From an optimization exercise on the open Yosys and OpenROAD flow, aimed at small area; shortcuts taken in it are not production practice.
The RTL was checked by simulation tests, not by an equivalence proof against the original design.
The series may have gaps, and a smaller design here may also do less where the tests do not look.
Power is estimated from default activity; no workload was simulated. The flow treats the clock pin as an ideal source, which a real chip does not have.

$ cat flow/run.sh
#!/bin/bash
# synth_recipe.tcl (not shown) runs the flow's synth.tcl, then flattens the netlist and writes it again
# the make line also repeats each setting of config.mk as NAME=value (left out here)
make -C /OpenROAD-flow-scripts/flow DESIGN_CONFIG=/design/flow/config.mk WORK_HOME=/design/flow/orfs CLKGATE_MAP_FILE= SYNTH_SCRIPT=/design/flow/synth_recipe.tcl finish
$ cat flow/config.mk
export PLATFORM = sky130hd
export DESIGN_NAME = cpu
export DESIGN_NICKNAME = cpu
export VERILOG_FILES = /design/flow/design.v
export SDC_FILE = /design/flow/constraint.sdc
export NUM_CORES = 4
export LEC_CHECK = 0
export CAP_MARGIN = 20
export CORE_MARGIN = 2
export CORE_UTILIZATION = 40
export SLEW_MARGIN = 20
$ cat flow/constraint.sdc
create_clock -name core_clock -period 10.0 [get_ports {clk}]
set_input_delay 2.0000 -clock core_clock [delete_from_list [all_inputs] [get_ports {clk}]]
set_output_delay 2.0000 -clock core_clock [all_outputs]
set_load 0.01 [all_outputs]
$ cat flow/design.v
module alu(
    input   wire    [4:0]   opcode,
    input   wire    [15:0]  a,
    input   wire    [15:0]  b,
    output  logic   [15:0]  out
);
always_comb begin
    casez (opcode)
        5'd0:    out = a + b;
        5'd1:    out = a - b;
        5'd2:    out = $signed(a) * $signed(b);
        5'd3:    out = a & b;
        5'd4:     out = a | b;
        5'd5:    out = a ^ b;
        5'd6:    out = a << b;
        5'd7:    out = a >> b;
        5'd8:   out = $signed(a) >>> b;
        5'd9:     out = 16'(a == b);
        5'd10:    out = 16'(a != b);
        5'd11:     out = 16'($signed(a) < $signed(b));
        5'd12:     out = 16'($signed(a) <= $signed(b));
        5'd13:     out = 16'($signed(a) > $signed(b));
        5'd14:     out = 16'($signed(a) >= $signed(b));
        5'd15:    out = 16'(a < b);
        default: out = 16'b0;
    endcase
end
endmodule
module stack
#(
    parameter WIDTH = 5,  
    parameter SIZE  = 32
)
(
    input wire clk,
    input wire [WIDTH-1:0] mem_dout_addr0,
    output wire [15:0] mem_dout0,
    input wire [WIDTH-1:0] mem_dout_addr1,
    output wire [15:0] mem_dout1,
    input wire we,
    input wire [WIDTH-1:0] mem_din_addr,
    input wire [15:0] mem_din
);
reg [15:0] data [SIZE-1:0];
always @(posedge clk) begin
    if (we) begin
        data[mem_din_addr] <= mem_din;
    end
end
assign mem_dout0 = data[mem_dout_addr0];  
assign mem_dout1 = data[mem_dout_addr1];  
endmodule
module rstack
#(
    parameter WIDTH         = 4,
    parameter SIZE          = 16,
    parameter DATA_WIDTH    = 13
)
(
    input   wire                    clk,
    input   wire [WIDTH-1:0]        mem_dout_addr,
    output  wire [DATA_WIDTH-1:0]   mem_dout,
    input   wire                    we,
    input   wire [WIDTH-1:0]        mem_din_addr,
    input   wire [DATA_WIDTH-1:0]   mem_din
);
reg [DATA_WIDTH-1:0] data [SIZE-1:0];
always @(posedge clk) begin
    if (we) begin
        data[mem_din_addr] <= mem_din;
    end
end
assign mem_dout = data[mem_dout_addr];  
endmodule
module cpu
#(
    parameter CODE_ADDR_WIDTH   = 13,
    parameter DATA_ADDR_WIDTH   = 13,
    parameter STACK_DEPTH       = 5,
    parameter RSTACK_DEPTH      = 4,
    parameter FP                = (1 << 13) - (1 << 6) * 6 - 16 - 16 * 4
)
(
    input   wire                        clk,
    input   wire                        reset,           
    input   wire                        resume,          
    output  wire [CODE_ADDR_WIDTH-1:0]  code_addr,       
    input   wire [15:0]                 instruction,     
    output  wire [DATA_ADDR_WIDTH-1:0]  mem_addr,        
    input   wire [15:0]                 mem_din,         
    output  wire                        mem_dout_we,     
    output  wire [15:0]                 mem_dout         
);
reg     [STACK_DEPTH-1:0] sp;    
logic   [STACK_DEPTH-1:0] sp_new;
wire    [STACK_DEPTH-1:0] sp_plus_1  = sp + 1;
wire    [STACK_DEPTH-1:0] sp_minus_1 = sp - 1;
wire    [15:0] stack_top;        
logic   [15:0] stack_top_new;
wire    [15:0] stack_pre_top;    
logic write_to_stack;            
stack #(
    .WIDTH(STACK_DEPTH),
    .SIZE(1 << STACK_DEPTH)
)
stack(
    .clk(clk),
    .mem_dout_addr0(sp),
    .mem_dout0(stack_top),
    .mem_dout_addr1(sp_minus_1),
    .mem_dout1(stack_pre_top),
    .we(write_to_stack),
    .mem_din_addr(sp_new),
    .mem_din(stack_top_new)
);
reg     [RSTACK_DEPTH-1:0] rsp;              
logic   [RSTACK_DEPTH-1:0] rsp_new;
reg     [CODE_ADDR_WIDTH-1:0] rstack_top;    
logic   [CODE_ADDR_WIDTH-1:0] rstack_top_new;
logic write_to_rstack;                       
rstack #(
    .WIDTH(RSTACK_DEPTH),
    .SIZE(1 << RSTACK_DEPTH),
    .DATA_WIDTH(CODE_ADDR_WIDTH)
)
rstack(
    .clk(clk),
    .mem_dout_addr(rsp),
    .mem_dout(rstack_top),
    .we(write_to_rstack),
    .mem_din_addr(rsp_new),
    .mem_din(rstack_top_new)
);
wire [15:0] instr       = reset ? 18944 : instruction;  
wire [15:0] instr_simm9 = {{7{instr[8]}}, instr[8:0]};
wire [15:0] instr_imm13 = {3'b0, instr[12:0]};
wire [4:0]  opcode      = instr[14:10];
wire cmd_type   = instr[15];     
wire mode       = instr[9];      
reg     [CODE_ADDR_WIDTH-1:0] pc;    
logic   [CODE_ADDR_WIDTH-1:0] pc_new;
wire    [CODE_ADDR_WIDTH-1:0] pc_plus_1 = pc + 1;
wire    [CODE_ADDR_WIDTH-1:0] pc_jz     = (~|stack_top) ? instr_imm13[12:0] : pc_plus_1;
reg     [DATA_ADDR_WIDTH-1:0] fp;    
logic   [DATA_ADDR_WIDTH-1:0] fp_new;
reg     wait_flag;
logic   wait_flag_new;
assign code_addr = pc_new;
wire [DATA_ADDR_WIDTH-1:0] mem_abs_addr =  (mode ?
                                            fp :
                                            stack_top[DATA_ADDR_WIDTH-1:0]
                                            ) + instr_simm9[DATA_ADDR_WIDTH-1:0];
assign mem_dout_we   = (!cmd_type && opcode == 5'd17) ? 1'b1 : 1'b0;
assign mem_dout      = mode ? stack_top : stack_pre_top;
assign mem_addr = mem_abs_addr;
wire [15:0] alu_x = mode ? stack_top : stack_pre_top;
wire [15:0] alu_y = mode ? instr_simm9 : stack_top;
wire [15:0] alu_out;
wire is_alu = !cmd_type && opcode < 5'd16;
alu alu(
    .opcode(opcode),
    .a(alu_x),
    .b(alu_y),
    .out(alu_out)
);
always_comb begin
    casez ({cmd_type, opcode, wait_flag, resume})
        8'b?_??_???_?_1:     pc_new = pc_plus_1;          
        8'b?_??_???_1_0,                                  
        {1'b0, 5'd23, 2'b0}: pc_new = pc;                 
        8'b1_00_???_0_0,                                  
        8'b1_10_???_0_0:     pc_new = instr_imm13[12:0];  
        8'b1_01_???_0_0:     pc_new = pc_jz;              
        {1'b0, 5'd20, 2'b0}:  pc_new = rstack_top;         
        default:             pc_new = pc_plus_1;
    endcase
end
always_comb begin
    case ({cmd_type, opcode})
        {1'b0, 5'd18}: fp_new = fp - instr_simm9[DATA_ADDR_WIDTH-1:0];
        {1'b0, 5'd20}:    fp_new = fp + instr_simm9[DATA_ADDR_WIDTH-1:0];
        {1'b0, 5'd19}: fp_new = stack_top[DATA_ADDR_WIDTH-1:0];
        default:         fp_new = fp;
    endcase
end
always_comb begin
    casez ({cmd_type, opcode})
        6'b1_10_???: rstack_top_new = pc_plus_1;  
        default:     rstack_top_new = DATA_ADDR_WIDTH'('x);
    endcase
end
always_comb begin
    casez ({cmd_type, opcode})
        6'b1_10_???:  rsp_new = rsp + 1;  
        {1'b0, 5'd20}: rsp_new = rsp - 1;
        default:      rsp_new = rsp;
    endcase
end
always_comb begin
    casez ({cmd_type, opcode})
        6'b1_10_???: write_to_rstack = 1'b1;  
        default:     write_to_rstack = 1'b0;
    endcase
end
always_comb begin
    casez ({cmd_type, is_alu, opcode})
        {2'b00, 5'd16},
        7'b01?????:         sp_new = mode ? sp : sp_minus_1;     
        {2'b00, 5'd17}:    sp_new = mode ? sp_minus_1 : sp - 2;
        {2'b00, 5'd19},
        {7'b10_01_???}:     sp_new = sp_minus_1;                 
        {2'b00, 5'd21},
        {2'b00, 5'd22},
        7'b10_11_???:       sp_new = sp_plus_1;                  
        default:            sp_new = sp;                         
    endcase
end
always_comb begin
    casez ({cmd_type, is_alu, opcode})
        7'b01?????:         stack_top_new = alu_out;         
        {2'b00, 5'd21}: stack_top_new = instr_simm9;
        {2'b00, 5'd22}:  stack_top_new = mem_din;
        7'b10_11_???:       stack_top_new = instr_imm13;     
        default:            stack_top_new = 16'bx;
    endcase
end
always_comb begin
    casez ({cmd_type, is_alu, opcode})
        7'b01?????,                                  
        {2'b00, 5'd21},
        {2'b00, 5'd22},
        7'b10_11_???:       write_to_stack = 1'b1;   
        default:            write_to_stack = 1'b0;
    endcase
end
always_comb begin
    casez({cmd_type, opcode, resume})
        {1'b0, 5'd23, 1'b0}: wait_flag_new = 1'b1;
        {7'b?_?????_1}:      wait_flag_new = 1'b0;
        default:             wait_flag_new = wait_flag;
    endcase
end
always_ff @(posedge clk) begin
    if (reset) begin
        pc  <= {CODE_ADDR_WIDTH{1'b1}};
        sp  <= STACK_DEPTH'(0);
        rsp <= RSTACK_DEPTH'(0);
        fp  <= DATA_ADDR_WIDTH'(FP);
        wait_flag <= 1'b0;
    end else begin
        pc  <= pc_new;
        sp  <= sp_new;
        rsp <= rsp_new;
        fp  <= fp_new;
        wait_flag <= wait_flag_new;
    end
end
endmodule
run_1/met1.png
Supply wires on this layer in gray. Cells faint in the background.
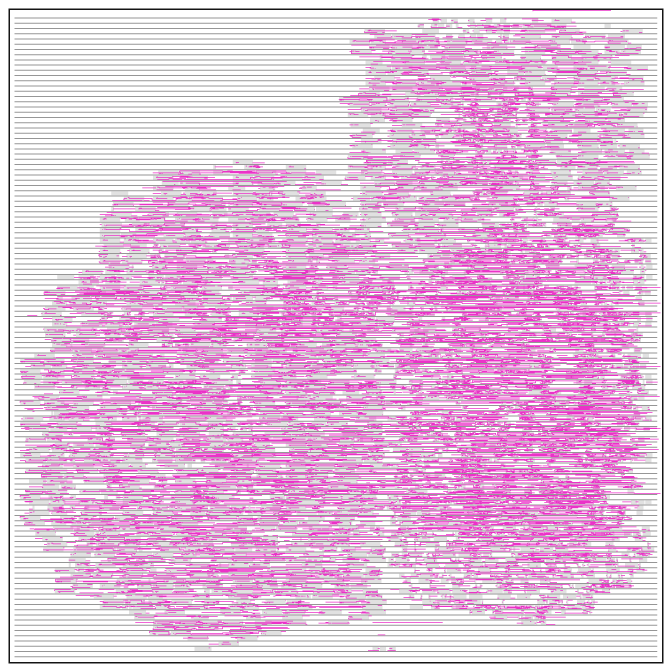
The layer holds 40% of the routed length. 3,547 nets have wire on it. The layer carries 61.5 mm of wire. The wires run mostly horizontal.

run_1/met2.png
Bar = 100 um. Cells faint in the background.
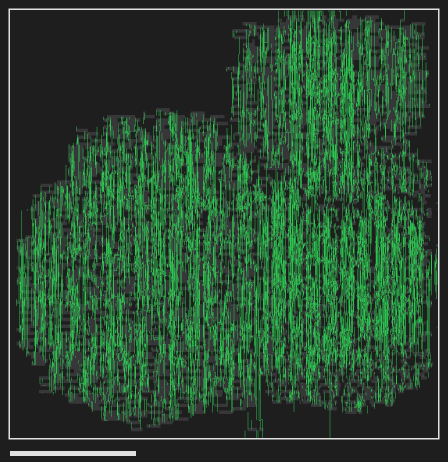
The longest straight run is 129 um. The layer holds 46% of the routed length.

==> qor.json, run 1 <==
{
  "run_status": {"value": "timing/DRC/antenna clean"},
  "largest_register_ff_count": {"value": 512},
  "critPathSlowestCell": {"value": "sky130_fd_sc_hd__ha_4"},
  "grt_antenna_before_repair": {"value": 5},
  "synth_largest_type_area_fraction": {"value": 48.2, "unit": "%"},
  "pre_cts_slack": {"value": 210, "unit": "ps"},
  "power.share.combinational": {"value": 49.0, "unit": "%"},
  "p_comb": {"value": 6.66, "unit": "mW"},
  "switching_share": {"value": 40.5, "unit": "%"},
  "top_power_group": {"value": "combinational cells"},
  "timing.hold.worst.class": {"value": "flop to flop"},
  "synth_cell_type_count": {"value": 102},
  "dominant_combinational_cell_family_by_area_after_synthesis": {"value": "multiplexers"},
  "detailed_place.area": {"value": 48200, "unit": "um2"},
  "slew_at_the_pin_with_the_worst_max_slew_slack": {"value": 1070, "unit": "ps"},
  "final_cell_count_no_fill": {"value": 5021},
  "seqAreaFraction": {"value": 44.0, "unit": "%"},
  "pwr-share-clk": {"value": 21.9, "unit": "%"},
  "met2_global_route_usage": {"value": 40.3, "unit": "%"},
  "timing.critical_path.required": {"value": 10380, "unit": "ps"},
  "worst_setup_path_startpoint": {"value": "sp[1]"},
  "post-route-period-util": {"value": 96.1, "unit": "%"},
  "cts_post_setup_buffers_inserted": {"value": 0},
  "p_sw": {"value": 5.50, "unit": "mW"},
  "muxShareOfSynthArea": {"value": 19.0, "unit": "%"},
  "power_clock": {"value": 2.98, "unit": "mW"},
  "setup_viol_count_final": {"value": 0},
  "final-clk-cell-share": {"value": 5.18, "unit": "%"},
  "die_y": {"value": 339, "unit": "um"},
  "cts_buffers": {"value": 82},
  "cp_top_family": {"value": "adder cells"},
  "fin_util": {"value": 45.8, "unit": "%"},
  "post_cts_resized": {"value": 0},
  "layout_setup_ws": {"value": 395, "unit": "ps"},
  "route.detailed.drc": {"value": 0},
  "synth_compound_gate_area_share": {"value": 9.11, "unit": "%"},
  "area_growth": {"value": 13.4, "unit": "%"},
  "grt_util_met1": {"value": 36.3, "unit": "%"},
  "drt-wirelength-per-cell": {"value": 30.4, "unit": "um"},
  "registers.top_by_ff_count": {"value": "stack.data"},
  "critical_setup_path_class": {"value": "flop to flop"},
  "worst_skew_pair.late_latency": {"value": 670, "unit": "ps"},
  "grt_overflow_total": {"value": 0},
  "worst_path_largest_cell_delay": {"value": 740, "unit": "ps"},
  "drt.antenna.violating_nets": {"value": 0},
  "r2r_end": {"value": "stack.data[26][14]"},
  "area_dominant_class": {"value": "registers"},
  "initial_util": {"value": 40.4, "unit": "%"},
  "core_rows": {"value": 122},
  "multi_input_gates": {"value": 2114},
  "gp_routability_congestion": {"value": 1.01},
  "cap_violations": {"value": 0},
  "multi_input_comb_area": {"value": 20600, "unit": "um2"},
  "timing.slew.headroom": {"value": 28.2, "unit": "%"},
  "p_total": {"value": 13.6, "unit": "mW"},
  "netlist_instances": {"value": 3301},
  "final.signal_buffer_count": {"value": 291},
  "routed-wl-met2": {"value": 69500, "unit": "um"},
  "synth_fa_ha_area_share": {"value": 7.73, "unit": "%"},
  "flop_to_flop_setup_slack": {"value": 390, "unit": "ps"},
  "post-synth-top-count-cell": {"value": "sky130_fd_sc_hd__edfxtp_1"},
  "number_of_flops_mapped_to_enable_cells_by_yosys": {"value": 720},
  "power_report.internal_total": {"value": 8.09, "unit": "mW"},
  "async_s_r_ff_share_synth": {"value": 0, "unit": "%"},
  "syn_nets": {"value": 3563},
  "sequential_element_share_of_the_synthesized_area": {"value": 49.9, "unit": "%"},
  "top_layer_in_use": {"value": "met5"},
  "min_delay_worst_endpoint": {"value": "fp[11]"},
  "worst_setup_path_start_kind": {"value": "flop"},
  "firstDrtPassIters": {"value": 6},
  "syn-cell-area": {"value": 44800, "unit": "um2"},
  "grt_pass1_wl": {"value": 218000, "unit": "um"},
  "m1WireLength": {"value": 61500, "unit": "um"},
  "synthesis.yosys.warnings": {"value": 4},
  "clkbuf_count": {"value": 107},
  "nets": {"value": 3731},
  "power_frac_seq": {"value": 29.1, "unit": "%"},
  "tapcell.inserted": {"value": 1488},
  "seq_power": {"value": 3.95, "unit": "mW"},
  "synthXorXnorAreaFrac": {"value": 1.91, "unit": "%"},
  "diodes": {"value": 1},
  "rr_startpoint": {"value": "sp[1]"},
  "ff_latch_area": {"value": 22400, "unit": "um2"},
  "unrepaired_setup_endpoints_after_global_routing": {"value": "no"},
  "vdd_drop_max": {"value": 499, "unit": "uV"},
  "routed-via-count": {"value": 31400},
  "layout-drive-gt1-share": {"value": 22.1, "unit": "%"},
  "tritoncts": {"value": "yes"},
  "postSynthRegisterBits": {"value": 756},
  "met3_length": {"value": 14700, "unit": "um"},
  "path_max_fanout": {"value": 32}
}
run_1/met3.png
Cells faint in the background.
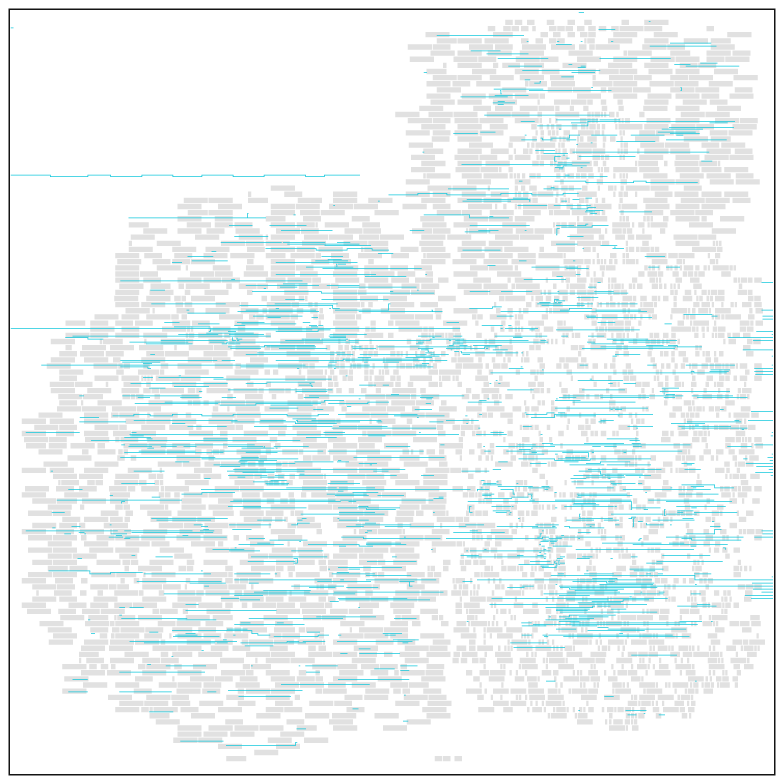
The longest straight run is 199 um. The wires run mostly horizontal.

run_1/met4.png
Supply wires on this layer in gray.
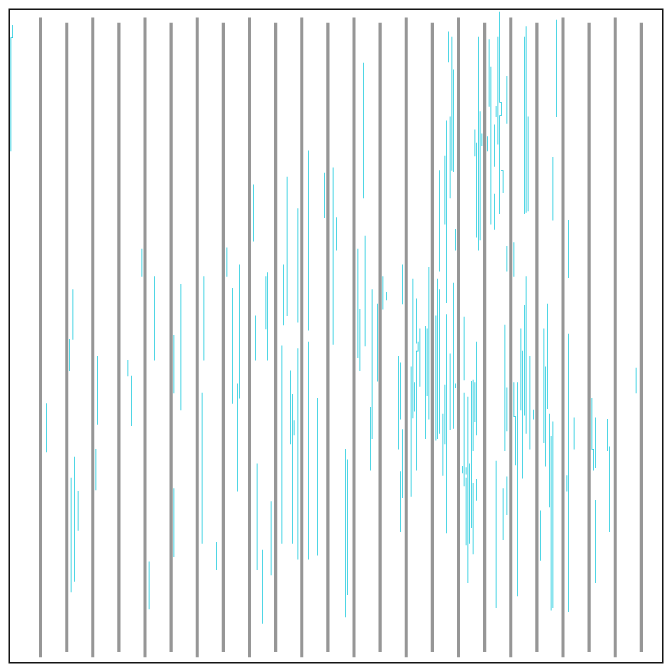
The longest straight run is 144 um. 114 nets have wire on it. The layer holds 4.6% of the routed length.

--- run 2 (changed files replaced; the others as in run 1) ---
==> flow/design.v <==
module alu(
    input   wire    [3:0]   opcode,
    input   wire    [15:0]  a,       
    input   wire    [15:0]  b,       
    input   wire    [15:0]  sum,     
    input   wire            cout,    
    output  logic   [15:0]  out
);
wire [15:0] prod;
mul16 mul(.a(a), .b(b), .o(prod));
wire        shift_left = (opcode == 4'd6);
wire        fill       = (opcode == 4'd8) && a[15];
wire [15:0] a_rev;
wire [15:0] sh_res;
genvar gi;
generate for (gi = 0; gi < 16; gi = gi + 1) begin : g_rev
    assign a_rev[gi] = shift_left ? a[15-gi] : a[gi];
end endgenerate
wire [15:0] sh0 = b[0] ? {fill, a_rev[15:1]} : a_rev;
wire [15:0] sh1 = b[1] ? {{2{fill}}, sh0[15:2]} : sh0;
wire [15:0] sh2 = b[2] ? {{4{fill}}, sh1[15:4]} : sh1;
wire [15:0] sh3 = b[3] ? {{8{fill}}, sh2[15:8]} : sh2;
assign sh_res   = (|b[15:4]) ? {16{fill}} : sh3;
wire [15:0] shr = sh_res;
wire [15:0] shl;
generate for (gi = 0; gi < 16; gi = gi + 1) begin : g_unrev
    assign shl[gi] = sh_res[15-gi];
end endgenerate
wire eq  = (a == b);
wire ltu = !cout;
wire lt  = (a[15] ^ b[15]) ? a[15] : sum[15];
always_comb begin
    case (opcode)
        4'd0, 4'd1: out = sum;
        4'd2:   out = prod;
        4'd3:   out = a & b;
        4'd4:   out = a | b;
        4'd5:   out = a ^ b;
        4'd6:   out = shl;
        4'd7,
        4'd8:   out = shr;
        4'd9:   out = 16'(eq);
        4'd10:  out = 16'(!eq);
        4'd11:  out = 16'(lt);
        4'd12:  out = 16'(lt | eq);
        4'd13:  out = 16'(!(lt | eq));
        4'd14:  out = 16'(!lt);
        default: out = 16'(ltu);
    endcase
end
endmodule
module mul16(input wire [15:0] a, input wire [15:0] b, output wire [15:0] o);
wire [15:0] pp [15:0];
genvar gi;
generate for (gi = 0; gi < 16; gi = gi + 1) begin : g_pp
    assign pp[gi] = b[gi] ? a : 16'b0;
end endgenerate
wire t1 = pp[0][13] ^ pp[1][12];
wire t2 = pp[0][13] & pp[1][12];
wire t3 = pp[0][14] ^ pp[1][13] ^ pp[2][12];
wire t4 = (pp[0][14] & pp[1][13]) | (pp[0][14] & pp[2][12]) | (pp[1][13] & pp[2][12]);
wire t5 = pp[3][11] ^ pp[4][10];
wire t6 = pp[3][11] & pp[4][10];
wire t7 = pp[0][9] ^ pp[1][8];
wire t8 = pp[0][9] & pp[1][8];
wire t9 = pp[0][10] ^ pp[1][9] ^ pp[2][8];
wire t10 = (pp[0][10] & pp[1][9]) | (pp[0][10] & pp[2][8]) | (pp[1][9] & pp[2][8]);
wire t11 = pp[3][7] ^ pp[4][6];
wire t12 = pp[3][7] & pp[4][6];
wire t13 = pp[0][11] ^ pp[1][10] ^ pp[2][9];
wire t14 = (pp[0][11] & pp[1][10]) | (pp[0][11] & pp[2][9]) | (pp[1][10] & pp[2][9]);
wire t15 = pp[3][8] ^ pp[4][7] ^ pp[5][6];
wire t16 = (pp[3][8] & pp[4][7]) | (pp[3][8] & pp[5][6]) | (pp[4][7] & pp[5][6]);
wire t17 = pp[6][5] ^ pp[7][4];
wire t18 = pp[6][5] & pp[7][4];
wire t19 = pp[0][12] ^ pp[1][11] ^ pp[2][10];
wire t20 = (pp[0][12] & pp[1][11]) | (pp[0][12] & pp[2][10]) | (pp[1][11] & pp[2][10]);
wire t21 = pp[3][9] ^ pp[4][8] ^ pp[5][7];
wire t22 = (pp[3][9] & pp[4][8]) | (pp[3][9] & pp[5][7]) | (pp[4][8] & pp[5][7]);
wire t23 = pp[6][6] ^ pp[7][5] ^ pp[8][4];
wire t24 = (pp[6][6] & pp[7][5]) | (pp[6][6] & pp[8][4]) | (pp[7][5] & pp[8][4]);
wire t25 = pp[9][3] ^ pp[10][2];
wire t26 = pp[9][3] & pp[10][2];
wire t27 = pp[2][11] ^ pp[3][10] ^ pp[4][9];
wire t28 = (pp[2][11] & pp[3][10]) | (pp[2][11] & pp[4][9]) | (pp[3][10] & pp[4][9]);
wire t29 = pp[5][8] ^ pp[6][7] ^ pp[7][6];
wire t30 = (pp[5][8] & pp[6][7]) | (pp[5][8] & pp[7][6]) | (pp[6][7] & pp[7][6]);
wire t31 = pp[8][5] ^ pp[9][4] ^ pp[10][3];
wire t32 = (pp[8][5] & pp[9][4]) | (pp[8][5] & pp[10][3]) | (pp[9][4] & pp[10][3]);
wire t33 = pp[11][2] ^ pp[12][1] ^ pp[13][0];
wire t34 = (pp[11][2] & pp[12][1]) | (pp[11][2] & pp[13][0]) | (pp[12][1] & pp[13][0]);
wire t35 = pp[5][9] ^ pp[6][8] ^ pp[7][7];
wire t36 = (pp[5][9] & pp[6][8]) | (pp[5][9] & pp[7][7]) | (pp[6][8] & pp[7][7]);
wire t37 = pp[8][6] ^ pp[9][5] ^ pp[10][4];
wire t38 = (pp[8][6] & pp[9][5]) | (pp[8][6] & pp[10][4]) | (pp[9][5] & pp[10][4]);
wire t39 = pp[11][3] ^ pp[12][2] ^ pp[13][1];
wire t40 = (pp[11][3] & pp[12][2]) | (pp[11][3] & pp[13][1]) | (pp[12][2] & pp[13][1]);
wire t41 = pp[14][0] ^ t3 ^ t5;
wire t42 = (pp[14][0] & t3) | (pp[14][0] & t5) | (t3 & t5);
wire t43 = pp[0][6] ^ pp[1][5];
wire t44 = pp[0][6] & pp[1][5];
wire t45 = pp[0][7] ^ pp[1][6] ^ pp[2][5];
wire t46 = (pp[0][7] & pp[1][6]) | (pp[0][7] & pp[2][5]) | (pp[1][6] & pp[2][5]);
wire t47 = pp[3][4] ^ pp[4][3];
wire t48 = pp[3][4] & pp[4][3];
wire t49 = pp[0][8] ^ pp[1][7] ^ pp[2][6];
wire t50 = (pp[0][8] & pp[1][7]) | (pp[0][8] & pp[2][6]) | (pp[1][7] & pp[2][6]);
wire t51 = pp[3][5] ^ pp[4][4] ^ pp[5][3];
wire t52 = (pp[3][5] & pp[4][4]) | (pp[3][5] & pp[5][3]) | (pp[4][4] & pp[5][3]);
wire t53 = pp[6][2] ^ pp[7][1];
wire t54 = pp[6][2] & pp[7][1];
wire t55 = pp[2][7] ^ pp[3][6] ^ pp[4][5];
wire t56 = (pp[2][7] & pp[3][6]) | (pp[2][7] & pp[4][5]) | (pp[3][6] & pp[4][5]);
wire t57 = pp[5][4] ^ pp[6][3] ^ pp[7][2];
wire t58 = (pp[5][4] & pp[6][3]) | (pp[5][4] & pp[7][2]) | (pp[6][3] & pp[7][2]);
wire t59 = pp[8][1] ^ pp[9][0] ^ t7;
wire t60 = (pp[8][1] & pp[9][0]) | (pp[8][1] & t7) | (pp[9][0] & t7);
wire t61 = pp[5][5] ^ pp[6][4] ^ pp[7][3];
wire t62 = (pp[5][5] & pp[6][4]) | (pp[5][5] & pp[7][3]) | (pp[6][4] & pp[7][3]);
wire t63 = pp[8][2] ^ pp[9][1] ^ pp[10][0];
wire t64 = (pp[8][2] & pp[9][1]) | (pp[8][2] & pp[10][0]) | (pp[9][1] & pp[10][0]);
wire t65 = t9 ^ t11 ^ t8;
wire t66 = (t9 & t11) | (t9 & t8) | (t11 & t8);
wire t67 = pp[8][3] ^ pp[9][2] ^ pp[10][1];
wire t68 = (pp[8][3] & pp[9][2]) | (pp[8][3] & pp[10][1]) | (pp[9][2] & pp[10][1]);
wire t69 = pp[11][0] ^ t13 ^ t15;
wire t70 = (pp[11][0] & t13) | (pp[11][0] & t15) | (t13 & t15);
wire t71 = t17 ^ t10 ^ t12;
wire t72 = (t17 & t10) | (t17 & t12) | (t10 & t12);
wire t73 = pp[11][1] ^ pp[12][0] ^ t19;
wire t74 = (pp[11][1] & pp[12][0]) | (pp[11][1] & t19) | (pp[12][0] & t19);
wire t75 = t21 ^ t23 ^ t25;
wire t76 = (t21 & t23) | (t21 & t25) | (t23 & t25);
wire t77 = t14 ^ t16 ^ t18;
wire t78 = (t14 & t16) | (t14 & t18) | (t16 & t18);
wire t79 = t1 ^ t27 ^ t29;
wire t80 = (t1 & t27) | (t1 & t29) | (t27 & t29);
wire t81 = t31 ^ t33 ^ t20;
wire t82 = (t31 & t33) | (t31 & t20) | (t33 & t20);
wire t83 = t22 ^ t24 ^ t26;
wire t84 = (t22 & t24) | (t22 & t26) | (t24 & t26);
wire t85 = t2 ^ t35 ^ t37;
wire t86 = (t2 & t35) | (t2 & t37) | (t35 & t37);
wire t87 = t39 ^ t41 ^ t28;
wire t88 = (t39 & t41) | (t39 & t28) | (t41 & t28);
wire t89 = t30 ^ t32 ^ t34;
wire t90 = (t30 & t32) | (t30 & t34) | (t32 & t34);
wire t91 = pp[0][4] ^ pp[1][3];
wire t92 = pp[0][4] & pp[1][3];
wire t93 = pp[0][5] ^ pp[1][4] ^ pp[2][3];
wire t94 = (pp[0][5] & pp[1][4]) | (pp[0][5] & pp[2][3]) | (pp[1][4] & pp[2][3]);
wire t95 = pp[3][2] ^ pp[4][1];
wire t96 = pp[3][2] & pp[4][1];
wire t97 = pp[2][4] ^ pp[3][3] ^ pp[4][2];
wire t98 = (pp[2][4] & pp[3][3]) | (pp[2][4] & pp[4][2]) | (pp[3][3] & pp[4][2]);
wire t99 = pp[5][1] ^ pp[6][0] ^ t43;
wire t100 = (pp[5][1] & pp[6][0]) | (pp[5][1] & t43) | (pp[6][0] & t43);
wire t101 = pp[5][2] ^ pp[6][1] ^ pp[7][0];
wire t102 = (pp[5][2] & pp[6][1]) | (pp[5][2] & pp[7][0]) | (pp[6][1] & pp[7][0]);
wire t103 = t45 ^ t47 ^ t44;
wire t104 = (t45 & t47) | (t45 & t44) | (t47 & t44);
wire t105 = pp[8][0] ^ t49 ^ t51;
wire t106 = (pp[8][0] & t49) | (pp[8][0] & t51) | (t49 & t51);
wire t107 = t53 ^ t46 ^ t48;
wire t108 = (t53 & t46) | (t53 & t48) | (t46 & t48);
wire t109 = t55 ^ t57 ^ t59;
wire t110 = (t55 & t57) | (t55 & t59) | (t57 & t59);
wire t111 = t50 ^ t52 ^ t54;
wire t112 = (t50 & t52) | (t50 & t54) | (t52 & t54);
wire t113 = t61 ^ t63 ^ t65;
wire t114 = (t61 & t63) | (t61 & t65) | (t63 & t65);
wire t115 = t56 ^ t58 ^ t60;
wire t116 = (t56 & t58) | (t56 & t60) | (t58 & t60);
wire t117 = t67 ^ t69 ^ t71;
wire t118 = (t67 & t69) | (t67 & t71) | (t69 & t71);
wire t119 = t62 ^ t64 ^ t66;
wire t120 = (t62 & t64) | (t62 & t66) | (t64 & t66);
wire t121 = t73 ^ t75 ^ t77;
wire t122 = (t73 & t75) | (t73 & t77) | (t75 & t77);
wire t123 = t68 ^ t70 ^ t72;
wire t124 = (t68 & t70) | (t68 & t72) | (t70 & t72);
wire t125 = t79 ^ t81 ^ t83;
wire t126 = (t79 & t81) | (t79 & t83) | (t81 & t83);
wire t127 = t74 ^ t76 ^ t78;
wire t128 = (t74 & t76) | (t74 & t78) | (t76 & t78);
wire t129 = t85 ^ t87 ^ t89;
wire t130 = (t85 & t87) | (t85 & t89) | (t87 & t89);
wire t131 = t80 ^ t82 ^ t84;
wire t132 = (t80 & t82) | (t80 & t84) | (t82 & t84);
wire t133 = pp[0][3] ^ pp[1][2];
wire t134 = pp[0][3] & pp[1][2];
wire t135 = pp[2][2] ^ pp[3][1] ^ pp[4][0];
wire t136 = (pp[2][2] & pp[3][1]) | (pp[2][2] & pp[4][0]) | (pp[3][1] & pp[4][0]);
wire t137 = pp[5][0] ^ t93 ^ t95;
wire t138 = (pp[5][0] & t93) | (pp[5][0] & t95) | (t93 & t95);
wire t139 = t97 ^ t99 ^ t94;
wire t140 = (t97 & t99) | (t97 & t94) | (t99 & t94);
wire t141 = t101 ^ t103 ^ t98;
wire t142 = (t101 & t103) | (t101 & t98) | (t103 & t98);
wire t143 = t105 ^ t107 ^ t102;
wire t144 = (t105 & t107) | (t105 & t102) | (t107 & t102);
wire t145 = t109 ^ t111 ^ t106;
wire t146 = (t109 & t111) | (t109 & t106) | (t111 & t106);
wire t147 = t113 ^ t115 ^ t110;
wire t148 = (t113 & t115) | (t113 & t110) | (t115 & t110);
wire t149 = t117 ^ t119 ^ t114;
wire t150 = (t117 & t119) | (t117 & t114) | (t119 & t114);
wire t151 = t121 ^ t123 ^ t118;
wire t152 = (t121 & t123) | (t121 & t118) | (t123 & t118);
wire t153 = t125 ^ t127 ^ t122;
wire t154 = (t125 & t127) | (t125 & t122) | (t127 & t122);
wire t155 = t129 ^ t131 ^ t126;
wire t156 = (t129 & t131) | (t129 & t126) | (t131 & t126);
wire t157 = pp[0][2] ^ pp[1][1];
wire t158 = pp[0][2] & pp[1][1];
wire t159 = pp[2][1] ^ pp[3][0] ^ t133;
wire t160 = (pp[2][1] & pp[3][0]) | (pp[2][1] & t133) | (pp[3][0] & t133);
wire t161 = t91 ^ t135 ^ t134;
wire t162 = (t91 & t135) | (t91 & t134) | (t135 & t134);
wire t163 = t92 ^ t137 ^ t136;
wire t164 = (t92 & t137) | (t92 & t136) | (t137 & t136);
wire t165 = t96 ^ t139 ^ t138;
wire t166 = (t96 & t139) | (t96 & t138) | (t139 & t138);
wire t167 = t100 ^ t141 ^ t140;
wire t168 = (t100 & t141) | (t100 & t140) | (t141 & t140);
wire t169 = t104 ^ t143 ^ t142;
wire t170 = (t104 & t143) | (t104 & t142) | (t143 & t142);
wire t171 = t108 ^ t145 ^ t144;
wire t172 = (t108 & t145) | (t108 & t144) | (t145 & t144);
wire t173 = t112 ^ t147 ^ t146;
wire t174 = (t112 & t147) | (t112 & t146) | (t147 & t146);
wire t175 = t116 ^ t149 ^ t148;
wire t176 = (t116 & t149) | (t116 & t148) | (t149 & t148);
wire t177 = t120 ^ t151 ^ t150;
wire t178 = (t120 & t151) | (t120 & t150) | (t151 & t150);
wire t179 = t124 ^ t153 ^ t152;
wire t180 = (t124 & t153) | (t124 & t152) | (t153 & t152);
wire t181 = t128 ^ t155 ^ t154;
wire t182 = (t128 & t155) | (t128 & t154) | (t155 & t154);
wire t183 = pp[0][1] ^ pp[1][0];
wire t184 = pp[0][1] & pp[1][0];
wire t185 = pp[2][0] ^ t157 ^ t184;
wire t186 = (pp[2][0] & t157) | (pp[2][0] & t184) | (t157 & t184);
wire t187 = t159 ^ t158 ^ t186;
wire t188 = (t159 & t158) | (t159 & t186) | (t158 & t186);
wire t189 = t161 ^ t160 ^ t188;
wire t190 = (t161 & t160) | (t161 & t188) | (t160 & t188);
wire t191 = t163 ^ t162 ^ t190;
wire t192 = (t163 & t162) | (t163 & t190) | (t162 & t190);
wire t193 = t165 ^ t164 ^ t192;
wire t194 = (t165 & t164) | (t165 & t192) | (t164 & t192);
wire t195 = t167 ^ t166 ^ t194;
wire t196 = (t167 & t166) | (t167 & t194) | (t166 & t194);
wire t197 = t169 ^ t168 ^ t196;
wire t198 = (t169 & t168) | (t169 & t196) | (t168 & t196);
wire t199 = t171 ^ t170 ^ t198;
wire t200 = (t171 & t170) | (t171 & t198) | (t170 & t198);
wire t201 = t173 ^ t172 ^ t200;
wire t202 = (t173 & t172) | (t173 & t200) | (t172 & t200);
wire t203 = t175 ^ t174;
wire t204 = t175 & t174;
wire t205 = t177 ^ t176 ^ t204;
wire t206 = (t177 & t176) | (t177 & t204) | (t176 & t204);
wire t207 = t179 ^ t178 ^ t206;
wire t208 = (t179 & t178) | (t179 & t206) | (t178 & t206);
wire t209 = t181 ^ t180 ^ t208;
wire t210 = (t181 & t180) | (t181 & t208) | (t180 & t208);
wire t211 = pp[0][15] ^ pp[1][14];
wire t212 = pp[2][13] ^ pp[3][12];
wire t213 = pp[4][11] ^ pp[5][10];
wire t214 = pp[6][9] ^ pp[7][8];
wire t215 = pp[8][7] ^ pp[9][6];
wire t216 = pp[10][5] ^ pp[11][4];
wire t217 = pp[12][3] ^ pp[13][2];
wire t218 = pp[14][1] ^ pp[15][0];
wire t219 = t4 ^ t6;
wire t220 = t36 ^ t38;
wire t221 = t40 ^ t42;
wire t222 = t86 ^ t88;
wire t223 = t90 ^ t130;
wire t224 = t132 ^ t156;
wire t225 = t211 ^ t212;
wire t226 = t213 ^ t214;
wire t227 = t215 ^ t216;
wire t228 = t217 ^ t218;
wire t229 = t219 ^ t220;
wire t230 = t221 ^ t222;
wire t231 = t223 ^ t224;
wire t232 = t225 ^ t226;
wire t233 = t227 ^ t228;
wire t234 = t229 ^ t230;
wire t235 = t231 ^ t182;
wire t236 = t232 ^ t233;
wire t237 = t234 ^ t235;
wire t238 = t236 ^ t237;
wire t239 = t238 ^ t210;
wire t240 = ~(t175 ^ t174);
wire t241 = t175 | t174;
wire t242 = t177 ^ t176 ^ t241;
wire t243 = (t177 & t176) | (t177 & t241) | (t176 & t241);
wire t244 = t179 ^ t178 ^ t243;
wire t245 = (t179 & t178) | (t179 & t243) | (t178 & t243);
wire t246 = t181 ^ t180 ^ t245;
wire t247 = (t181 & t180) | (t181 & t245) | (t180 & t245);
wire t248 = pp[0][15] ^ pp[1][14];
wire t249 = pp[2][13] ^ pp[3][12];
wire t250 = pp[4][11] ^ pp[5][10];
wire t251 = pp[6][9] ^ pp[7][8];
wire t252 = pp[8][7] ^ pp[9][6];
wire t253 = pp[10][5] ^ pp[11][4];
wire t254 = pp[12][3] ^ pp[13][2];
wire t255 = pp[14][1] ^ pp[15][0];
wire t256 = t4 ^ t6;
wire t257 = t36 ^ t38;
wire t258 = t40 ^ t42;
wire t259 = t86 ^ t88;
wire t260 = t90 ^ t130;
wire t261 = t132 ^ t156;
wire t262 = t248 ^ t249;
wire t263 = t250 ^ t251;
wire t264 = t252 ^ t253;
wire t265 = t254 ^ t255;
wire t266 = t256 ^ t257;
wire t267 = t258 ^ t259;
wire t268 = t260 ^ t261;
wire t269 = t262 ^ t263;
wire t270 = t264 ^ t265;
wire t271 = t266 ^ t267;
wire t272 = t268 ^ t182;
wire t273 = t269 ^ t270;
wire t274 = t271 ^ t272;
wire t275 = t273 ^ t274;
wire t276 = t275 ^ t247;
wire t277 = t202 ? t240 : t203;
wire t278 = t202 ? t242 : t205;
wire t279 = t202 ? t244 : t207;
wire t280 = t202 ? t246 : t209;
wire t281 = t202 ? t276 : t239;
assign o = {t281, t280, t279, t278, t277, t201, t199, t197, t195, t193, t191, t189, t187, t185, t183, pp[0][0]};
endmodule
module stack
#(
    parameter WIDTH = 5,  
    parameter SIZE  = 32
)
(
    input wire clk,
    input wire [WIDTH-1:0] sp,
    input wire [WIDTH-2:0] sp_minus_1_hi,
    output wire [15:0] even_out,     
    output wire [15:0] odd_out,      
    input wire we,
    input wire [WIDTH-1:0] mem_din_addr,
    input wire [15:0] mem_din
);
localparam HALF = SIZE / 2;
reg [15:0] even [HALF-1:0];
reg [15:0] odd  [HALF-1:0];
always @(posedge clk) begin
    if (we && !mem_din_addr[0]) even[mem_din_addr[WIDTH-1:1]] <= mem_din;
    if (we &&  mem_din_addr[0]) odd[mem_din_addr[WIDTH-1:1]]  <= mem_din;
end
wire [WIDTH-2:0] even_addr = sp[WIDTH-1:1];
wire [WIDTH-2:0] odd_addr  = sp_minus_1_hi;   
wire [16*HALF-1:0] even_flat;
wire [16*HALF-1:0] odd_flat;
genvar k;
generate for (k = 0; k < HALF; k = k + 1) begin : g_flat
    assign even_flat[k*16 +: 16] = even[k];
    assign odd_flat[k*16 +: 16]  = odd[k];
end endgenerate
mux16 #(.W(16)) even_mux(.d(even_flat), .sel(even_addr), .out(even_out));
mux16 #(.W(16)) odd_mux(.d(odd_flat), .sel(odd_addr), .out(odd_out));
endmodule
module mux16
#(
    parameter W = 16
)
(
    input  wire [16*W-1:0] d,      
    input  wire [3:0]   sel,
    output wire [W-1:0] out
);
wire [W-1:0] s0 [7:0];
wire [W-1:0] s1 [3:0];
wire [W-1:0] s2 [1:0];
genvar i;
generate
    for (i = 0; i < 8; i = i + 1) begin : g_s0
        assign s0[i] = sel[0] ? d[(2*i+1)*W +: W] : d[2*i*W +: W];
    end
    for (i = 0; i < 4; i = i + 1) begin : g_s1
        assign s1[i] = sel[1] ? s0[2*i+1] : s0[2*i];
    end
    for (i = 0; i < 2; i = i + 1) begin : g_s2
        assign s2[i] = sel[2] ? s1[2*i+1] : s1[2*i];
    end
endgenerate
assign out = sel[3] ? s2[1] : s2[0];
endmodule
module rstack
#(
    parameter WIDTH         = 4,
    parameter SIZE          = 16,
    parameter DATA_WIDTH    = 13
)
(
    input   wire                    clk,
    input   wire [WIDTH-1:0]        mem_dout_addr,
    output  wire [DATA_WIDTH-1:0]   mem_dout,
    input   wire                    we,
    input   wire [WIDTH-1:0]        mem_din_addr,
    input   wire [DATA_WIDTH-1:0]   mem_din
);
reg [DATA_WIDTH-1:0] data [SIZE-1:0];
always @(posedge clk) begin
    if (we) begin
        data[mem_din_addr] <= mem_din;
    end
end
wire [SIZE*DATA_WIDTH-1:0] data_flat;
genvar k;
generate for (k = 0; k < SIZE; k = k + 1) begin : g_flat
    assign data_flat[k*DATA_WIDTH +: DATA_WIDTH] = data[k];
end endgenerate
mux16 #(.W(DATA_WIDTH)) read_mux(.d(data_flat), .sel(mem_dout_addr), .out(mem_dout));  
endmodule
module cpu
#(
    parameter CODE_ADDR_WIDTH   = 13,
    parameter DATA_ADDR_WIDTH   = 13,
    parameter STACK_DEPTH       = 5,
    parameter RSTACK_DEPTH      = 4,
    parameter FP                = (1 << 13) - (1 << 6) * 6 - 16 - 16 * 4
)
(
    input   wire                        clk,
    input   wire                        reset,           
    input   wire                        resume,          
    output  wire [CODE_ADDR_WIDTH-1:0]  code_addr,       
    input   wire [15:0]                 instruction,     
    output  wire [DATA_ADDR_WIDTH-1:0]  mem_addr,        
    input   wire [15:0]                 mem_din,         
    output  wire                        mem_dout_we,     
    output  wire [15:0]                 mem_dout         
);
wire [15:0] instr       = instruction;
wire [15:0] instr_simm9 = {{7{instr[8]}}, instr[8:0]};
wire [15:0] instr_imm13 = {3'b0, instr[12:0]};
wire [4:0]  opcode      = instr[14:10];
wire [1:0]  op1         = instr[14:13];
wire cmd_type   = instr[15];     
wire mode       = instr[9];      
wire is_f2      = !cmd_type;
wire is_alu     = is_f2 && !opcode[4];
wire is_load    = is_f2 && opcode == 5'd16;
wire is_store   = is_f2 && opcode == 5'd17;
wire is_locals  = is_f2 && opcode == 5'd18;
wire is_set_fp  = is_f2 && opcode == 5'd19;
wire is_ret     = is_f2 && opcode == 5'd20;
wire is_push_int= is_f2 && opcode == 5'd21;
wire is_push_mr = is_f2 && opcode == 5'd22;
wire is_wait    = is_f2 && opcode == 5'd23;
wire is_jmp     = cmd_type && op1 == 2'd0;
wire is_jz      = cmd_type && op1 == 2'd1;
wire is_call    = cmd_type && op1 == 2'd2;
wire is_push_addr = cmd_type && op1 == 2'd3;
reg     [CODE_ADDR_WIDTH-1:0] pc;    
reg     [DATA_ADDR_WIDTH-1:0] fp;    
reg     [STACK_DEPTH-1:0]     sp;    
reg     [STACK_DEPTH-2:0]     sp_minus_1_hi;   
reg     [RSTACK_DEPTH-1:0]    rsp;   
reg                           wait_flag;
logic   [STACK_DEPTH-1:0] sp_new;
wire    [STACK_DEPTH-1:0] sp_new_minus_1 = sp_new - 1;
logic   [15:0] stack_top_new;
wire    write_to_stack = !reset && (is_alu || is_push_int || is_push_mr || is_push_addr);
wire    [15:0] even_out;
wire    [15:0] odd_out;
stack #(
    .WIDTH(STACK_DEPTH),
    .SIZE(1 << STACK_DEPTH)
)
stack(
    .clk(clk),
    .sp(sp),
    .sp_minus_1_hi(sp_minus_1_hi),
    .even_out(even_out),
    .odd_out(odd_out),
    .we(write_to_stack),
    .mem_din_addr(sp_new),
    .mem_din(stack_top_new)
);
wire [15:0] stack_top = sp[0] ? odd_out : even_out;             
wire [15:0] alu_x     = (mode == sp[0]) ? odd_out : even_out;   
wire    [RSTACK_DEPTH-1:0]    rsp_plus_1 = rsp + 1;
wire    [CODE_ADDR_WIDTH-1:0] rstack_top;
wire    [CODE_ADDR_WIDTH-1:0] pc_plus_1 = pc + 1;
rstack #(
    .WIDTH(RSTACK_DEPTH),
    .SIZE(1 << RSTACK_DEPTH),
    .DATA_WIDTH(CODE_ADDR_WIDTH)
)
rstack(
    .clk(clk),
    .mem_dout_addr(rsp),
    .mem_dout(rstack_top),
    .we(!reset && is_call),
    .mem_din_addr(rsp_plus_1),
    .mem_din(pc_plus_1)
);
wire use_fp    = mode || opcode[1] || opcode[2];    
wire [15:0] add_a = is_alu ? alu_x : (use_fp ? {3'b0, fp} : stack_top);
wire [15:0] alu_y = mode ? instr_simm9 : stack_top;
wire add_sub   = opcode[4] ? opcode[1] : (opcode[0] || opcode[3]);
wire [15:0] add_b = (is_alu ? alu_y : instr_simm9) ^ {16{add_sub}};
wire [16:0] add_c;
wire [16:0] add_out;
assign add_c[0] = add_sub;
genvar gi;
generate for (gi = 0; gi < 16; gi = gi + 1) begin : g_add     
    assign add_out[gi]  = add_a[gi] ^ add_b[gi] ^ add_c[gi];
    assign add_c[gi+1]  = (add_a[gi] & add_b[gi]) | (add_a[gi] & add_c[gi]) | (add_b[gi] & add_c[gi]);
end endgenerate
assign add_out[16] = add_c[16];
wire [15:0] sum = add_out[15:0];
wire [15:0] alu_out;
alu alu(
    .opcode(opcode[3:0]),
    .a(alu_x),
    .b(alu_y),
    .sum(sum),
    .cout(add_out[16]),
    .out(alu_out)
);
wire [DATA_ADDR_WIDTH-1:9] addr_base_hi = add_a[DATA_ADDR_WIDTH-1:9];
wire [DATA_ADDR_WIDTH-1:9] addr_hi_inc  = addr_base_hi + 1'b1;
wire [DATA_ADDR_WIDTH-1:9] addr_hi_dec  = addr_base_hi - 1'b1;
wire simm_sign = instr[8];
wire carry_9   = add_c[9];
wire [DATA_ADDR_WIDTH-1:9] addr_hi_c1 = simm_sign ? addr_base_hi : addr_hi_inc;
wire [DATA_ADDR_WIDTH-1:9] addr_hi_c0 = simm_sign ? addr_hi_dec : addr_base_hi;
wire [DATA_ADDR_WIDTH-1:9] addr_hi = carry_9 ? addr_hi_c1 : addr_hi_c0;
assign mem_addr    = {addr_hi, sum[8:0]};
assign mem_dout    = alu_x;
assign mem_dout_we = !reset && is_store;
logic [CODE_ADDR_WIDTH-1:0] pc_new;
assign code_addr = pc_new;
always_comb begin
    if (resume)
        pc_new = pc_plus_1;
    else if (wait_flag || is_wait)
        pc_new = pc;
    else if (is_jmp || is_call || (is_jz && ~|stack_top))
        pc_new = instr[12:0];
    else if (is_ret)
        pc_new = rstack_top;
    else
        pc_new = pc_plus_1;
end
always_comb begin
    if (is_push_int || is_push_mr || is_push_addr)
        sp_new = sp + 1;
    else if (is_store && !mode)
        sp_new = sp - 2;
    else if (((is_alu || is_load) && !mode) || (is_store && mode) || is_set_fp || is_jz)
        sp_new = sp - 1;
    else
        sp_new = sp;
end
always_comb begin
    if (is_alu)
        stack_top_new = alu_out;
    else if (is_push_int)
        stack_top_new = instr_simm9;
    else if (is_push_mr)
        stack_top_new = mem_din;
    else
        stack_top_new = instr_imm13;
end
logic [DATA_ADDR_WIDTH-1:0] fp_new;
always_comb begin
    if (is_locals || is_ret)
        fp_new = sum[DATA_ADDR_WIDTH-1:0];
    else if (is_set_fp)
        fp_new = stack_top[DATA_ADDR_WIDTH-1:0];
    else
        fp_new = fp;
end
logic [RSTACK_DEPTH-1:0] rsp_new;
always_comb begin
    if (is_call)
        rsp_new = rsp_plus_1;
    else if (is_ret)
        rsp_new = rsp - 1;
    else
        rsp_new = rsp;
end
wire wait_flag_new = resume ? 1'b0 : (is_wait ? 1'b1 : wait_flag);
always_ff @(posedge clk) begin
    if (reset) begin
        pc  <= {CODE_ADDR_WIDTH{1'b1}};
        sp  <= STACK_DEPTH'(0);
        sp_minus_1_hi <= {(STACK_DEPTH-1){1'b1}};
        rsp <= RSTACK_DEPTH'(0);
        fp  <= DATA_ADDR_WIDTH'(FP);
        wait_flag <= 1'b0;
    end else begin
        pc  <= pc_new;
        sp  <= sp_new;
        sp_minus_1_hi <= sp_new_minus_1[STACK_DEPTH-1:1];
        rsp <= rsp_new;
        fp  <= fp_new;
        wait_flag <= wait_flag_new;
    end
end
endmodule
==> flow/config.mk <==
export PLATFORM = sky130hd
export DESIGN_NAME = cpu
export DESIGN_NICKNAME = cpu
export VERILOG_FILES = /design/flow/design.v
export SDC_FILE = /design/flow/constraint.sdc
export NUM_CORES = 4
export LEC_CHECK = 0
export CAP_MARGIN = 20
export CORE_MARGIN = 2
export CORE_UTILIZATION = 70
export CTS_CLUSTER_DIAMETER = 100
export CTS_CLUSTER_SIZE = 30
export SETUP_SLACK_MARGIN = 0.1
export SLEW_MARGIN = 20
run_2/met4.png
Supply wires on this layer in gray.
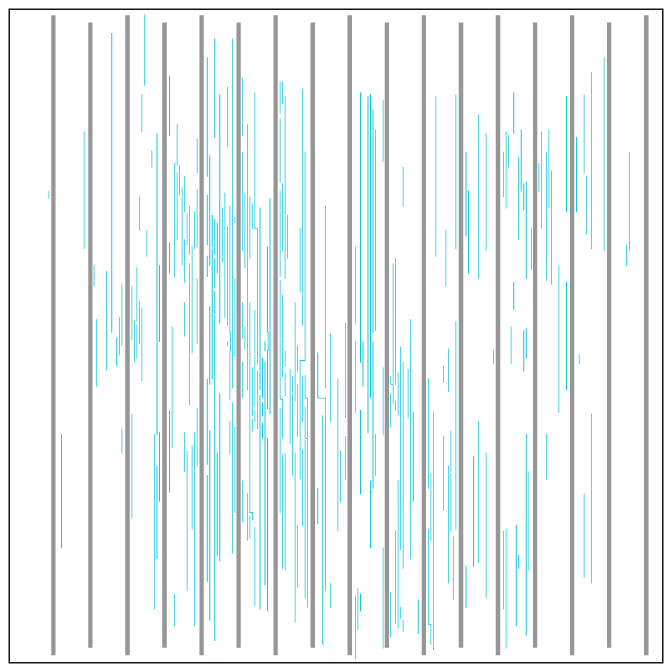
211 nets have wire on it. The longest straight run is 128 um. The layer carries 8,500 um of wire.

run_2/met3.png
Cells faint in the background.
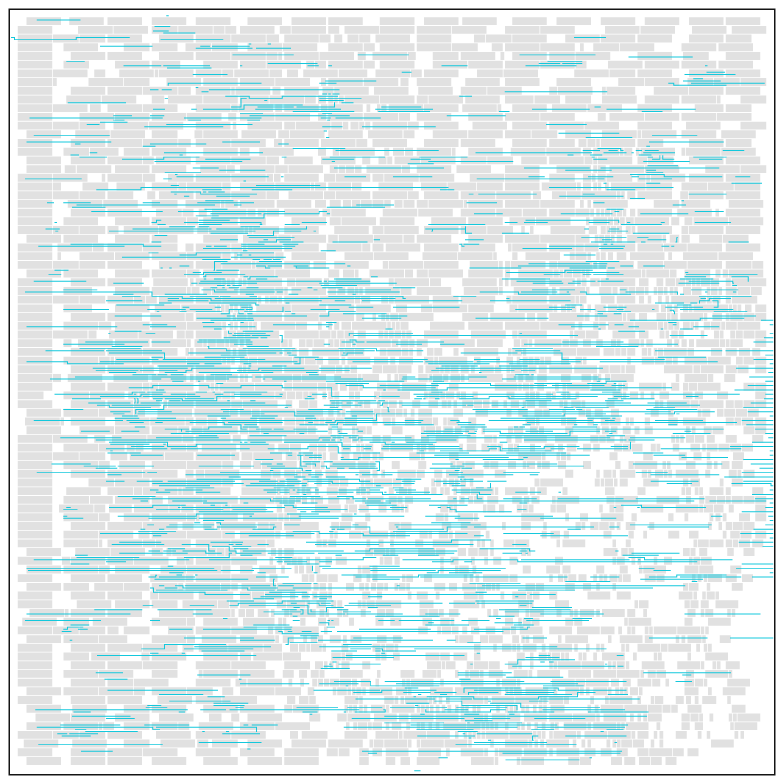
The layer holds 15% of the routed length. The wires run mostly horizontal. The longest straight run is 112 um. 791 nets have wire on it. The layer carries 17,800 um of wire.

==> run 2 against run 1 <==
Clock-buffer cell count shrank 57. Global-route usage grew 18 points. Clock skew shrank 7.0 ps. Combinational power grew 52%. Sequential power shrank 2%. Synthesized area shrank 14%. Worst hold slack is essentially flat. Critical path depth shrank 9. Via count shrank 14%. Critical path type is now flop to primary output. Largest cell class unchanged.
==> qor.json, run 2 <==
{
  "run_status": {"value": "timing/DRC/antenna clean"},
  "p_total": {"value": 15.4, "unit": "mW", "change": "+14%"},
  "dominant_combinational_cell_family_by_area_after_synthesis": {"value": "multiplexers"},
  "timing.slew.headroom": {"value": 20.4, "unit": "%", "change": "-7.9 points"},
  "diodes": {"value": 0, "change": "-1"},
  "area_growth": {"value": 9.63, "unit": "%"},
  "cts_buffers": {"value": 29, "change": "-65%"},
  "met3_length": {"value": 17800, "unit": "um", "change": "+21%"},
  "final-clk-cell-share": {"value": 2.01, "unit": "%", "change": "-3.2 points"},
  "timing.critical_path.required": {"value": 8000, "unit": "ps", "change": "-2380 ps"},
  "r2r_end": {"value": "stack.odd[0][0]"},
  "post-synth-top-count-cell": {"value": "sky130_fd_sc_hd__edfxtp_1"},
  "pwr-share-clk": {"value": 9.7, "unit": "%", "change": "-12 points"},
  "slew_at_the_pin_with_the_worst_max_slew_slack": {"value": 1190, "unit": "ps", "change": "+117 ps"},
  "tapcell.inserted": {"value": 704, "change": "-53%"},
  "path_max_fanout": {"value": 16, "change": "-50%"},
  "worst_path_largest_cell_delay": {"value": 740, "unit": "ps", "change": "about the same"},
  "timing.hold.worst.class": {"value": "flop to flop"},
  "route.detailed.drc": {"value": 0, "change": "unchanged"},
  "synthesis.yosys.warnings": {"value": 7, "change": "+3"},
  "power.share.combinational": {"value": 65.2, "unit": "%", "change": "+16 points"},
  "layout_setup_ws": {"value": 206, "unit": "ps", "change": "-189 ps"},
  "power_frac_seq": {"value": 25.1, "unit": "%", "change": "-4.0 points"},
  "drt.antenna.violating_nets": {"value": 0, "change": "unchanged"},
  "post_cts_resized": {"value": 1, "change": "+1"},
  "unrepaired_setup_endpoints_after_global_routing": {"value": "no"},
  "power_clock": {"value": 1.49, "unit": "mW", "change": "-50%"},
  "grt_antenna_before_repair": {"value": 3, "change": "-2"},
  "tritoncts": {"value": "yes"},
  "grt_overflow_total": {"value": 0, "change": "unchanged"},
  "synth_fa_ha_area_share": {"value": 7.43, "unit": "%", "change": "-0.29 points"},
  "seqAreaFraction": {"value": 53.1, "unit": "%", "change": "+9.1 points"},
  "pre_cts_slack": {"value": -287, "unit": "ps", "change": "-497 ps"},
  "power_report.internal_total": {"value": 8.87, "unit": "mW", "change": "+9.7%"},
  "critPathSlowestCell": {"value": "sky130_fd_sc_hd__dfxtp_2"},
  "switching_share": {"value": 42.5, "unit": "%", "change": "+2.1 points"},
  "flop_to_flop_setup_slack": {"value": 520, "unit": "ps", "change": "+130 ps"},
  "vdd_drop_max": {"value": 1230, "unit": "uV", "change": "+150%"},
  "post-route-period-util": {"value": 97.9, "unit": "%", "change": "+1.9 points"},
  "final_cell_count_no_fill": {"value": 3650, "change": "-27%"},
  "worst_setup_path_start_kind": {"value": "flop"},
  "initial_util": {"value": 70.4, "unit": "%", "change": "+30 points"},
  "muxShareOfSynthArea": {"value": 14.3, "unit": "%", "change": "-4.7 points"},
  "grt_util_met1": {"value": 58.5, "unit": "%", "change": "+22 points"},
  "fin_util": {"value": 77.2, "unit": "%", "change": "+31 points"},
  "synth_cell_type_count": {"value": 80, "change": "-22%"},
  "p_comb": {"value": 10.1, "unit": "mW", "change": "+52%"},
  "routed-wl-met2": {"value": 55400, "unit": "um", "change": "-20%"},
  "postSynthRegisterBits": {"value": 760, "change": "+0.53%"},
  "async_s_r_ff_share_synth": {"value": 0, "unit": "%", "change": "unchanged"},
  "layout-drive-gt1-share": {"value": 17.2, "unit": "%", "change": "-4.8 points"},
  "met2_global_route_usage": {"value": 66.6, "unit": "%", "change": "+26 points"},
  "multi_input_gates": {"value": 1677, "change": "-21%"},
  "min_delay_worst_endpoint": {"value": "fp[10]"},
  "p_sw": {"value": 6.57, "unit": "mW", "change": "+19%"},
  "top_layer_in_use": {"value": "met5"},
  "multi_input_comb_area": {"value": 15000, "unit": "um2", "change": "-27%"},
  "seq_power": {"value": 3.88, "unit": "mW", "change": "-2%"},
  "cts_post_setup_buffers_inserted": {"value": 0, "change": "unchanged"},
  "gp_routability_congestion": {"value": 1.06, "change": "+5.1%"},
  "synthXorXnorAreaFrac": {"value": 1.89, "unit": "%", "change": "-0.016 points"},
  "rr_startpoint": {"value": "sp[1]"},
  "die_y": {"value": 239, "unit": "um", "change": "-30%"},
  "detailed_place.area": {"value": 41300, "unit": "um2", "change": "-14%"},
  "number_of_flops_mapped_to_enable_cells_by_yosys": {"value": 720, "change": "unchanged"},
  "grt_pass1_wl": {"value": 179000, "unit": "um", "change": "-18%"},
  "ff_latch_area": {"value": 22400, "unit": "um2", "change": "+0.37%"},
  "final.signal_buffer_count": {"value": 300, "change": "+3.1%"},
  "m1WireLength": {"value": 41000, "unit": "um", "change": "-33%"},
  "routed-via-count": {"value": 27000, "change": "-14%"},
  "core_rows": {"value": 86, "change": "-30%"},
  "area_dominant_class": {"value": "registers"},
  "worst_skew_pair.late_latency": {"value": 660, "unit": "ps", "change": "about the same"},
  "syn-cell-area": {"value": 38600, "unit": "um2", "change": "-14%"},
  "firstDrtPassIters": {"value": 9, "change": "+3"},
  "cp_top_family": {"value": "adder cells"}
}
run_2/met1.png
Supply wires on this layer in gray. Cells faint in the background.
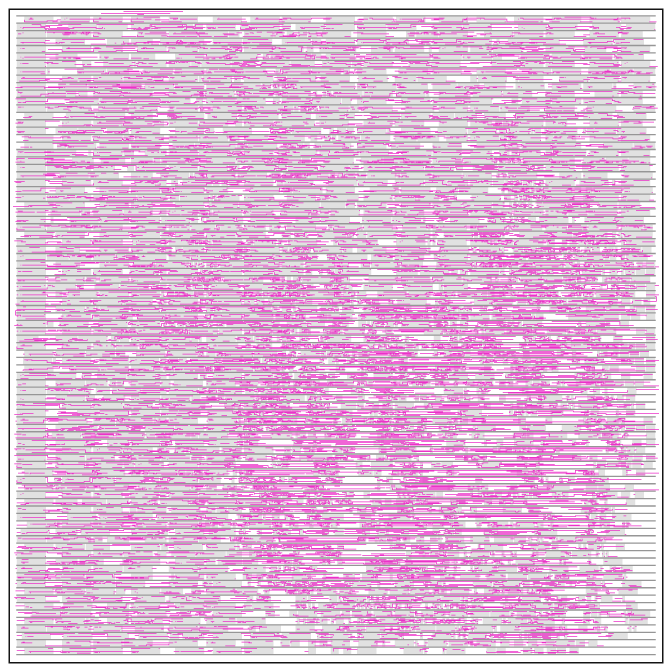
The layer carries 41.0 mm of wire. The longest straight run is 64.4 um. 2,930 nets have wire on it. The wires run mostly horizontal. The layer holds 33% of the routed length.

run_2/met2.png
Bar = 50 um. Cells faint in the background.
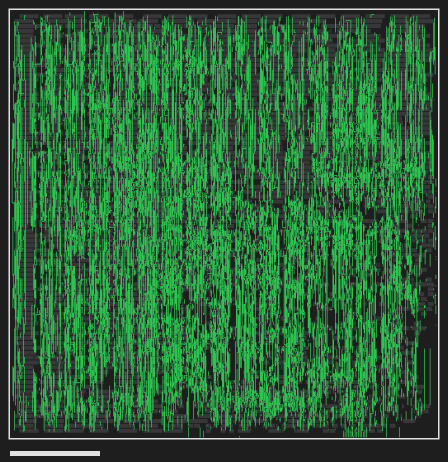
The longest straight run is 112 um. The layer holds 45% of the routed length. The layer carries 55.4 mm of wire. 2,818 nets have wire on it.

--- run 3 (diff from run 2) ---
==> flow/flow/run.sh (new file) <==
#!/bin/bash
# Layout flow: the standard ORFS flow (standard.sh) with these changes
# to how the layout is made:
#  - synthesis is synth_recipe.tcl with ABC's combinational mapping script
#    replaced (flow/synth_abc.tcl, flow/abc_map.script);
#  - the buffer that buffer_ports puts on every input and output port is
#    sky130_fd_sc_hd__buf_1 instead of the delay cell the tool picks itself;
#  - clock tree synthesis inserts no dummy loads (same clustering settings as
#    config.mk's CTS_CLUSTER_SIZE / CTS_CLUSTER_DIAMETER).
# The full output goes to flow_standard.log in the work folder; each ORFS
# step also keeps its own log under orfs/logs/.
set -euo pipefail
here=$(cd "$(dirname "$0")" && pwd)
export BUFFER_PORTS_ARGS="-buffer_cell sky130_fd_sc_hd__buf_1"
export CTS_ARGS="-sink_clustering_enable -repair_clock_nets -sink_clustering_size 30 -sink_clustering_max_diameter 100 -dont_use_dummy_load"
bash standard.sh finish "SYNTH_SCRIPT=$here/synth_abc.tcl" > flow_standard.log 2>&1
==> flow/flow/abc_map.script (new file) <==
&get -n
&st
&dch
&nf -R 1000
&put
==> flow/flow/synth_abc.tcl (new file) <==
# The standard synthesis (synth_recipe.tcl, beside this folder), with one
# change: ABC maps the combinational logic with abc_map.script (one
# choice-based mapping with extended area recovery, no buffering or sizing,
# which the placer's repair does later) instead of ORFS's speed script.
# The flip-flops are mapped before ABC runs, so they are the same.
set ::abc_map_script [file join [file dirname [file normalize [info script]]] abc_map.script]
proc abc {args} {
  set i [lsearch -exact $args -script]
  if { $i >= 0 } {
    lset args [expr { $i + 1 }] $::abc_map_script
  }
  yosys abc {*}$args
}
source [file join [file dirname [file dirname $::abc_map_script]] synth_recipe.tcl]
==> flow/standard.sh (new file) <==
#!/bin/bash
# synth_recipe.tcl (not shown) runs the flow's synth.tcl, then flattens the netlist and writes it again
# the make line also repeats each setting of config.mk as NAME=value (left out here)
make -C /OpenROAD-flow-scripts/flow DESIGN_CONFIG=/design/flow/config.mk WORK_HOME=/design/flow/orfs CLKGATE_MAP_FILE= SYNTH_SCRIPT=/design/flow/synth_recipe.tcl "${@:-finish}"
--- a/flow/config.mk
+++ b/flow/config.mk
@@ -10,5 +10,5 @@
 export CORE_UTILIZATION = 70
 export CTS_CLUSTER_DIAMETER = 100
 export CTS_CLUSTER_SIZE = 30
-export SETUP_SLACK_MARGIN = 0.1
+export SETUP_SLACK_MARGIN = 0.15
 export SLEW_MARGIN = 20
removed: flow/run.sh
run_3/met2.png
Bar = 50 um. Cells faint in the background.
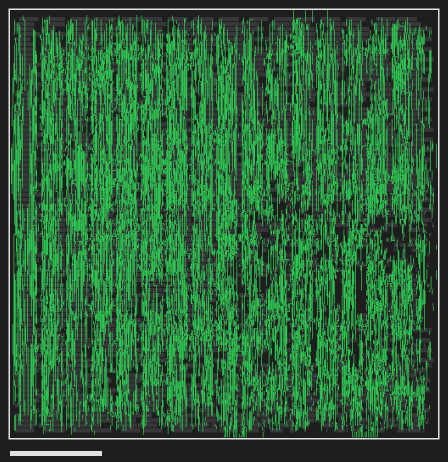
The longest straight run is 124 um. The wires run mostly vertical. The layer carries 53.8 mm of wire. The layer holds 46% of the routed length. 2,615 nets have wire on it.

run_3/met3.png
Cells faint in the background.
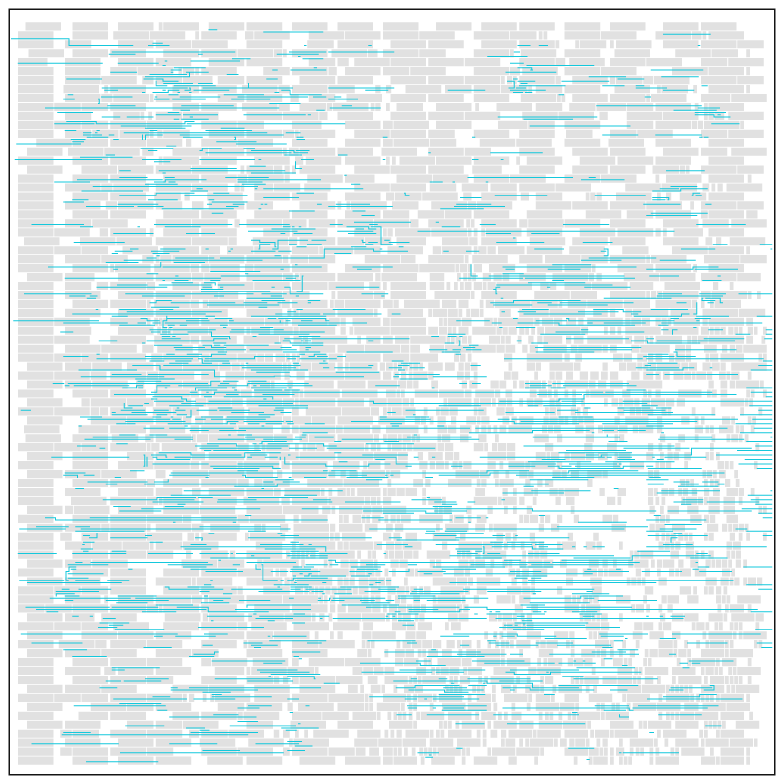
The longest straight run is 118 um. The wires run mostly horizontal.

run_3/met4.png
Supply wires on this layer in gray.
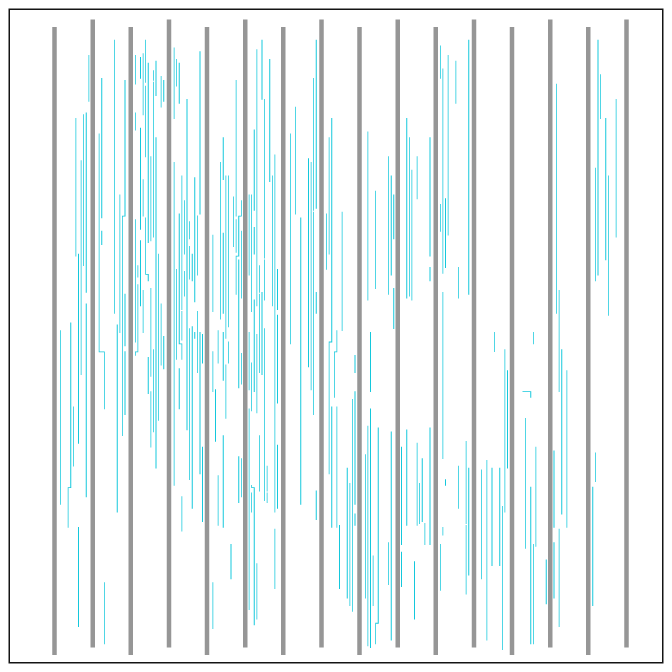
201 nets have wire on it. The longest straight run is 127 um.

run_3/met1.png
Supply wires on this layer in gray. Cells faint in the background.
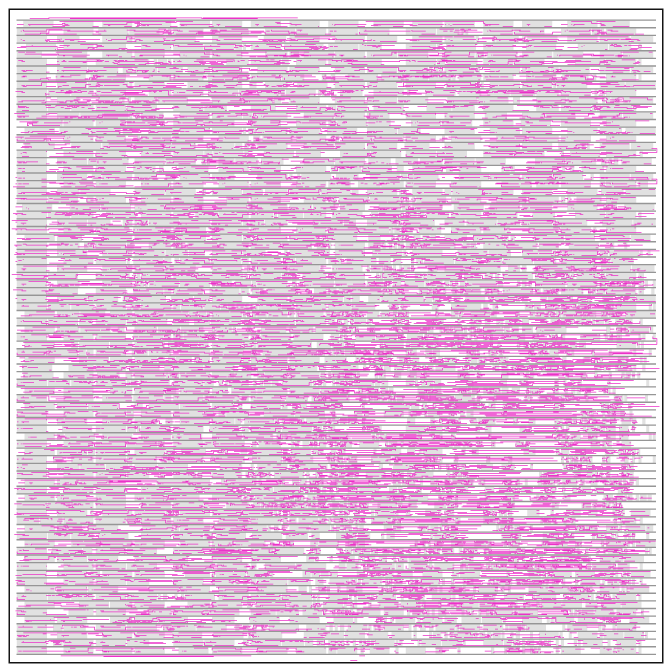
The longest straight run is 67.6 um. 2,719 nets have wire on it.

==> run 3 against run 2 <==
Via count fell by 5.7%. Largest cell class unchanged. Critical endpoint is now stack.odd[2][0]. Still clean. Clock-buffer cell count decreased by 21. Cell count decreased by 6.4%. First-iteration DRC count down 7.4%.
==> qor.json, run 3 <==
{
  "tapcell.inserted": {"value": 680, "change": "-3.4%"},
  "grt_pass1_wl": {"value": 159000, "unit": "um", "change": "-11%"},
  "timing.hold.worst.class": {"value": "flop to flop"},
  "cp_top_family": {"value": "adder cells"},
  "fin_util": {"value": 78.2, "unit": "%", "change": "+0.99 points"},
  "post-synth-top-count-cell": {"value": "sky130_fd_sc_hd__edfxtp_1"},
  "vdd_drop_max": {"value": 925, "unit": "uV", "change": "-25%"},
  "post-route-period-util": {"value": 98.0, "unit": "%", "change": "about the same"},
  "power_clock": {"value": 1.43, "unit": "mW", "change": "-4%"},
  "syn-cell-area": {"value": 36400, "unit": "um2", "change": "-5.6%"},
  "synthXorXnorAreaFrac": {"value": 1.80, "unit": "%", "change": "-0.087 points"},
  "post_cts_resized": {"value": 0, "change": "-1"},
  "synth_fa_ha_area_share": {"value": 7.87, "unit": "%", "change": "+0.44 points"},
  "initial_util": {"value": 70.8, "unit": "%", "change": "+0.41 points"},
  "min_delay_worst_endpoint": {"value": "fp[5]"},
  "synth_cell_type_count": {"value": 48, "change": "-40%"},
  "run_status": {"value": "timing/DRC/antenna clean"},
  "critPathSlowestCell": {"value": "sky130_fd_sc_hd__nor2_1"},
  "routed-wl-met2": {"value": 53800, "unit": "um", "change": "-2.9%"},
  "multi_input_comb_area": {"value": 13900, "unit": "um2", "change": "-7.4%"},
  "power_report.internal_total": {"value": 7.28, "unit": "mW", "change": "-18%"},
  "number_of_flops_mapped_to_enable_cells_by_yosys": {"value": 720, "change": "unchanged"},
  "p_total": {"value": 13.0, "unit": "mW", "change": "-16%"},
  "final_cell_count_no_fill": {"value": 3417, "change": "-6.4%"},
  "drt.antenna.violating_nets": {"value": 0, "change": "unchanged"},
  "layout_setup_ws": {"value": 197, "unit": "ps", "change": "-9.03 ps"},
  "p_sw": {"value": 5.76, "unit": "mW", "change": "-12%"},
  "worst_path_largest_cell_delay": {"value": 500, "unit": "ps", "change": "-240 ps"},
  "die_y": {"value": 232, "unit": "um", "change": "-2.8%"},
  "met3_length": {"value": 15700, "unit": "um", "change": "-12%"},
  "async_s_r_ff_share_synth": {"value": 0, "unit": "%", "change": "unchanged"},
  "path_max_fanout": {"value": 32, "change": "+16"},
  "area_growth": {"value": 10.4, "unit": "%"},
  "diodes": {"value": 0, "change": "unchanged"},
  "muxShareOfSynthArea": {"value": 12.5, "unit": "%", "change": "-1.8 points"},
  "timing.critical_path.required": {"value": 10350, "unit": "ps", "change": "+2350 ps"},
  "core_rows": {"value": 83, "change": "-3.5%"},
  "switching_share": {"value": 44.2, "unit": "%", "change": "+1.6 points"},
  "gp_routability_congestion": {"value": 1.04, "change": "-1.7%"},
  "final.signal_buffer_count": {"value": 251, "change": "-16%"},
  "route.detailed.drc": {"value": 0, "change": "unchanged"},
  "top_layer_in_use": {"value": "met5"},
  "grt_util_met1": {"value": 56.4, "unit": "%", "change": "-2.2 points"},
  "routed-via-count": {"value": 25500, "change": "-5.7%"},
  "r2r_end": {"value": "stack.odd[2][0]"},
  "ff_latch_area": {"value": 22400, "unit": "um2", "change": "unchanged"},
  "grt_antenna_before_repair": {"value": 1, "change": "-2"},
  "met2_global_route_usage": {"value": 65.4, "unit": "%", "change": "-1.3 points"},
  "area_dominant_class": {"value": "registers"},
  "synthesis.yosys.warnings": {"value": 7, "change": "unchanged"},
  "p_comb": {"value": 7.81, "unit": "mW", "change": "-23%"},
  "firstDrtPassIters": {"value": 8, "change": "-1"},
  "cts_buffers": {"value": 29, "change": "unchanged"},
  "seq_power": {"value": 3.79, "unit": "mW", "change": "-2%"},
  "cts_post_setup_buffers_inserted": {"value": 0, "change": "unchanged"}
}
--- run 4 (diff from run 3) ---
--- a/flow/design.v
+++ b/flow/design.v
@@ -26,7 +26,7 @@
 generate for (gi = 0; gi < 16; gi = gi + 1) begin : g_unrev
     assign shl[gi] = sh_res[15-gi];
 end endgenerate
-wire eq  = (a == b);
+wire eq  = ~|sum;        
 wire ltu = !cout;
 wire lt  = (a[15] ^ b[15]) ? a[15] : sum[15];
 always_comb begin
@@ -511,9 +511,9 @@
 );
 wire use_fp    = mode || opcode[1] || opcode[2];    
 wire [15:0] add_a = is_alu ? alu_x : (use_fp ? {3'b0, fp} : stack_top);
-wire [15:0] alu_y = mode ? instr_simm9 : stack_top;
+wire [15:0] alu_y = (is_alu && !mode) ? stack_top : instr_simm9;
 wire add_sub   = opcode[4] ? opcode[1] : (opcode[0] || opcode[3]);
-wire [15:0] add_b = (is_alu ? alu_y : instr_simm9) ^ {16{add_sub}};
+wire [15:0] add_b = alu_y ^ {16{add_sub}};
 wire [16:0] add_c;
 wire [16:0] add_out;
 assign add_c[0] = add_sub;
==> flow/flow/run.sh (replaced) <==
#!/bin/bash
# Layout flow: the standard ORFS flow (standard.sh) with these changes
# to how the layout is made:
#  - synthesis is synth_recipe.tcl with ABC's combinational mapping script
#    replaced and only full adders extracted before ABC (flow/synth_abc.tcl,
#    flow/abc_map.script);
#  - the buffer that buffer_ports puts on every input and output port is
#    sky130_fd_sc_hd__buf_1 instead of the delay cell the tool picks itself;
#  - clock tree synthesis inserts no dummy loads (same clustering settings as
#    config.mk's CTS_CLUSTER_SIZE / CTS_CLUSTER_DIAMETER).
# The full output goes to flow_standard.log in the work folder; each ORFS
# step also keeps its own log under orfs/logs/.
set -euo pipefail
here=$(cd "$(dirname "$0")" && pwd)
export BUFFER_PORTS_ARGS="-buffer_cell sky130_fd_sc_hd__buf_1"
export CTS_ARGS="-sink_clustering_enable -repair_clock_nets -sink_clustering_size 24 -sink_clustering_max_diameter 80 -dont_use_dummy_load"
bash standard.sh finish "SYNTH_SCRIPT=$here/synth_abc.tcl" > flow_standard.log 2>&1
==> flow/flow/synth_abc.tcl (replaced) <==
# The standard synthesis (synth_recipe.tcl, beside this folder), with two
# changes to how the combinational logic is mapped:
#  - ABC uses abc_map.script (one choice-based mapping with extended area
#    recovery, no buffering or sizing, which the placer's repair does later)
#    instead of ORFS's speed script;
#  - the adder extraction before ABC takes only full adders (extract_fa -fa),
#    leaving half adders to ABC.
# The flip-flops are mapped before either step, so they are the same.
set ::abc_map_script [file join [file dirname [file normalize [info script]]] abc_map.script]
proc abc {args} {
  set i [lsearch -exact $args -script]
  if { $i >= 0 } {
    lset args [expr { $i + 1 }] $::abc_map_script
  }
  yosys abc {*}$args
}
proc extract_fa {args} {
  yosys extract_fa -fa
}
source [file join [file dirname [file dirname $::abc_map_script]] synth_recipe.tcl]
--- a/flow/config.mk
+++ b/flow/config.mk
@@ -8,7 +8,7 @@
 export CAP_MARGIN = 20
 export CORE_MARGIN = 2
 export CORE_UTILIZATION = 70
-export CTS_CLUSTER_DIAMETER = 100
-export CTS_CLUSTER_SIZE = 30
+export CTS_CLUSTER_DIAMETER = 80
+export CTS_CLUSTER_SIZE = 24
 export SETUP_SLACK_MARGIN = 0.15
 export SLEW_MARGIN = 20
run_4/met1.png
Supply wires on this layer in gray. Cells faint in the background.
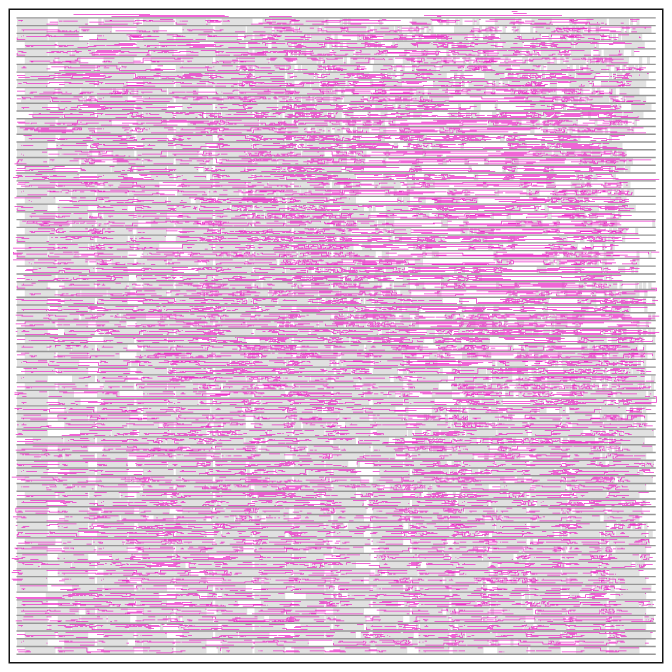
2,739 nets have wire on it. The longest straight run is 62.6 um. The layer holds 31% of the routed length.

run_4/met4.png
Supply wires on this layer in gray.
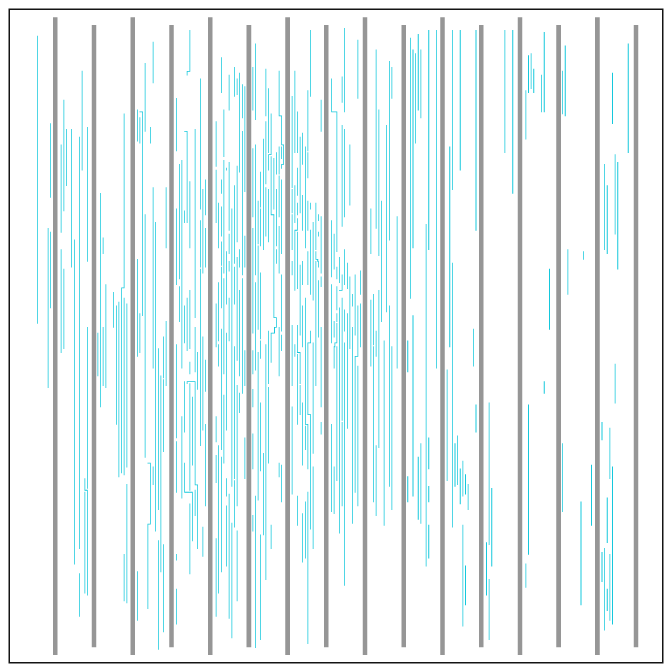
The wires run mostly vertical. The layer holds 8.4% of the routed length. The layer carries 10,400 um of wire. 296 nets have wire on it. The longest straight run is 144 um.

==> run 4 against run 3 <==
Sequential cell count did not move. Maximum frequency grew 1.8%. Sequential share of layout area is 1.5 points higher. Cell count increased by 0.32%. Global-route usage increased by 6.7 points. First-iteration DRC count increased by 38%. Via count rose by 5.5%. Wire length grew 7.1%. Register-to-register slack gained 170 ps. Non-clock buffer count increased by 9. Cell area shrank 2.6%. Worst hold slack gained 56 ps. Largest power group unchanged.
==> qor.json, run 4 <==
{
  "cap_violations": {"value": 0},
  "synthXorXnorAreaFrac": {"value": 1.94, "unit": "%", "change": "+0.13 points"},
  "area_growth": {"value": 11.0, "unit": "%"},
  "multi_input_comb_area": {"value": 12700, "unit": "um2", "change": "-8.5%"},
  "cp_top_family": {"value": "adder cells"},
  "ff_latch_area": {"value": 22400, "unit": "um2", "change": "about the same"},
  "count_of_final_max_slew_check_failures": {"value": 0},
  "tapcell.inserted": {"value": 672, "change": "-1.2%"},
  "route.detailed.drc": {"value": 0, "change": "unchanged"},
  "synth.top_cells.by_count": {"value": "720 x sky130_fd_sc_hd__edfxtp_1, 376 x sky130_fd_sc_hd__nor2_1, 173 x sky130_fd_sc_hd__nand2_1, 153 x sky130_fd_sc_hd__a21oi_1, 139 x sky130_fd_sc_hd__o21ai_0"},
  "gp_routability_congestion": {"value": 1.02, "change": "-2.1%"},
  "firstDrtPassIters": {"value": 11, "change": "+3"},
  "top_layer_in_use": {"value": "met5"},
  "cts_post_setup_buffers_inserted": {"value": 0, "change": "unchanged"},
  "hold_buffers": {"value": 0},
  "post-synth-top-count-cell": {"value": "sky130_fd_sc_hd__edfxtp_1"},
  "final_setup_skew": {"value": 60.4, "unit": "ps"},
  "multi_input_area_share": {"value": 32.5, "unit": "%"},
  "cts.reportedPaths.clkPinSlew": {"value": 100, "unit": "ps"},
  "nFillCells": {"value": 2613},
  "power_frac_seq": {"value": 31.1, "unit": "%"},
  "diodes": {"value": 2, "change": "+2"},
  "worst_case_reg_to_reg_path_depth": {"value": 37},
  "setup_viol_count_final": {"value": 0},
  "core_region_area": {"value": 50000, "unit": "um2"},
  "grt_start_max_net_pins": {"value": 57},
  "p_sw": {"value": 5.14, "unit": "mW", "change": "-11%"},
  "timing.hold.worst.start": {"value": "fp[9]"},
  "muxShareOfSynthArea": {"value": 9.31, "unit": "%", "change": "-3.2 points"},
  "tritoncts": {"value": "yes"},
  "die_y": {"value": 229, "unit": "um", "change": "-1.5%"},
  "routed-wl-met2": {"value": 55300, "unit": "um", "change": "+2.8%"},
  "met2_global_route_usage": {"value": 72.7, "unit": "%", "change": "+7.3 points"},
  "hold_viol": {"value": 0},
  "grt_overflow_total": {"value": 0},
  "cp.buffers_inverters": {"value": 6},
  "cp-end-kind": {"value": "flop"},
  "p_total": {"value": 12.1, "unit": "mW", "change": "-7.1%"},
  "seq_power": {"value": 3.77, "unit": "mW", "change": "about the same"},
  "syn-mean-instance-area": {"value": 14.4, "unit": "um2"},
  "number_of_flops_mapped_to_enable_cells_by_yosys": {"value": 720, "change": "unchanged"},
  "path_max_fanout": {"value": 16, "change": "-50%"},
  "critPathSlowestCell": {"value": "sky130_fd_sc_hd__fa_1"},
  "seqAreaFraction": {"value": 57.3, "unit": "%"},
  "layout_setup_ws": {"value": 370, "unit": "ps", "change": "+173 ps"},
  "core_rows": {"value": 82, "change": "-1.2%"},
  "slew_at_the_pin_with_the_worst_max_slew_slack": {"value": 1130, "unit": "ps"},
  "syn_nets": {"value": 2592},
  "area_dominant_class": {"value": "registers"},
  "routed-via-count": {"value": 26900, "change": "+5.5%"},
  "grt_antenna_before_repair": {"value": 2, "change": "+1"},
  "vdd_drop_max": {"value": 401, "unit": "uV", "change": "-57%"},
  "flop_to_flop_setup_slack": {"value": 370, "unit": "ps"},
  "cts_buffers": {"value": 38, "change": "+31%"},
  "leakagePower": {"value": 12.7, "unit": "nW"},
  "die_width": {"value": 229, "unit": "um"},
  "finalWirelength": {"value": 124000, "unit": "um"},
  "syn-cell-area": {"value": 35300, "unit": "um2", "change": "-3.1%"},
  "grt_util_met1": {"value": 61.9, "unit": "%", "change": "+5.5 points"},
  "top_power_group": {"value": "combinational cells"},
  "p_comb": {"value": 6.70, "unit": "mW", "change": "-14%"},
  "synth_fa_ha_area_share": {"value": 5.84, "unit": "%", "change": "-2.0 points"},
  "r2r_end": {"value": "stack.odd[8][0]"},
  "post-route-period-util": {"value": 96.3, "unit": "%", "change": "-1.7 points"},
  "timing.critical_path.required": {"value": 10240, "unit": "ps", "change": "-110 ps"},
  "final.signal_buffer_count": {"value": 260, "change": "+3.6%"},
  "synth_cell_type_count": {"value": 54, "change": "+13%"},
  "place.detailed.instances": {"value": 3376},
  "timing.hold.worst.class": {"value": "flop to flop"},
  "globalRouteTotalUtil": {"value": 48.0, "unit": "%"},
  "synthFlopType": {"value": "sky130_fd_sc_hd__edfxtp_1"},
  "run_status": {"value": "timing/DRC/antenna clean"},
  "initial_util": {"value": 70.6, "unit": "%", "change": "-0.23 points"},
  "async_s_r_ff_share_synth": {"value": 0, "unit": "%", "change": "unchanged"},
  "sequential_element_share_of_the_synthesized_area": {"value": 63.5, "unit": "%"},
  "fin_util": {"value": 78.4, "unit": "%", "change": "+0.19 points"},
  "worst_path_largest_cell_delay": {"value": 550, "unit": "ps", "change": "+50 ps"},
  "post_cts_resized": {"value": 0, "change": "unchanged"},
  "synthesis.yosys.warnings": {"value": 7, "change": "unchanged"},
  "grt_pass1_wl": {"value": 179000, "unit": "um", "change": "+13%"},
  "layout-drive-gt1-share": {"value": 14.7, "unit": "%"},
  "switching_share": {"value": 42.5, "unit": "%", "change": "-1.7 points"},
  "min_delay_worst_endpoint": {"value": "fp[9]"},
  "final_cell_count_no_fill": {"value": 3428, "change": "+0.32%"},
  "setup-tns-final": {"value": 0, "unit": "ps"},
  "postSynthRegisterBits": {"value": 760},
  "power_clock": {"value": 1.64, "unit": "mW", "change": "+15%"},
  "met3_length": {"value": 20000, "unit": "um", "change": "+27%"},
  "drt.antenna.violating_nets": {"value": 0, "change": "unchanged"},
  "power_report.internal_total": {"value": 6.96, "unit": "mW", "change": "-4.3%"}
}
run_4/met3.png
Cells faint in the background.
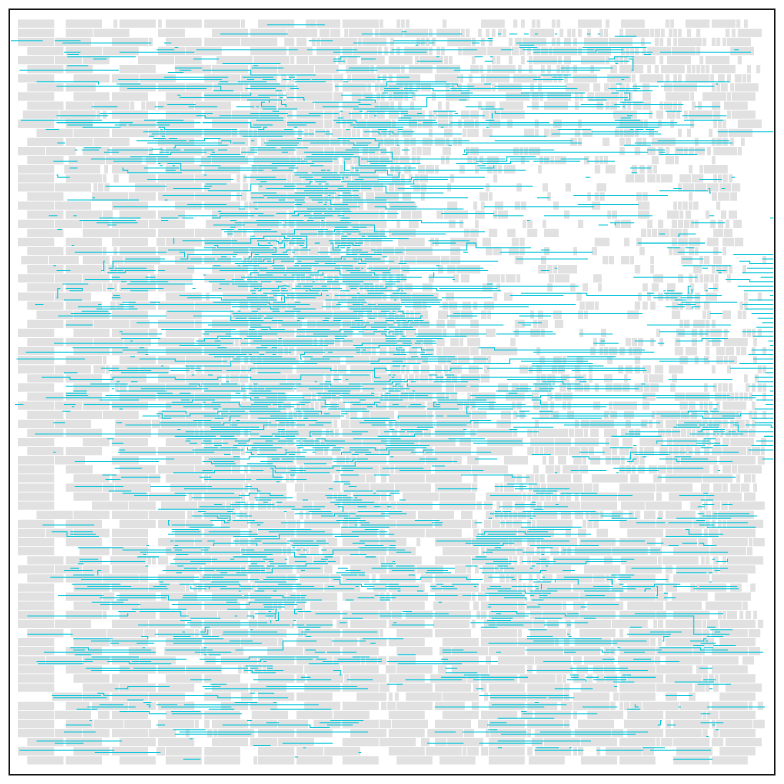
The wires run mostly horizontal. 917 nets have wire on it. The longest straight run is 103 um. The layer carries 20.0 mm of wire.

run_4/met2.png
Bar = 50 um. Cells faint in the background.
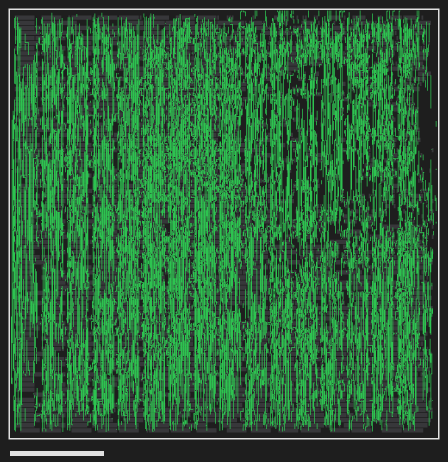
The longest straight run is 130 um. The layer holds 45% of the routed length.

--- run 5 (diff from run 4) ---
--- a/flow/flow/run.sh
+++ b/flow/flow/run.sh
@@ -13,5 +13,5 @@
 set -euo pipefail
 here=$(cd "$(dirname "$0")" && pwd)
 export BUFFER_PORTS_ARGS="-buffer_cell sky130_fd_sc_hd__buf_1"
-export CTS_ARGS="-sink_clustering_enable -repair_clock_nets -sink_clustering_size 24 -sink_clustering_max_diameter 80 -dont_use_dummy_load"
+export CTS_ARGS="-sink_clustering_enable -repair_clock_nets -sink_clustering_size 28 -sink_clustering_max_diameter 90 -dont_use_dummy_load"
 bash standard.sh finish "SYNTH_SCRIPT=$here/synth_abc.tcl" > flow_standard.log 2>&1
--- a/flow/config.mk
+++ b/flow/config.mk
@@ -8,7 +8,7 @@
 export CAP_MARGIN = 20
 export CORE_MARGIN = 2
 export CORE_UTILIZATION = 70
-export CTS_CLUSTER_DIAMETER = 80
-export CTS_CLUSTER_SIZE = 24
+export CTS_CLUSTER_DIAMETER = 90
+export CTS_CLUSTER_SIZE = 28
 export SETUP_SLACK_MARGIN = 0.15
 export SLEW_MARGIN = 20
run_5/met4.png
Supply wires on this layer in gray.
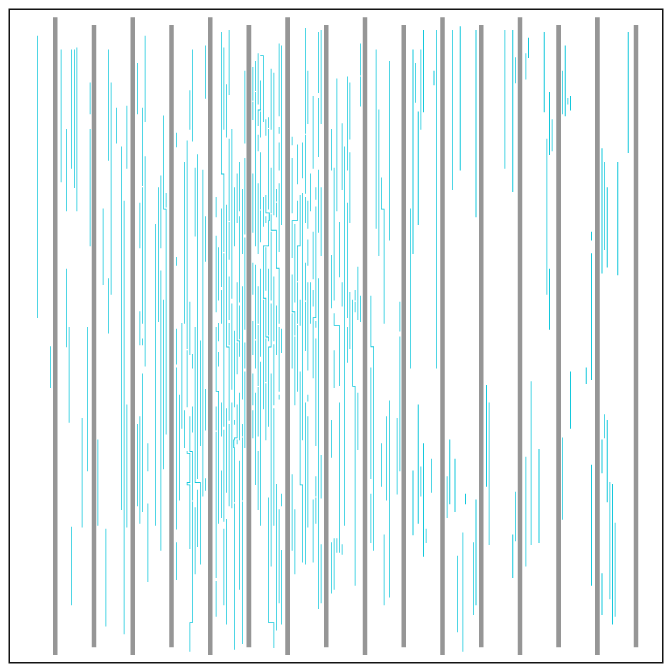
The layer holds 8.5% of the routed length. 278 nets have wire on it. The wires run mostly vertical. The longest straight run is 152 um.

run_5/met1.png
Supply wires on this layer in gray. Cells faint in the background.
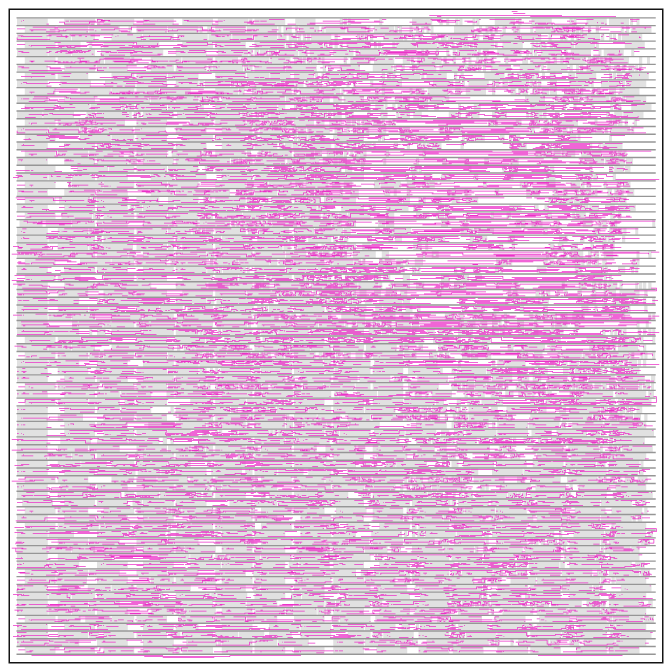
The longest straight run is 54.7 um. The layer carries 38.3 mm of wire. 2,696 nets have wire on it. The layer holds 32% of the routed length.

==> run 5 against run 4 <==
Via count down 1.5%. Synthesized cell count is the same. Critical path depth decreased by 3. Register-to-register slack lost 20 ps. Worst hold slack better by 9.9 ps. Sequential power is essentially flat. Maximum frequency down 0.21%.
==> qor.json, run 5 <==
{
  "synthFlopType": {"value": "sky130_fd_sc_hd__edfxtp_1"},
  "core_region_area": {"value": 50000, "unit": "um2", "change": "unchanged"},
  "multi_input_area_share": {"value": 32.6, "unit": "%", "change": "+0.14 points"},
  "final_setup_skew": {"value": 76.6, "unit": "ps", "change": "+16.2 ps"},
  "min_delay_worst_endpoint": {"value": "fp[4]"},
  "cap_violations": {"value": 0, "change": "unchanged"},
  "cts_buffers": {"value": 31, "change": "-18%"},
  "tapcell.inserted": {"value": 672, "change": "unchanged"},
  "p_sw": {"value": 4.99, "unit": "mW", "change": "-2.9%"},
  "cp.buffers_inverters": {"value": 4, "change": "-2"},
  "post-synth-top-count-cell": {"value": "sky130_fd_sc_hd__edfxtp_1"},
  "final_cell_count_no_fill": {"value": 3416, "change": "-0.35%"},
  "diodes": {"value": 1, "change": "-1"},
  "slew_at_the_pin_with_the_worst_max_slew_slack": {"value": 1290, "unit": "ps", "change": "+158 ps"},
  "setup_viol_count_final": {"value": 0, "change": "unchanged"},
  "synthXorXnorAreaFrac": {"value": 1.94, "unit": "%", "change": "unchanged"},
  "leakagePower": {"value": 12.6, "unit": "nW", "change": "-0.86%"},
  "ff_latch_area": {"value": 22400, "unit": "um2", "change": "about the same"},
  "power_frac_seq": {"value": 31.8, "unit": "%", "change": "+0.7 points"},
  "top_layer_in_use": {"value": "met5"},
  "hold_viol": {"value": 0, "change": "unchanged"},
  "cp-end-kind": {"value": "flop"},
  "firstDrtPassIters": {"value": 14, "change": "+3"},
  "syn-mean-instance-area": {"value": 14.4, "unit": "um2", "change": "unchanged"},
  "seqAreaFraction": {"value": 57.6, "unit": "%", "change": "+0.33 points"},
  "timing.critical_path.required": {"value": 10300, "unit": "ps", "change": "+60 ps"},
  "r2r_end": {"value": "stack.odd[4][0]"},
  "post_cts_resized": {"value": 0, "change": "unchanged"},
  "cts_post_setup_buffers_inserted": {"value": 0, "change": "unchanged"},
  "finalWirelength": {"value": 121000, "unit": "um", "change": "-2.6%"},
  "critPathSlowestCell": {"value": "sky130_fd_sc_hd__dfxtp_2"},
  "multi_input_comb_area": {"value": 12700, "unit": "um2", "change": "-0.15%"},
  "layout-drive-gt1-share": {"value": 14.2, "unit": "%", "change": "-0.49 points"},
  "count_of_final_max_slew_check_failures": {"value": 0, "change": "unchanged"},
  "grt_overflow_total": {"value": 0, "change": "unchanged"},
  "cts.reportedPaths.clkPinSlew": {"value": 110, "unit": "ps", "change": "about the same"},
  "initial_util": {"value": 70.6, "unit": "%", "change": "unchanged"},
  "layout_setup_ws": {"value": 350, "unit": "ps", "change": "-19.9 ps"},
  "worst_case_reg_to_reg_path_depth": {"value": 34, "change": "-8.1%"},
  "grt_util_met1": {"value": 60.8, "unit": "%", "change": "-1.1 points"},
  "setup-tns-final": {"value": 0, "unit": "ps", "change": "unchanged"},
  "muxShareOfSynthArea": {"value": 9.31, "unit": "%", "change": "unchanged"},
  "post-route-period-util": {"value": 96.5, "unit": "%", "change": "+0.20 points"},
  "syn-cell-area": {"value": 35300, "unit": "um2", "change": "unchanged"},
  "postSynthRegisterBits": {"value": 760, "change": "unchanged"},
  "final.signal_buffer_count": {"value": 256, "change": "-1.5%"},
  "met3_length": {"value": 18200, "unit": "um", "change": "-9.1%"},
  "path_max_fanout": {"value": 22, "change": "+6"},
  "run_status": {"value": "timing/DRC/antenna clean"},
  "cp_top_family": {"value": "adder cells"},
  "sequential_element_share_of_the_synthesized_area": {"value": 63.5, "unit": "%", "change": "unchanged"},
  "grt_pass1_wl": {"value": 174000, "unit": "um", "change": "-2.8%"},
  "met2_global_route_usage": {"value": 70.5, "unit": "%", "change": "-2.2 points"},
  "hold_buffers": {"value": 0, "change": "unchanged"},
  "route.detailed.drc": {"value": 0, "change": "unchanged"},
  "fin_util": {"value": 77.9, "unit": "%", "change": "-0.45 points"}
}
run_5/met2.png
Bar = 50 um. Cells faint in the background.
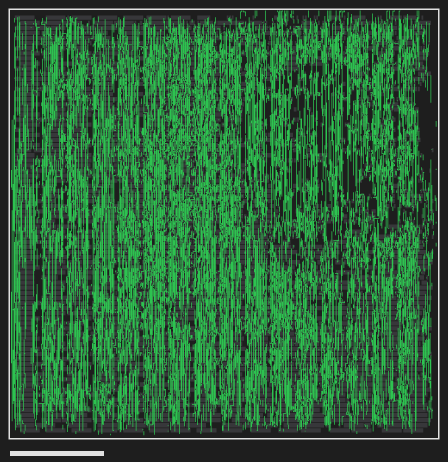
The wires run mostly vertical. 2,635 nets have wire on it. The longest straight run is 130 um.

run_5/met3.png
Cells faint in the background.
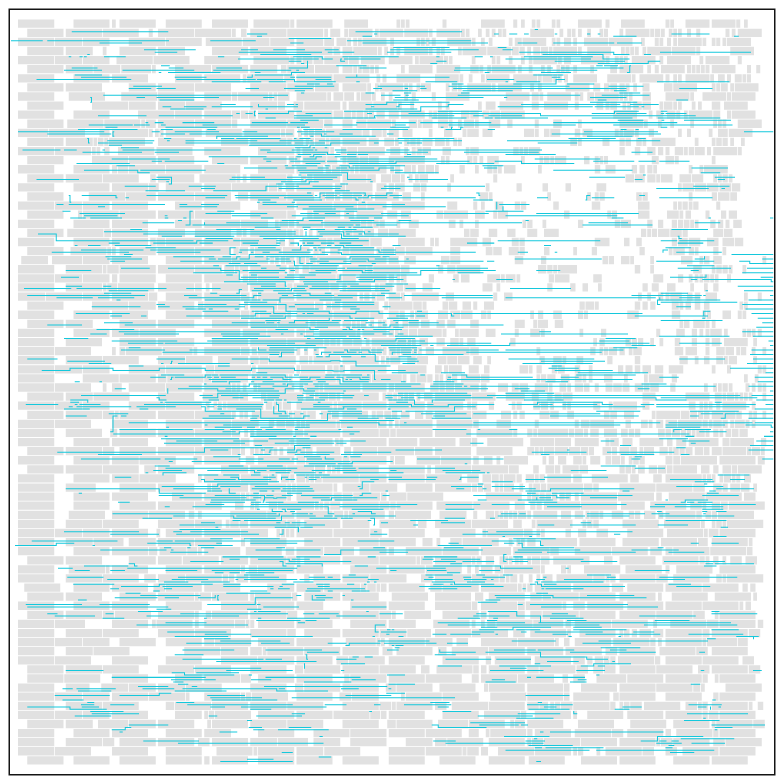
The longest straight run is 80.7 um. 873 nets have wire on it. The layer holds 15% of the routed length. The wires run mostly horizontal.

--- run 6 (diff from run 5) ---
--- a/flow/design.v
+++ b/flow/design.v
@@ -257,8 +257,8 @@
 wire t200 = (t171 & t170) | (t171 & t198) | (t170 & t198);
 wire t201 = t173 ^ t172 ^ t200;
 wire t202 = (t173 & t172) | (t173 & t200) | (t172 & t200);
-wire t203 = t175 ^ t174;
-wire t204 = t175 & t174;
+wire t203 = t175 ^ t174 ^ t202;
+wire t204 = (t175 & t174) | (t175 & t202) | (t174 & t202);
 wire t205 = t177 ^ t176 ^ t204;
 wire t206 = (t177 & t176) | (t177 & t204) | (t176 & t204);
 wire t207 = t179 ^ t178 ^ t206;
@@ -294,49 +294,7 @@
 wire t237 = t234 ^ t235;
 wire t238 = t236 ^ t237;
 wire t239 = t238 ^ t210;
-wire t240 = ~(t175 ^ t174);
-wire t241 = t175 | t174;
-wire t242 = t177 ^ t176 ^ t241;
-wire t243 = (t177 & t176) | (t177 & t241) | (t176 & t241);
-wire t244 = t179 ^ t178 ^ t243;
-wire t245 = (t179 & t178) | (t179 & t243) | (t178 & t243);
-wire t246 = t181 ^ t180 ^ t245;
-wire t247 = (t181 & t180) | (t181 & t245) | (t180 & t245);
-wire t248 = pp[0][15] ^ pp[1][14];
-wire t249 = pp[2][13] ^ pp[3][12];
-wire t250 = pp[4][11] ^ pp[5][10];
-wire t251 = pp[6][9] ^ pp[7][8];
-wire t252 = pp[8][7] ^ pp[9][6];
-wire t253 = pp[10][5] ^ pp[11][4];
-wire t254 = pp[12][3] ^ pp[13][2];
-wire t255 = pp[14][1] ^ pp[15][0];
-wire t256 = t4 ^ t6;
-wire t257 = t36 ^ t38;
-wire t258 = t40 ^ t42;
-wire t259 = t86 ^ t88;
-wire t260 = t90 ^ t130;
-wire t261 = t132 ^ t156;
-wire t262 = t248 ^ t249;
-wire t263 = t250 ^ t251;
-wire t264 = t252 ^ t253;
-wire t265 = t254 ^ t255;
-wire t266 = t256 ^ t257;
-wire t267 = t258 ^ t259;
-wire t268 = t260 ^ t261;
-wire t269 = t262 ^ t263;
-wire t270 = t264 ^ t265;
-wire t271 = t266 ^ t267;
-wire t272 = t268 ^ t182;
-wire t273 = t269 ^ t270;
-wire t274 = t271 ^ t272;
-wire t275 = t273 ^ t274;
-wire t276 = t275 ^ t247;
-wire t277 = t202 ? t240 : t203;
-wire t278 = t202 ? t242 : t205;
-wire t279 = t202 ? t244 : t207;
-wire t280 = t202 ? t246 : t209;
-wire t281 = t202 ? t276 : t239;
-assign o = {t281, t280, t279, t278, t277, t201, t199, t197, t195, t193, t191, t189, t187, t185, t183, pp[0][0]};
+assign o = {t239, t209, t207, t205, t203, t201, t199, t197, t195, t193, t191, t189, t187, t185, t183, pp[0][0]};
 endmodule
 module stack
 #(
--- a/flow/flow/run.sh
+++ b/flow/flow/run.sh
@@ -13,5 +13,5 @@
 set -euo pipefail
 here=$(cd "$(dirname "$0")" && pwd)
 export BUFFER_PORTS_ARGS="-buffer_cell sky130_fd_sc_hd__buf_1"
-export CTS_ARGS="-sink_clustering_enable -repair_clock_nets -sink_clustering_size 28 -sink_clustering_max_diameter 90 -dont_use_dummy_load"
+export CTS_ARGS="-sink_clustering_enable -repair_clock_nets -sink_clustering_size 24 -sink_clustering_max_diameter 80 -dont_use_dummy_load"
 bash standard.sh finish "SYNTH_SCRIPT=$here/synth_abc.tcl" > flow_standard.log 2>&1
--- a/flow/config.mk
+++ b/flow/config.mk
@@ -8,7 +8,7 @@
 export CAP_MARGIN = 20
 export CORE_MARGIN = 2
 export CORE_UTILIZATION = 70
-export CTS_CLUSTER_DIAMETER = 90
-export CTS_CLUSTER_SIZE = 28
+export CTS_CLUSTER_DIAMETER = 80
+export CTS_CLUSTER_SIZE = 24
 export SETUP_SLACK_MARGIN = 0.15
 export SLEW_MARGIN = 20
run_6/met4.png
Supply wires on this layer in gray.
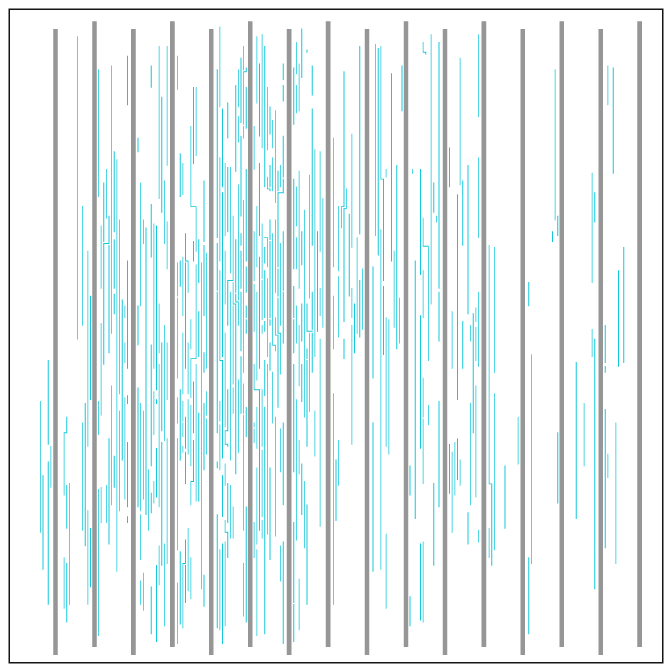
The layer holds 8.8% of the routed length. The layer carries 11,100 um of wire. The longest straight run is 144 um. The wires run mostly vertical.

run_6/met2.png
Bar = 50 um. Cells faint in the background.
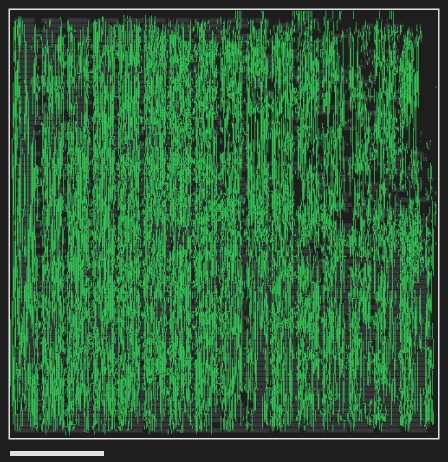
2,802 nets have wire on it. The wires run mostly vertical. The longest straight run is 136 um.

run_6/met3.png
Cells faint in the background.
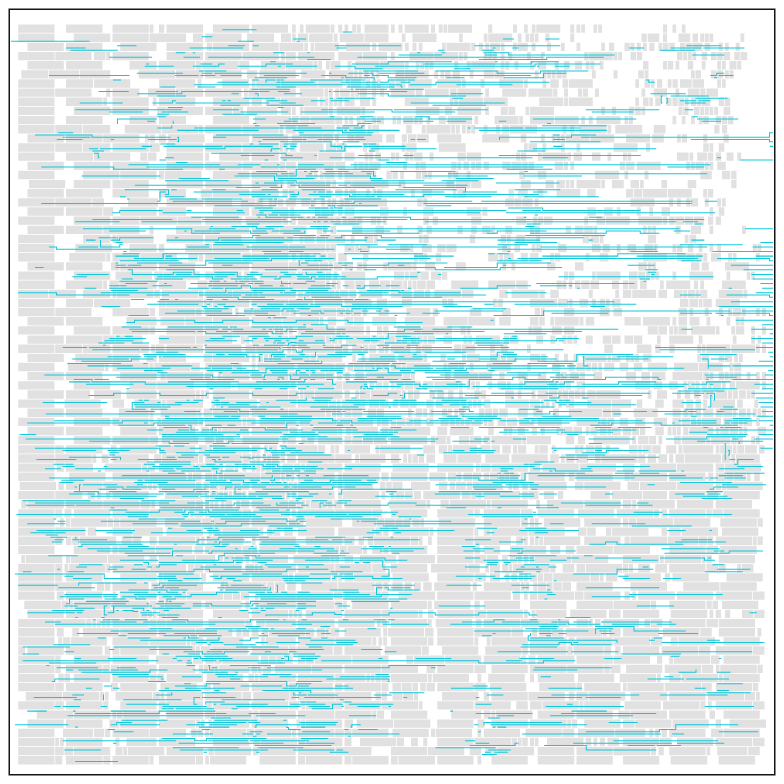
The layer holds 17% of the routed length. The longest straight run is 118 um. The wires run mostly horizontal. The layer carries 22.1 mm of wire.

run_6/met1.png
Supply wires on this layer in gray. Cells faint in the background.
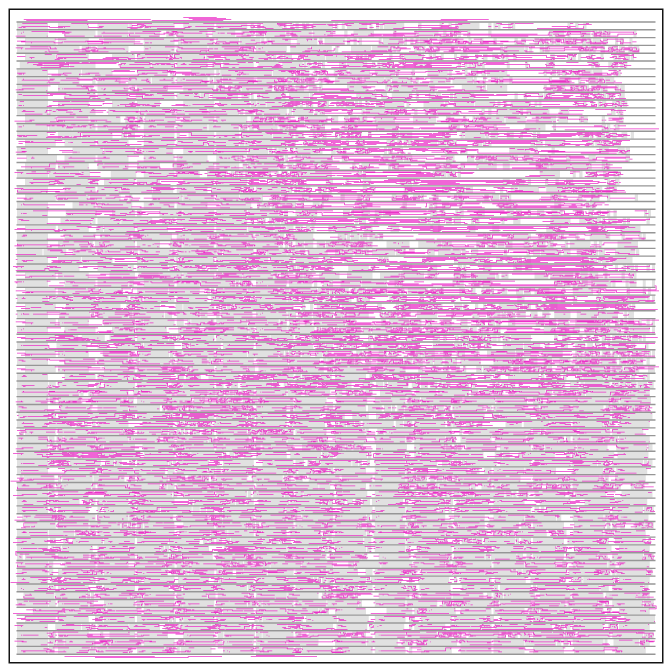
The longest straight run is 81.9 um. The layer carries 38.5 mm of wire. The layer holds 30% of the routed length.

==> run 6 against run 5 <==
Via count grew 6.1%. Critical path type unchanged. Register-to-register slack worse by 150 ps. Still clean. Clock-buffer cell count rose by 8. Sequential power barely moved. Global-route usage is 1.7 points higher.
==> qor.json, run 6 <==
{
  "syn-cell-area": {"value": 34900, "unit": "um2", "change": "-1.1%"},
  "sequential_element_share_of_the_synthesized_area": {"value": 64.3, "unit": "%", "change": "+0.74 points"},
  "layout-drive-gt1-share": {"value": 13.5, "unit": "%", "change": "-0.70 points"},
  "timing.critical_path.required": {"value": 10220, "unit": "ps", "change": "-80 ps"},
  "route.detailed.drc": {"value": 0, "change": "unchanged"},
  "slew_at_the_pin_with_the_worst_max_slew_slack": {"value": 1410, "unit": "ps", "change": "+124 ps"},
  "power_frac_seq": {"value": 29.7, "unit": "%", "change": "-2.1 points"},
  "final.signal_buffer_count": {"value": 291, "change": "+14%"},
  "post-synth-top-count-cell": {"value": "sky130_fd_sc_hd__edfxtp_1"},
  "final_cell_count_no_fill": {"value": 3603, "change": "+5.5%"},
  "grt_util_met1": {"value": 61.9, "unit": "%", "change": "+1.1 points"},
  "core_region_area": {"value": 49100, "unit": "um2", "change": "-1.8%"},
  "post_cts_resized": {"value": 0, "change": "unchanged"},
  "r2r_end": {"value": "stack.odd[4][0]"},
  "setup_viol_count_final": {"value": 0, "change": "unchanged"},
  "synthXorXnorAreaFrac": {"value": 1.83, "unit": "%", "change": "-0.10 points"},
  "path_max_fanout": {"value": 17, "change": "-23%"},
  "cp_top_family": {"value": "adder cells"},
  "cp.buffers_inverters": {"value": 5, "change": "+1"},
  "setup-tns-final": {"value": 0, "unit": "ps", "change": "unchanged"},
  "diodes": {"value": 2, "change": "+1"},
  "leakagePower": {"value": 12.8, "unit": "nW", "change": "+2.0%"},
  "count_of_final_max_slew_check_failures": {"value": 0, "change": "unchanged"},
  "hold_buffers": {"value": 0, "change": "unchanged"},
  "cap_violations": {"value": 0, "change": "unchanged"},
  "cts_buffers": {"value": 39, "change": "+26%"},
  "critPathSlowestCell": {"value": "sky130_fd_sc_hd__o32ai_1"},
  "run_status": {"value": "timing/DRC/antenna clean"},
  "min_delay_worst_endpoint": {"value": "fp[9]"},
  "fin_util": {"value": 79.7, "unit": "%", "change": "+1.7 points"},
  "cts.reportedPaths.clkPinSlew": {"value": 100, "unit": "ps", "change": "about the same"},
  "multi_input_area_share": {"value": 31.9, "unit": "%", "change": "-0.72 points"},
  "top_layer_in_use": {"value": "met5"},
  "layout_setup_ws": {"value": 203, "unit": "ps", "change": "-147 ps"},
  "worst_case_reg_to_reg_path_depth": {"value": 34, "change": "unchanged"},
  "grt_pass1_wl": {"value": 175000, "unit": "um", "change": "+0.66%"},
  "synthFlopType": {"value": "sky130_fd_sc_hd__edfxtp_1"},
  "hold_viol": {"value": 0, "change": "unchanged"},
  "finalWirelength": {"value": 126000, "unit": "um", "change": "+4.5%"},
  "tapcell.inserted": {"value": 664, "change": "-1.2%"},
  "post-route-period-util": {"value": 98.0, "unit": "%", "change": "+1.5 points"},
  "syn-mean-instance-area": {"value": 13.4, "unit": "um2", "change": "-6.8%"},
  "initial_util": {"value": 71.1, "unit": "%", "change": "+0.49 points"},
  "p_sw": {"value": 5.54, "unit": "mW", "change": "+11%"},
  "die_y": {"value": 227, "unit": "um"},
  "seqAreaFraction": {"value": 57.4, "unit": "%", "change": "-0.22 points"},
  "ff_latch_area": {"value": 22400, "unit": "um2", "change": "about the same"},
  "cts_post_setup_buffers_inserted": {"value": 0, "change": "unchanged"},
  "firstDrtPassIters": {"value": 12, "change": "-2"},
  "m1WireLength": {"value": 38500, "unit": "um"},
  "netlist.top_cell.by_area": {"value": "sky130_fd_sc_hd__edfxtp_1"},
  "multi_input_comb_area": {"value": 12500, "unit": "um2", "change": "-1.9%"}
}

[port drivers added, routing unchanged]
The flow's constraints put no driver on any port. The routed layouts listed below were extracted and timed again, unchanged, in two steps.
Step 1 sets driving cells, clkbuf_16 on the clock port and buf_2 on the other inputs (assumed; they add their load-dependent delay and slew).
Step 2 times the ports against the registers' clock, not the clock port: input delays grow and output delays shrink by t, the midpoint of the rising clock arrivals with the driver on.
Slacks: no drivers / after step 1 / after step 2; pairs: no drivers / after step 1.
| run | t, ns | slack for setup (ns) | clock arrival spread, ns | worst slew at a driven data input, ns | pins driven straight from the clock port |
|---|---|---|---|---|---|
| run 1 | 0.711 | 0.395 / 0.395 / 0.146 | 0.057 / 0.057 | 0.11 | 1 |
| run 2 | 0.705 | 0.206 / 0.139 / -0.258 | 0.050 / 0.049 | 0.05 | 1 |
| run 3 | 0.687 | 0.197 / 0.197 / -0.209 | 0.071 / 0.070 | 0.09 | 1 |
| run 4 | 0.658 | 0.370 / 0.370 / -0.177 | 0.062 / 0.062 | 0.04 | 1 |
| run 5 | 0.690 | 0.350 / 0.350 / -0.217 | 0.076 / 0.076 | 0.04 | 1 |
| run 6 | 0.636 | 0.203 / 0.203 / -0.287 | 0.112 / 0.112 | 0.11 | 1 |
With both steps, setup timing fails in 5 of these runs, where it was met with ideal ports. For run 5, which loses most, drivers alone change the setup slack by 0.000 ns; drivers and shift together by -0.567 ns.
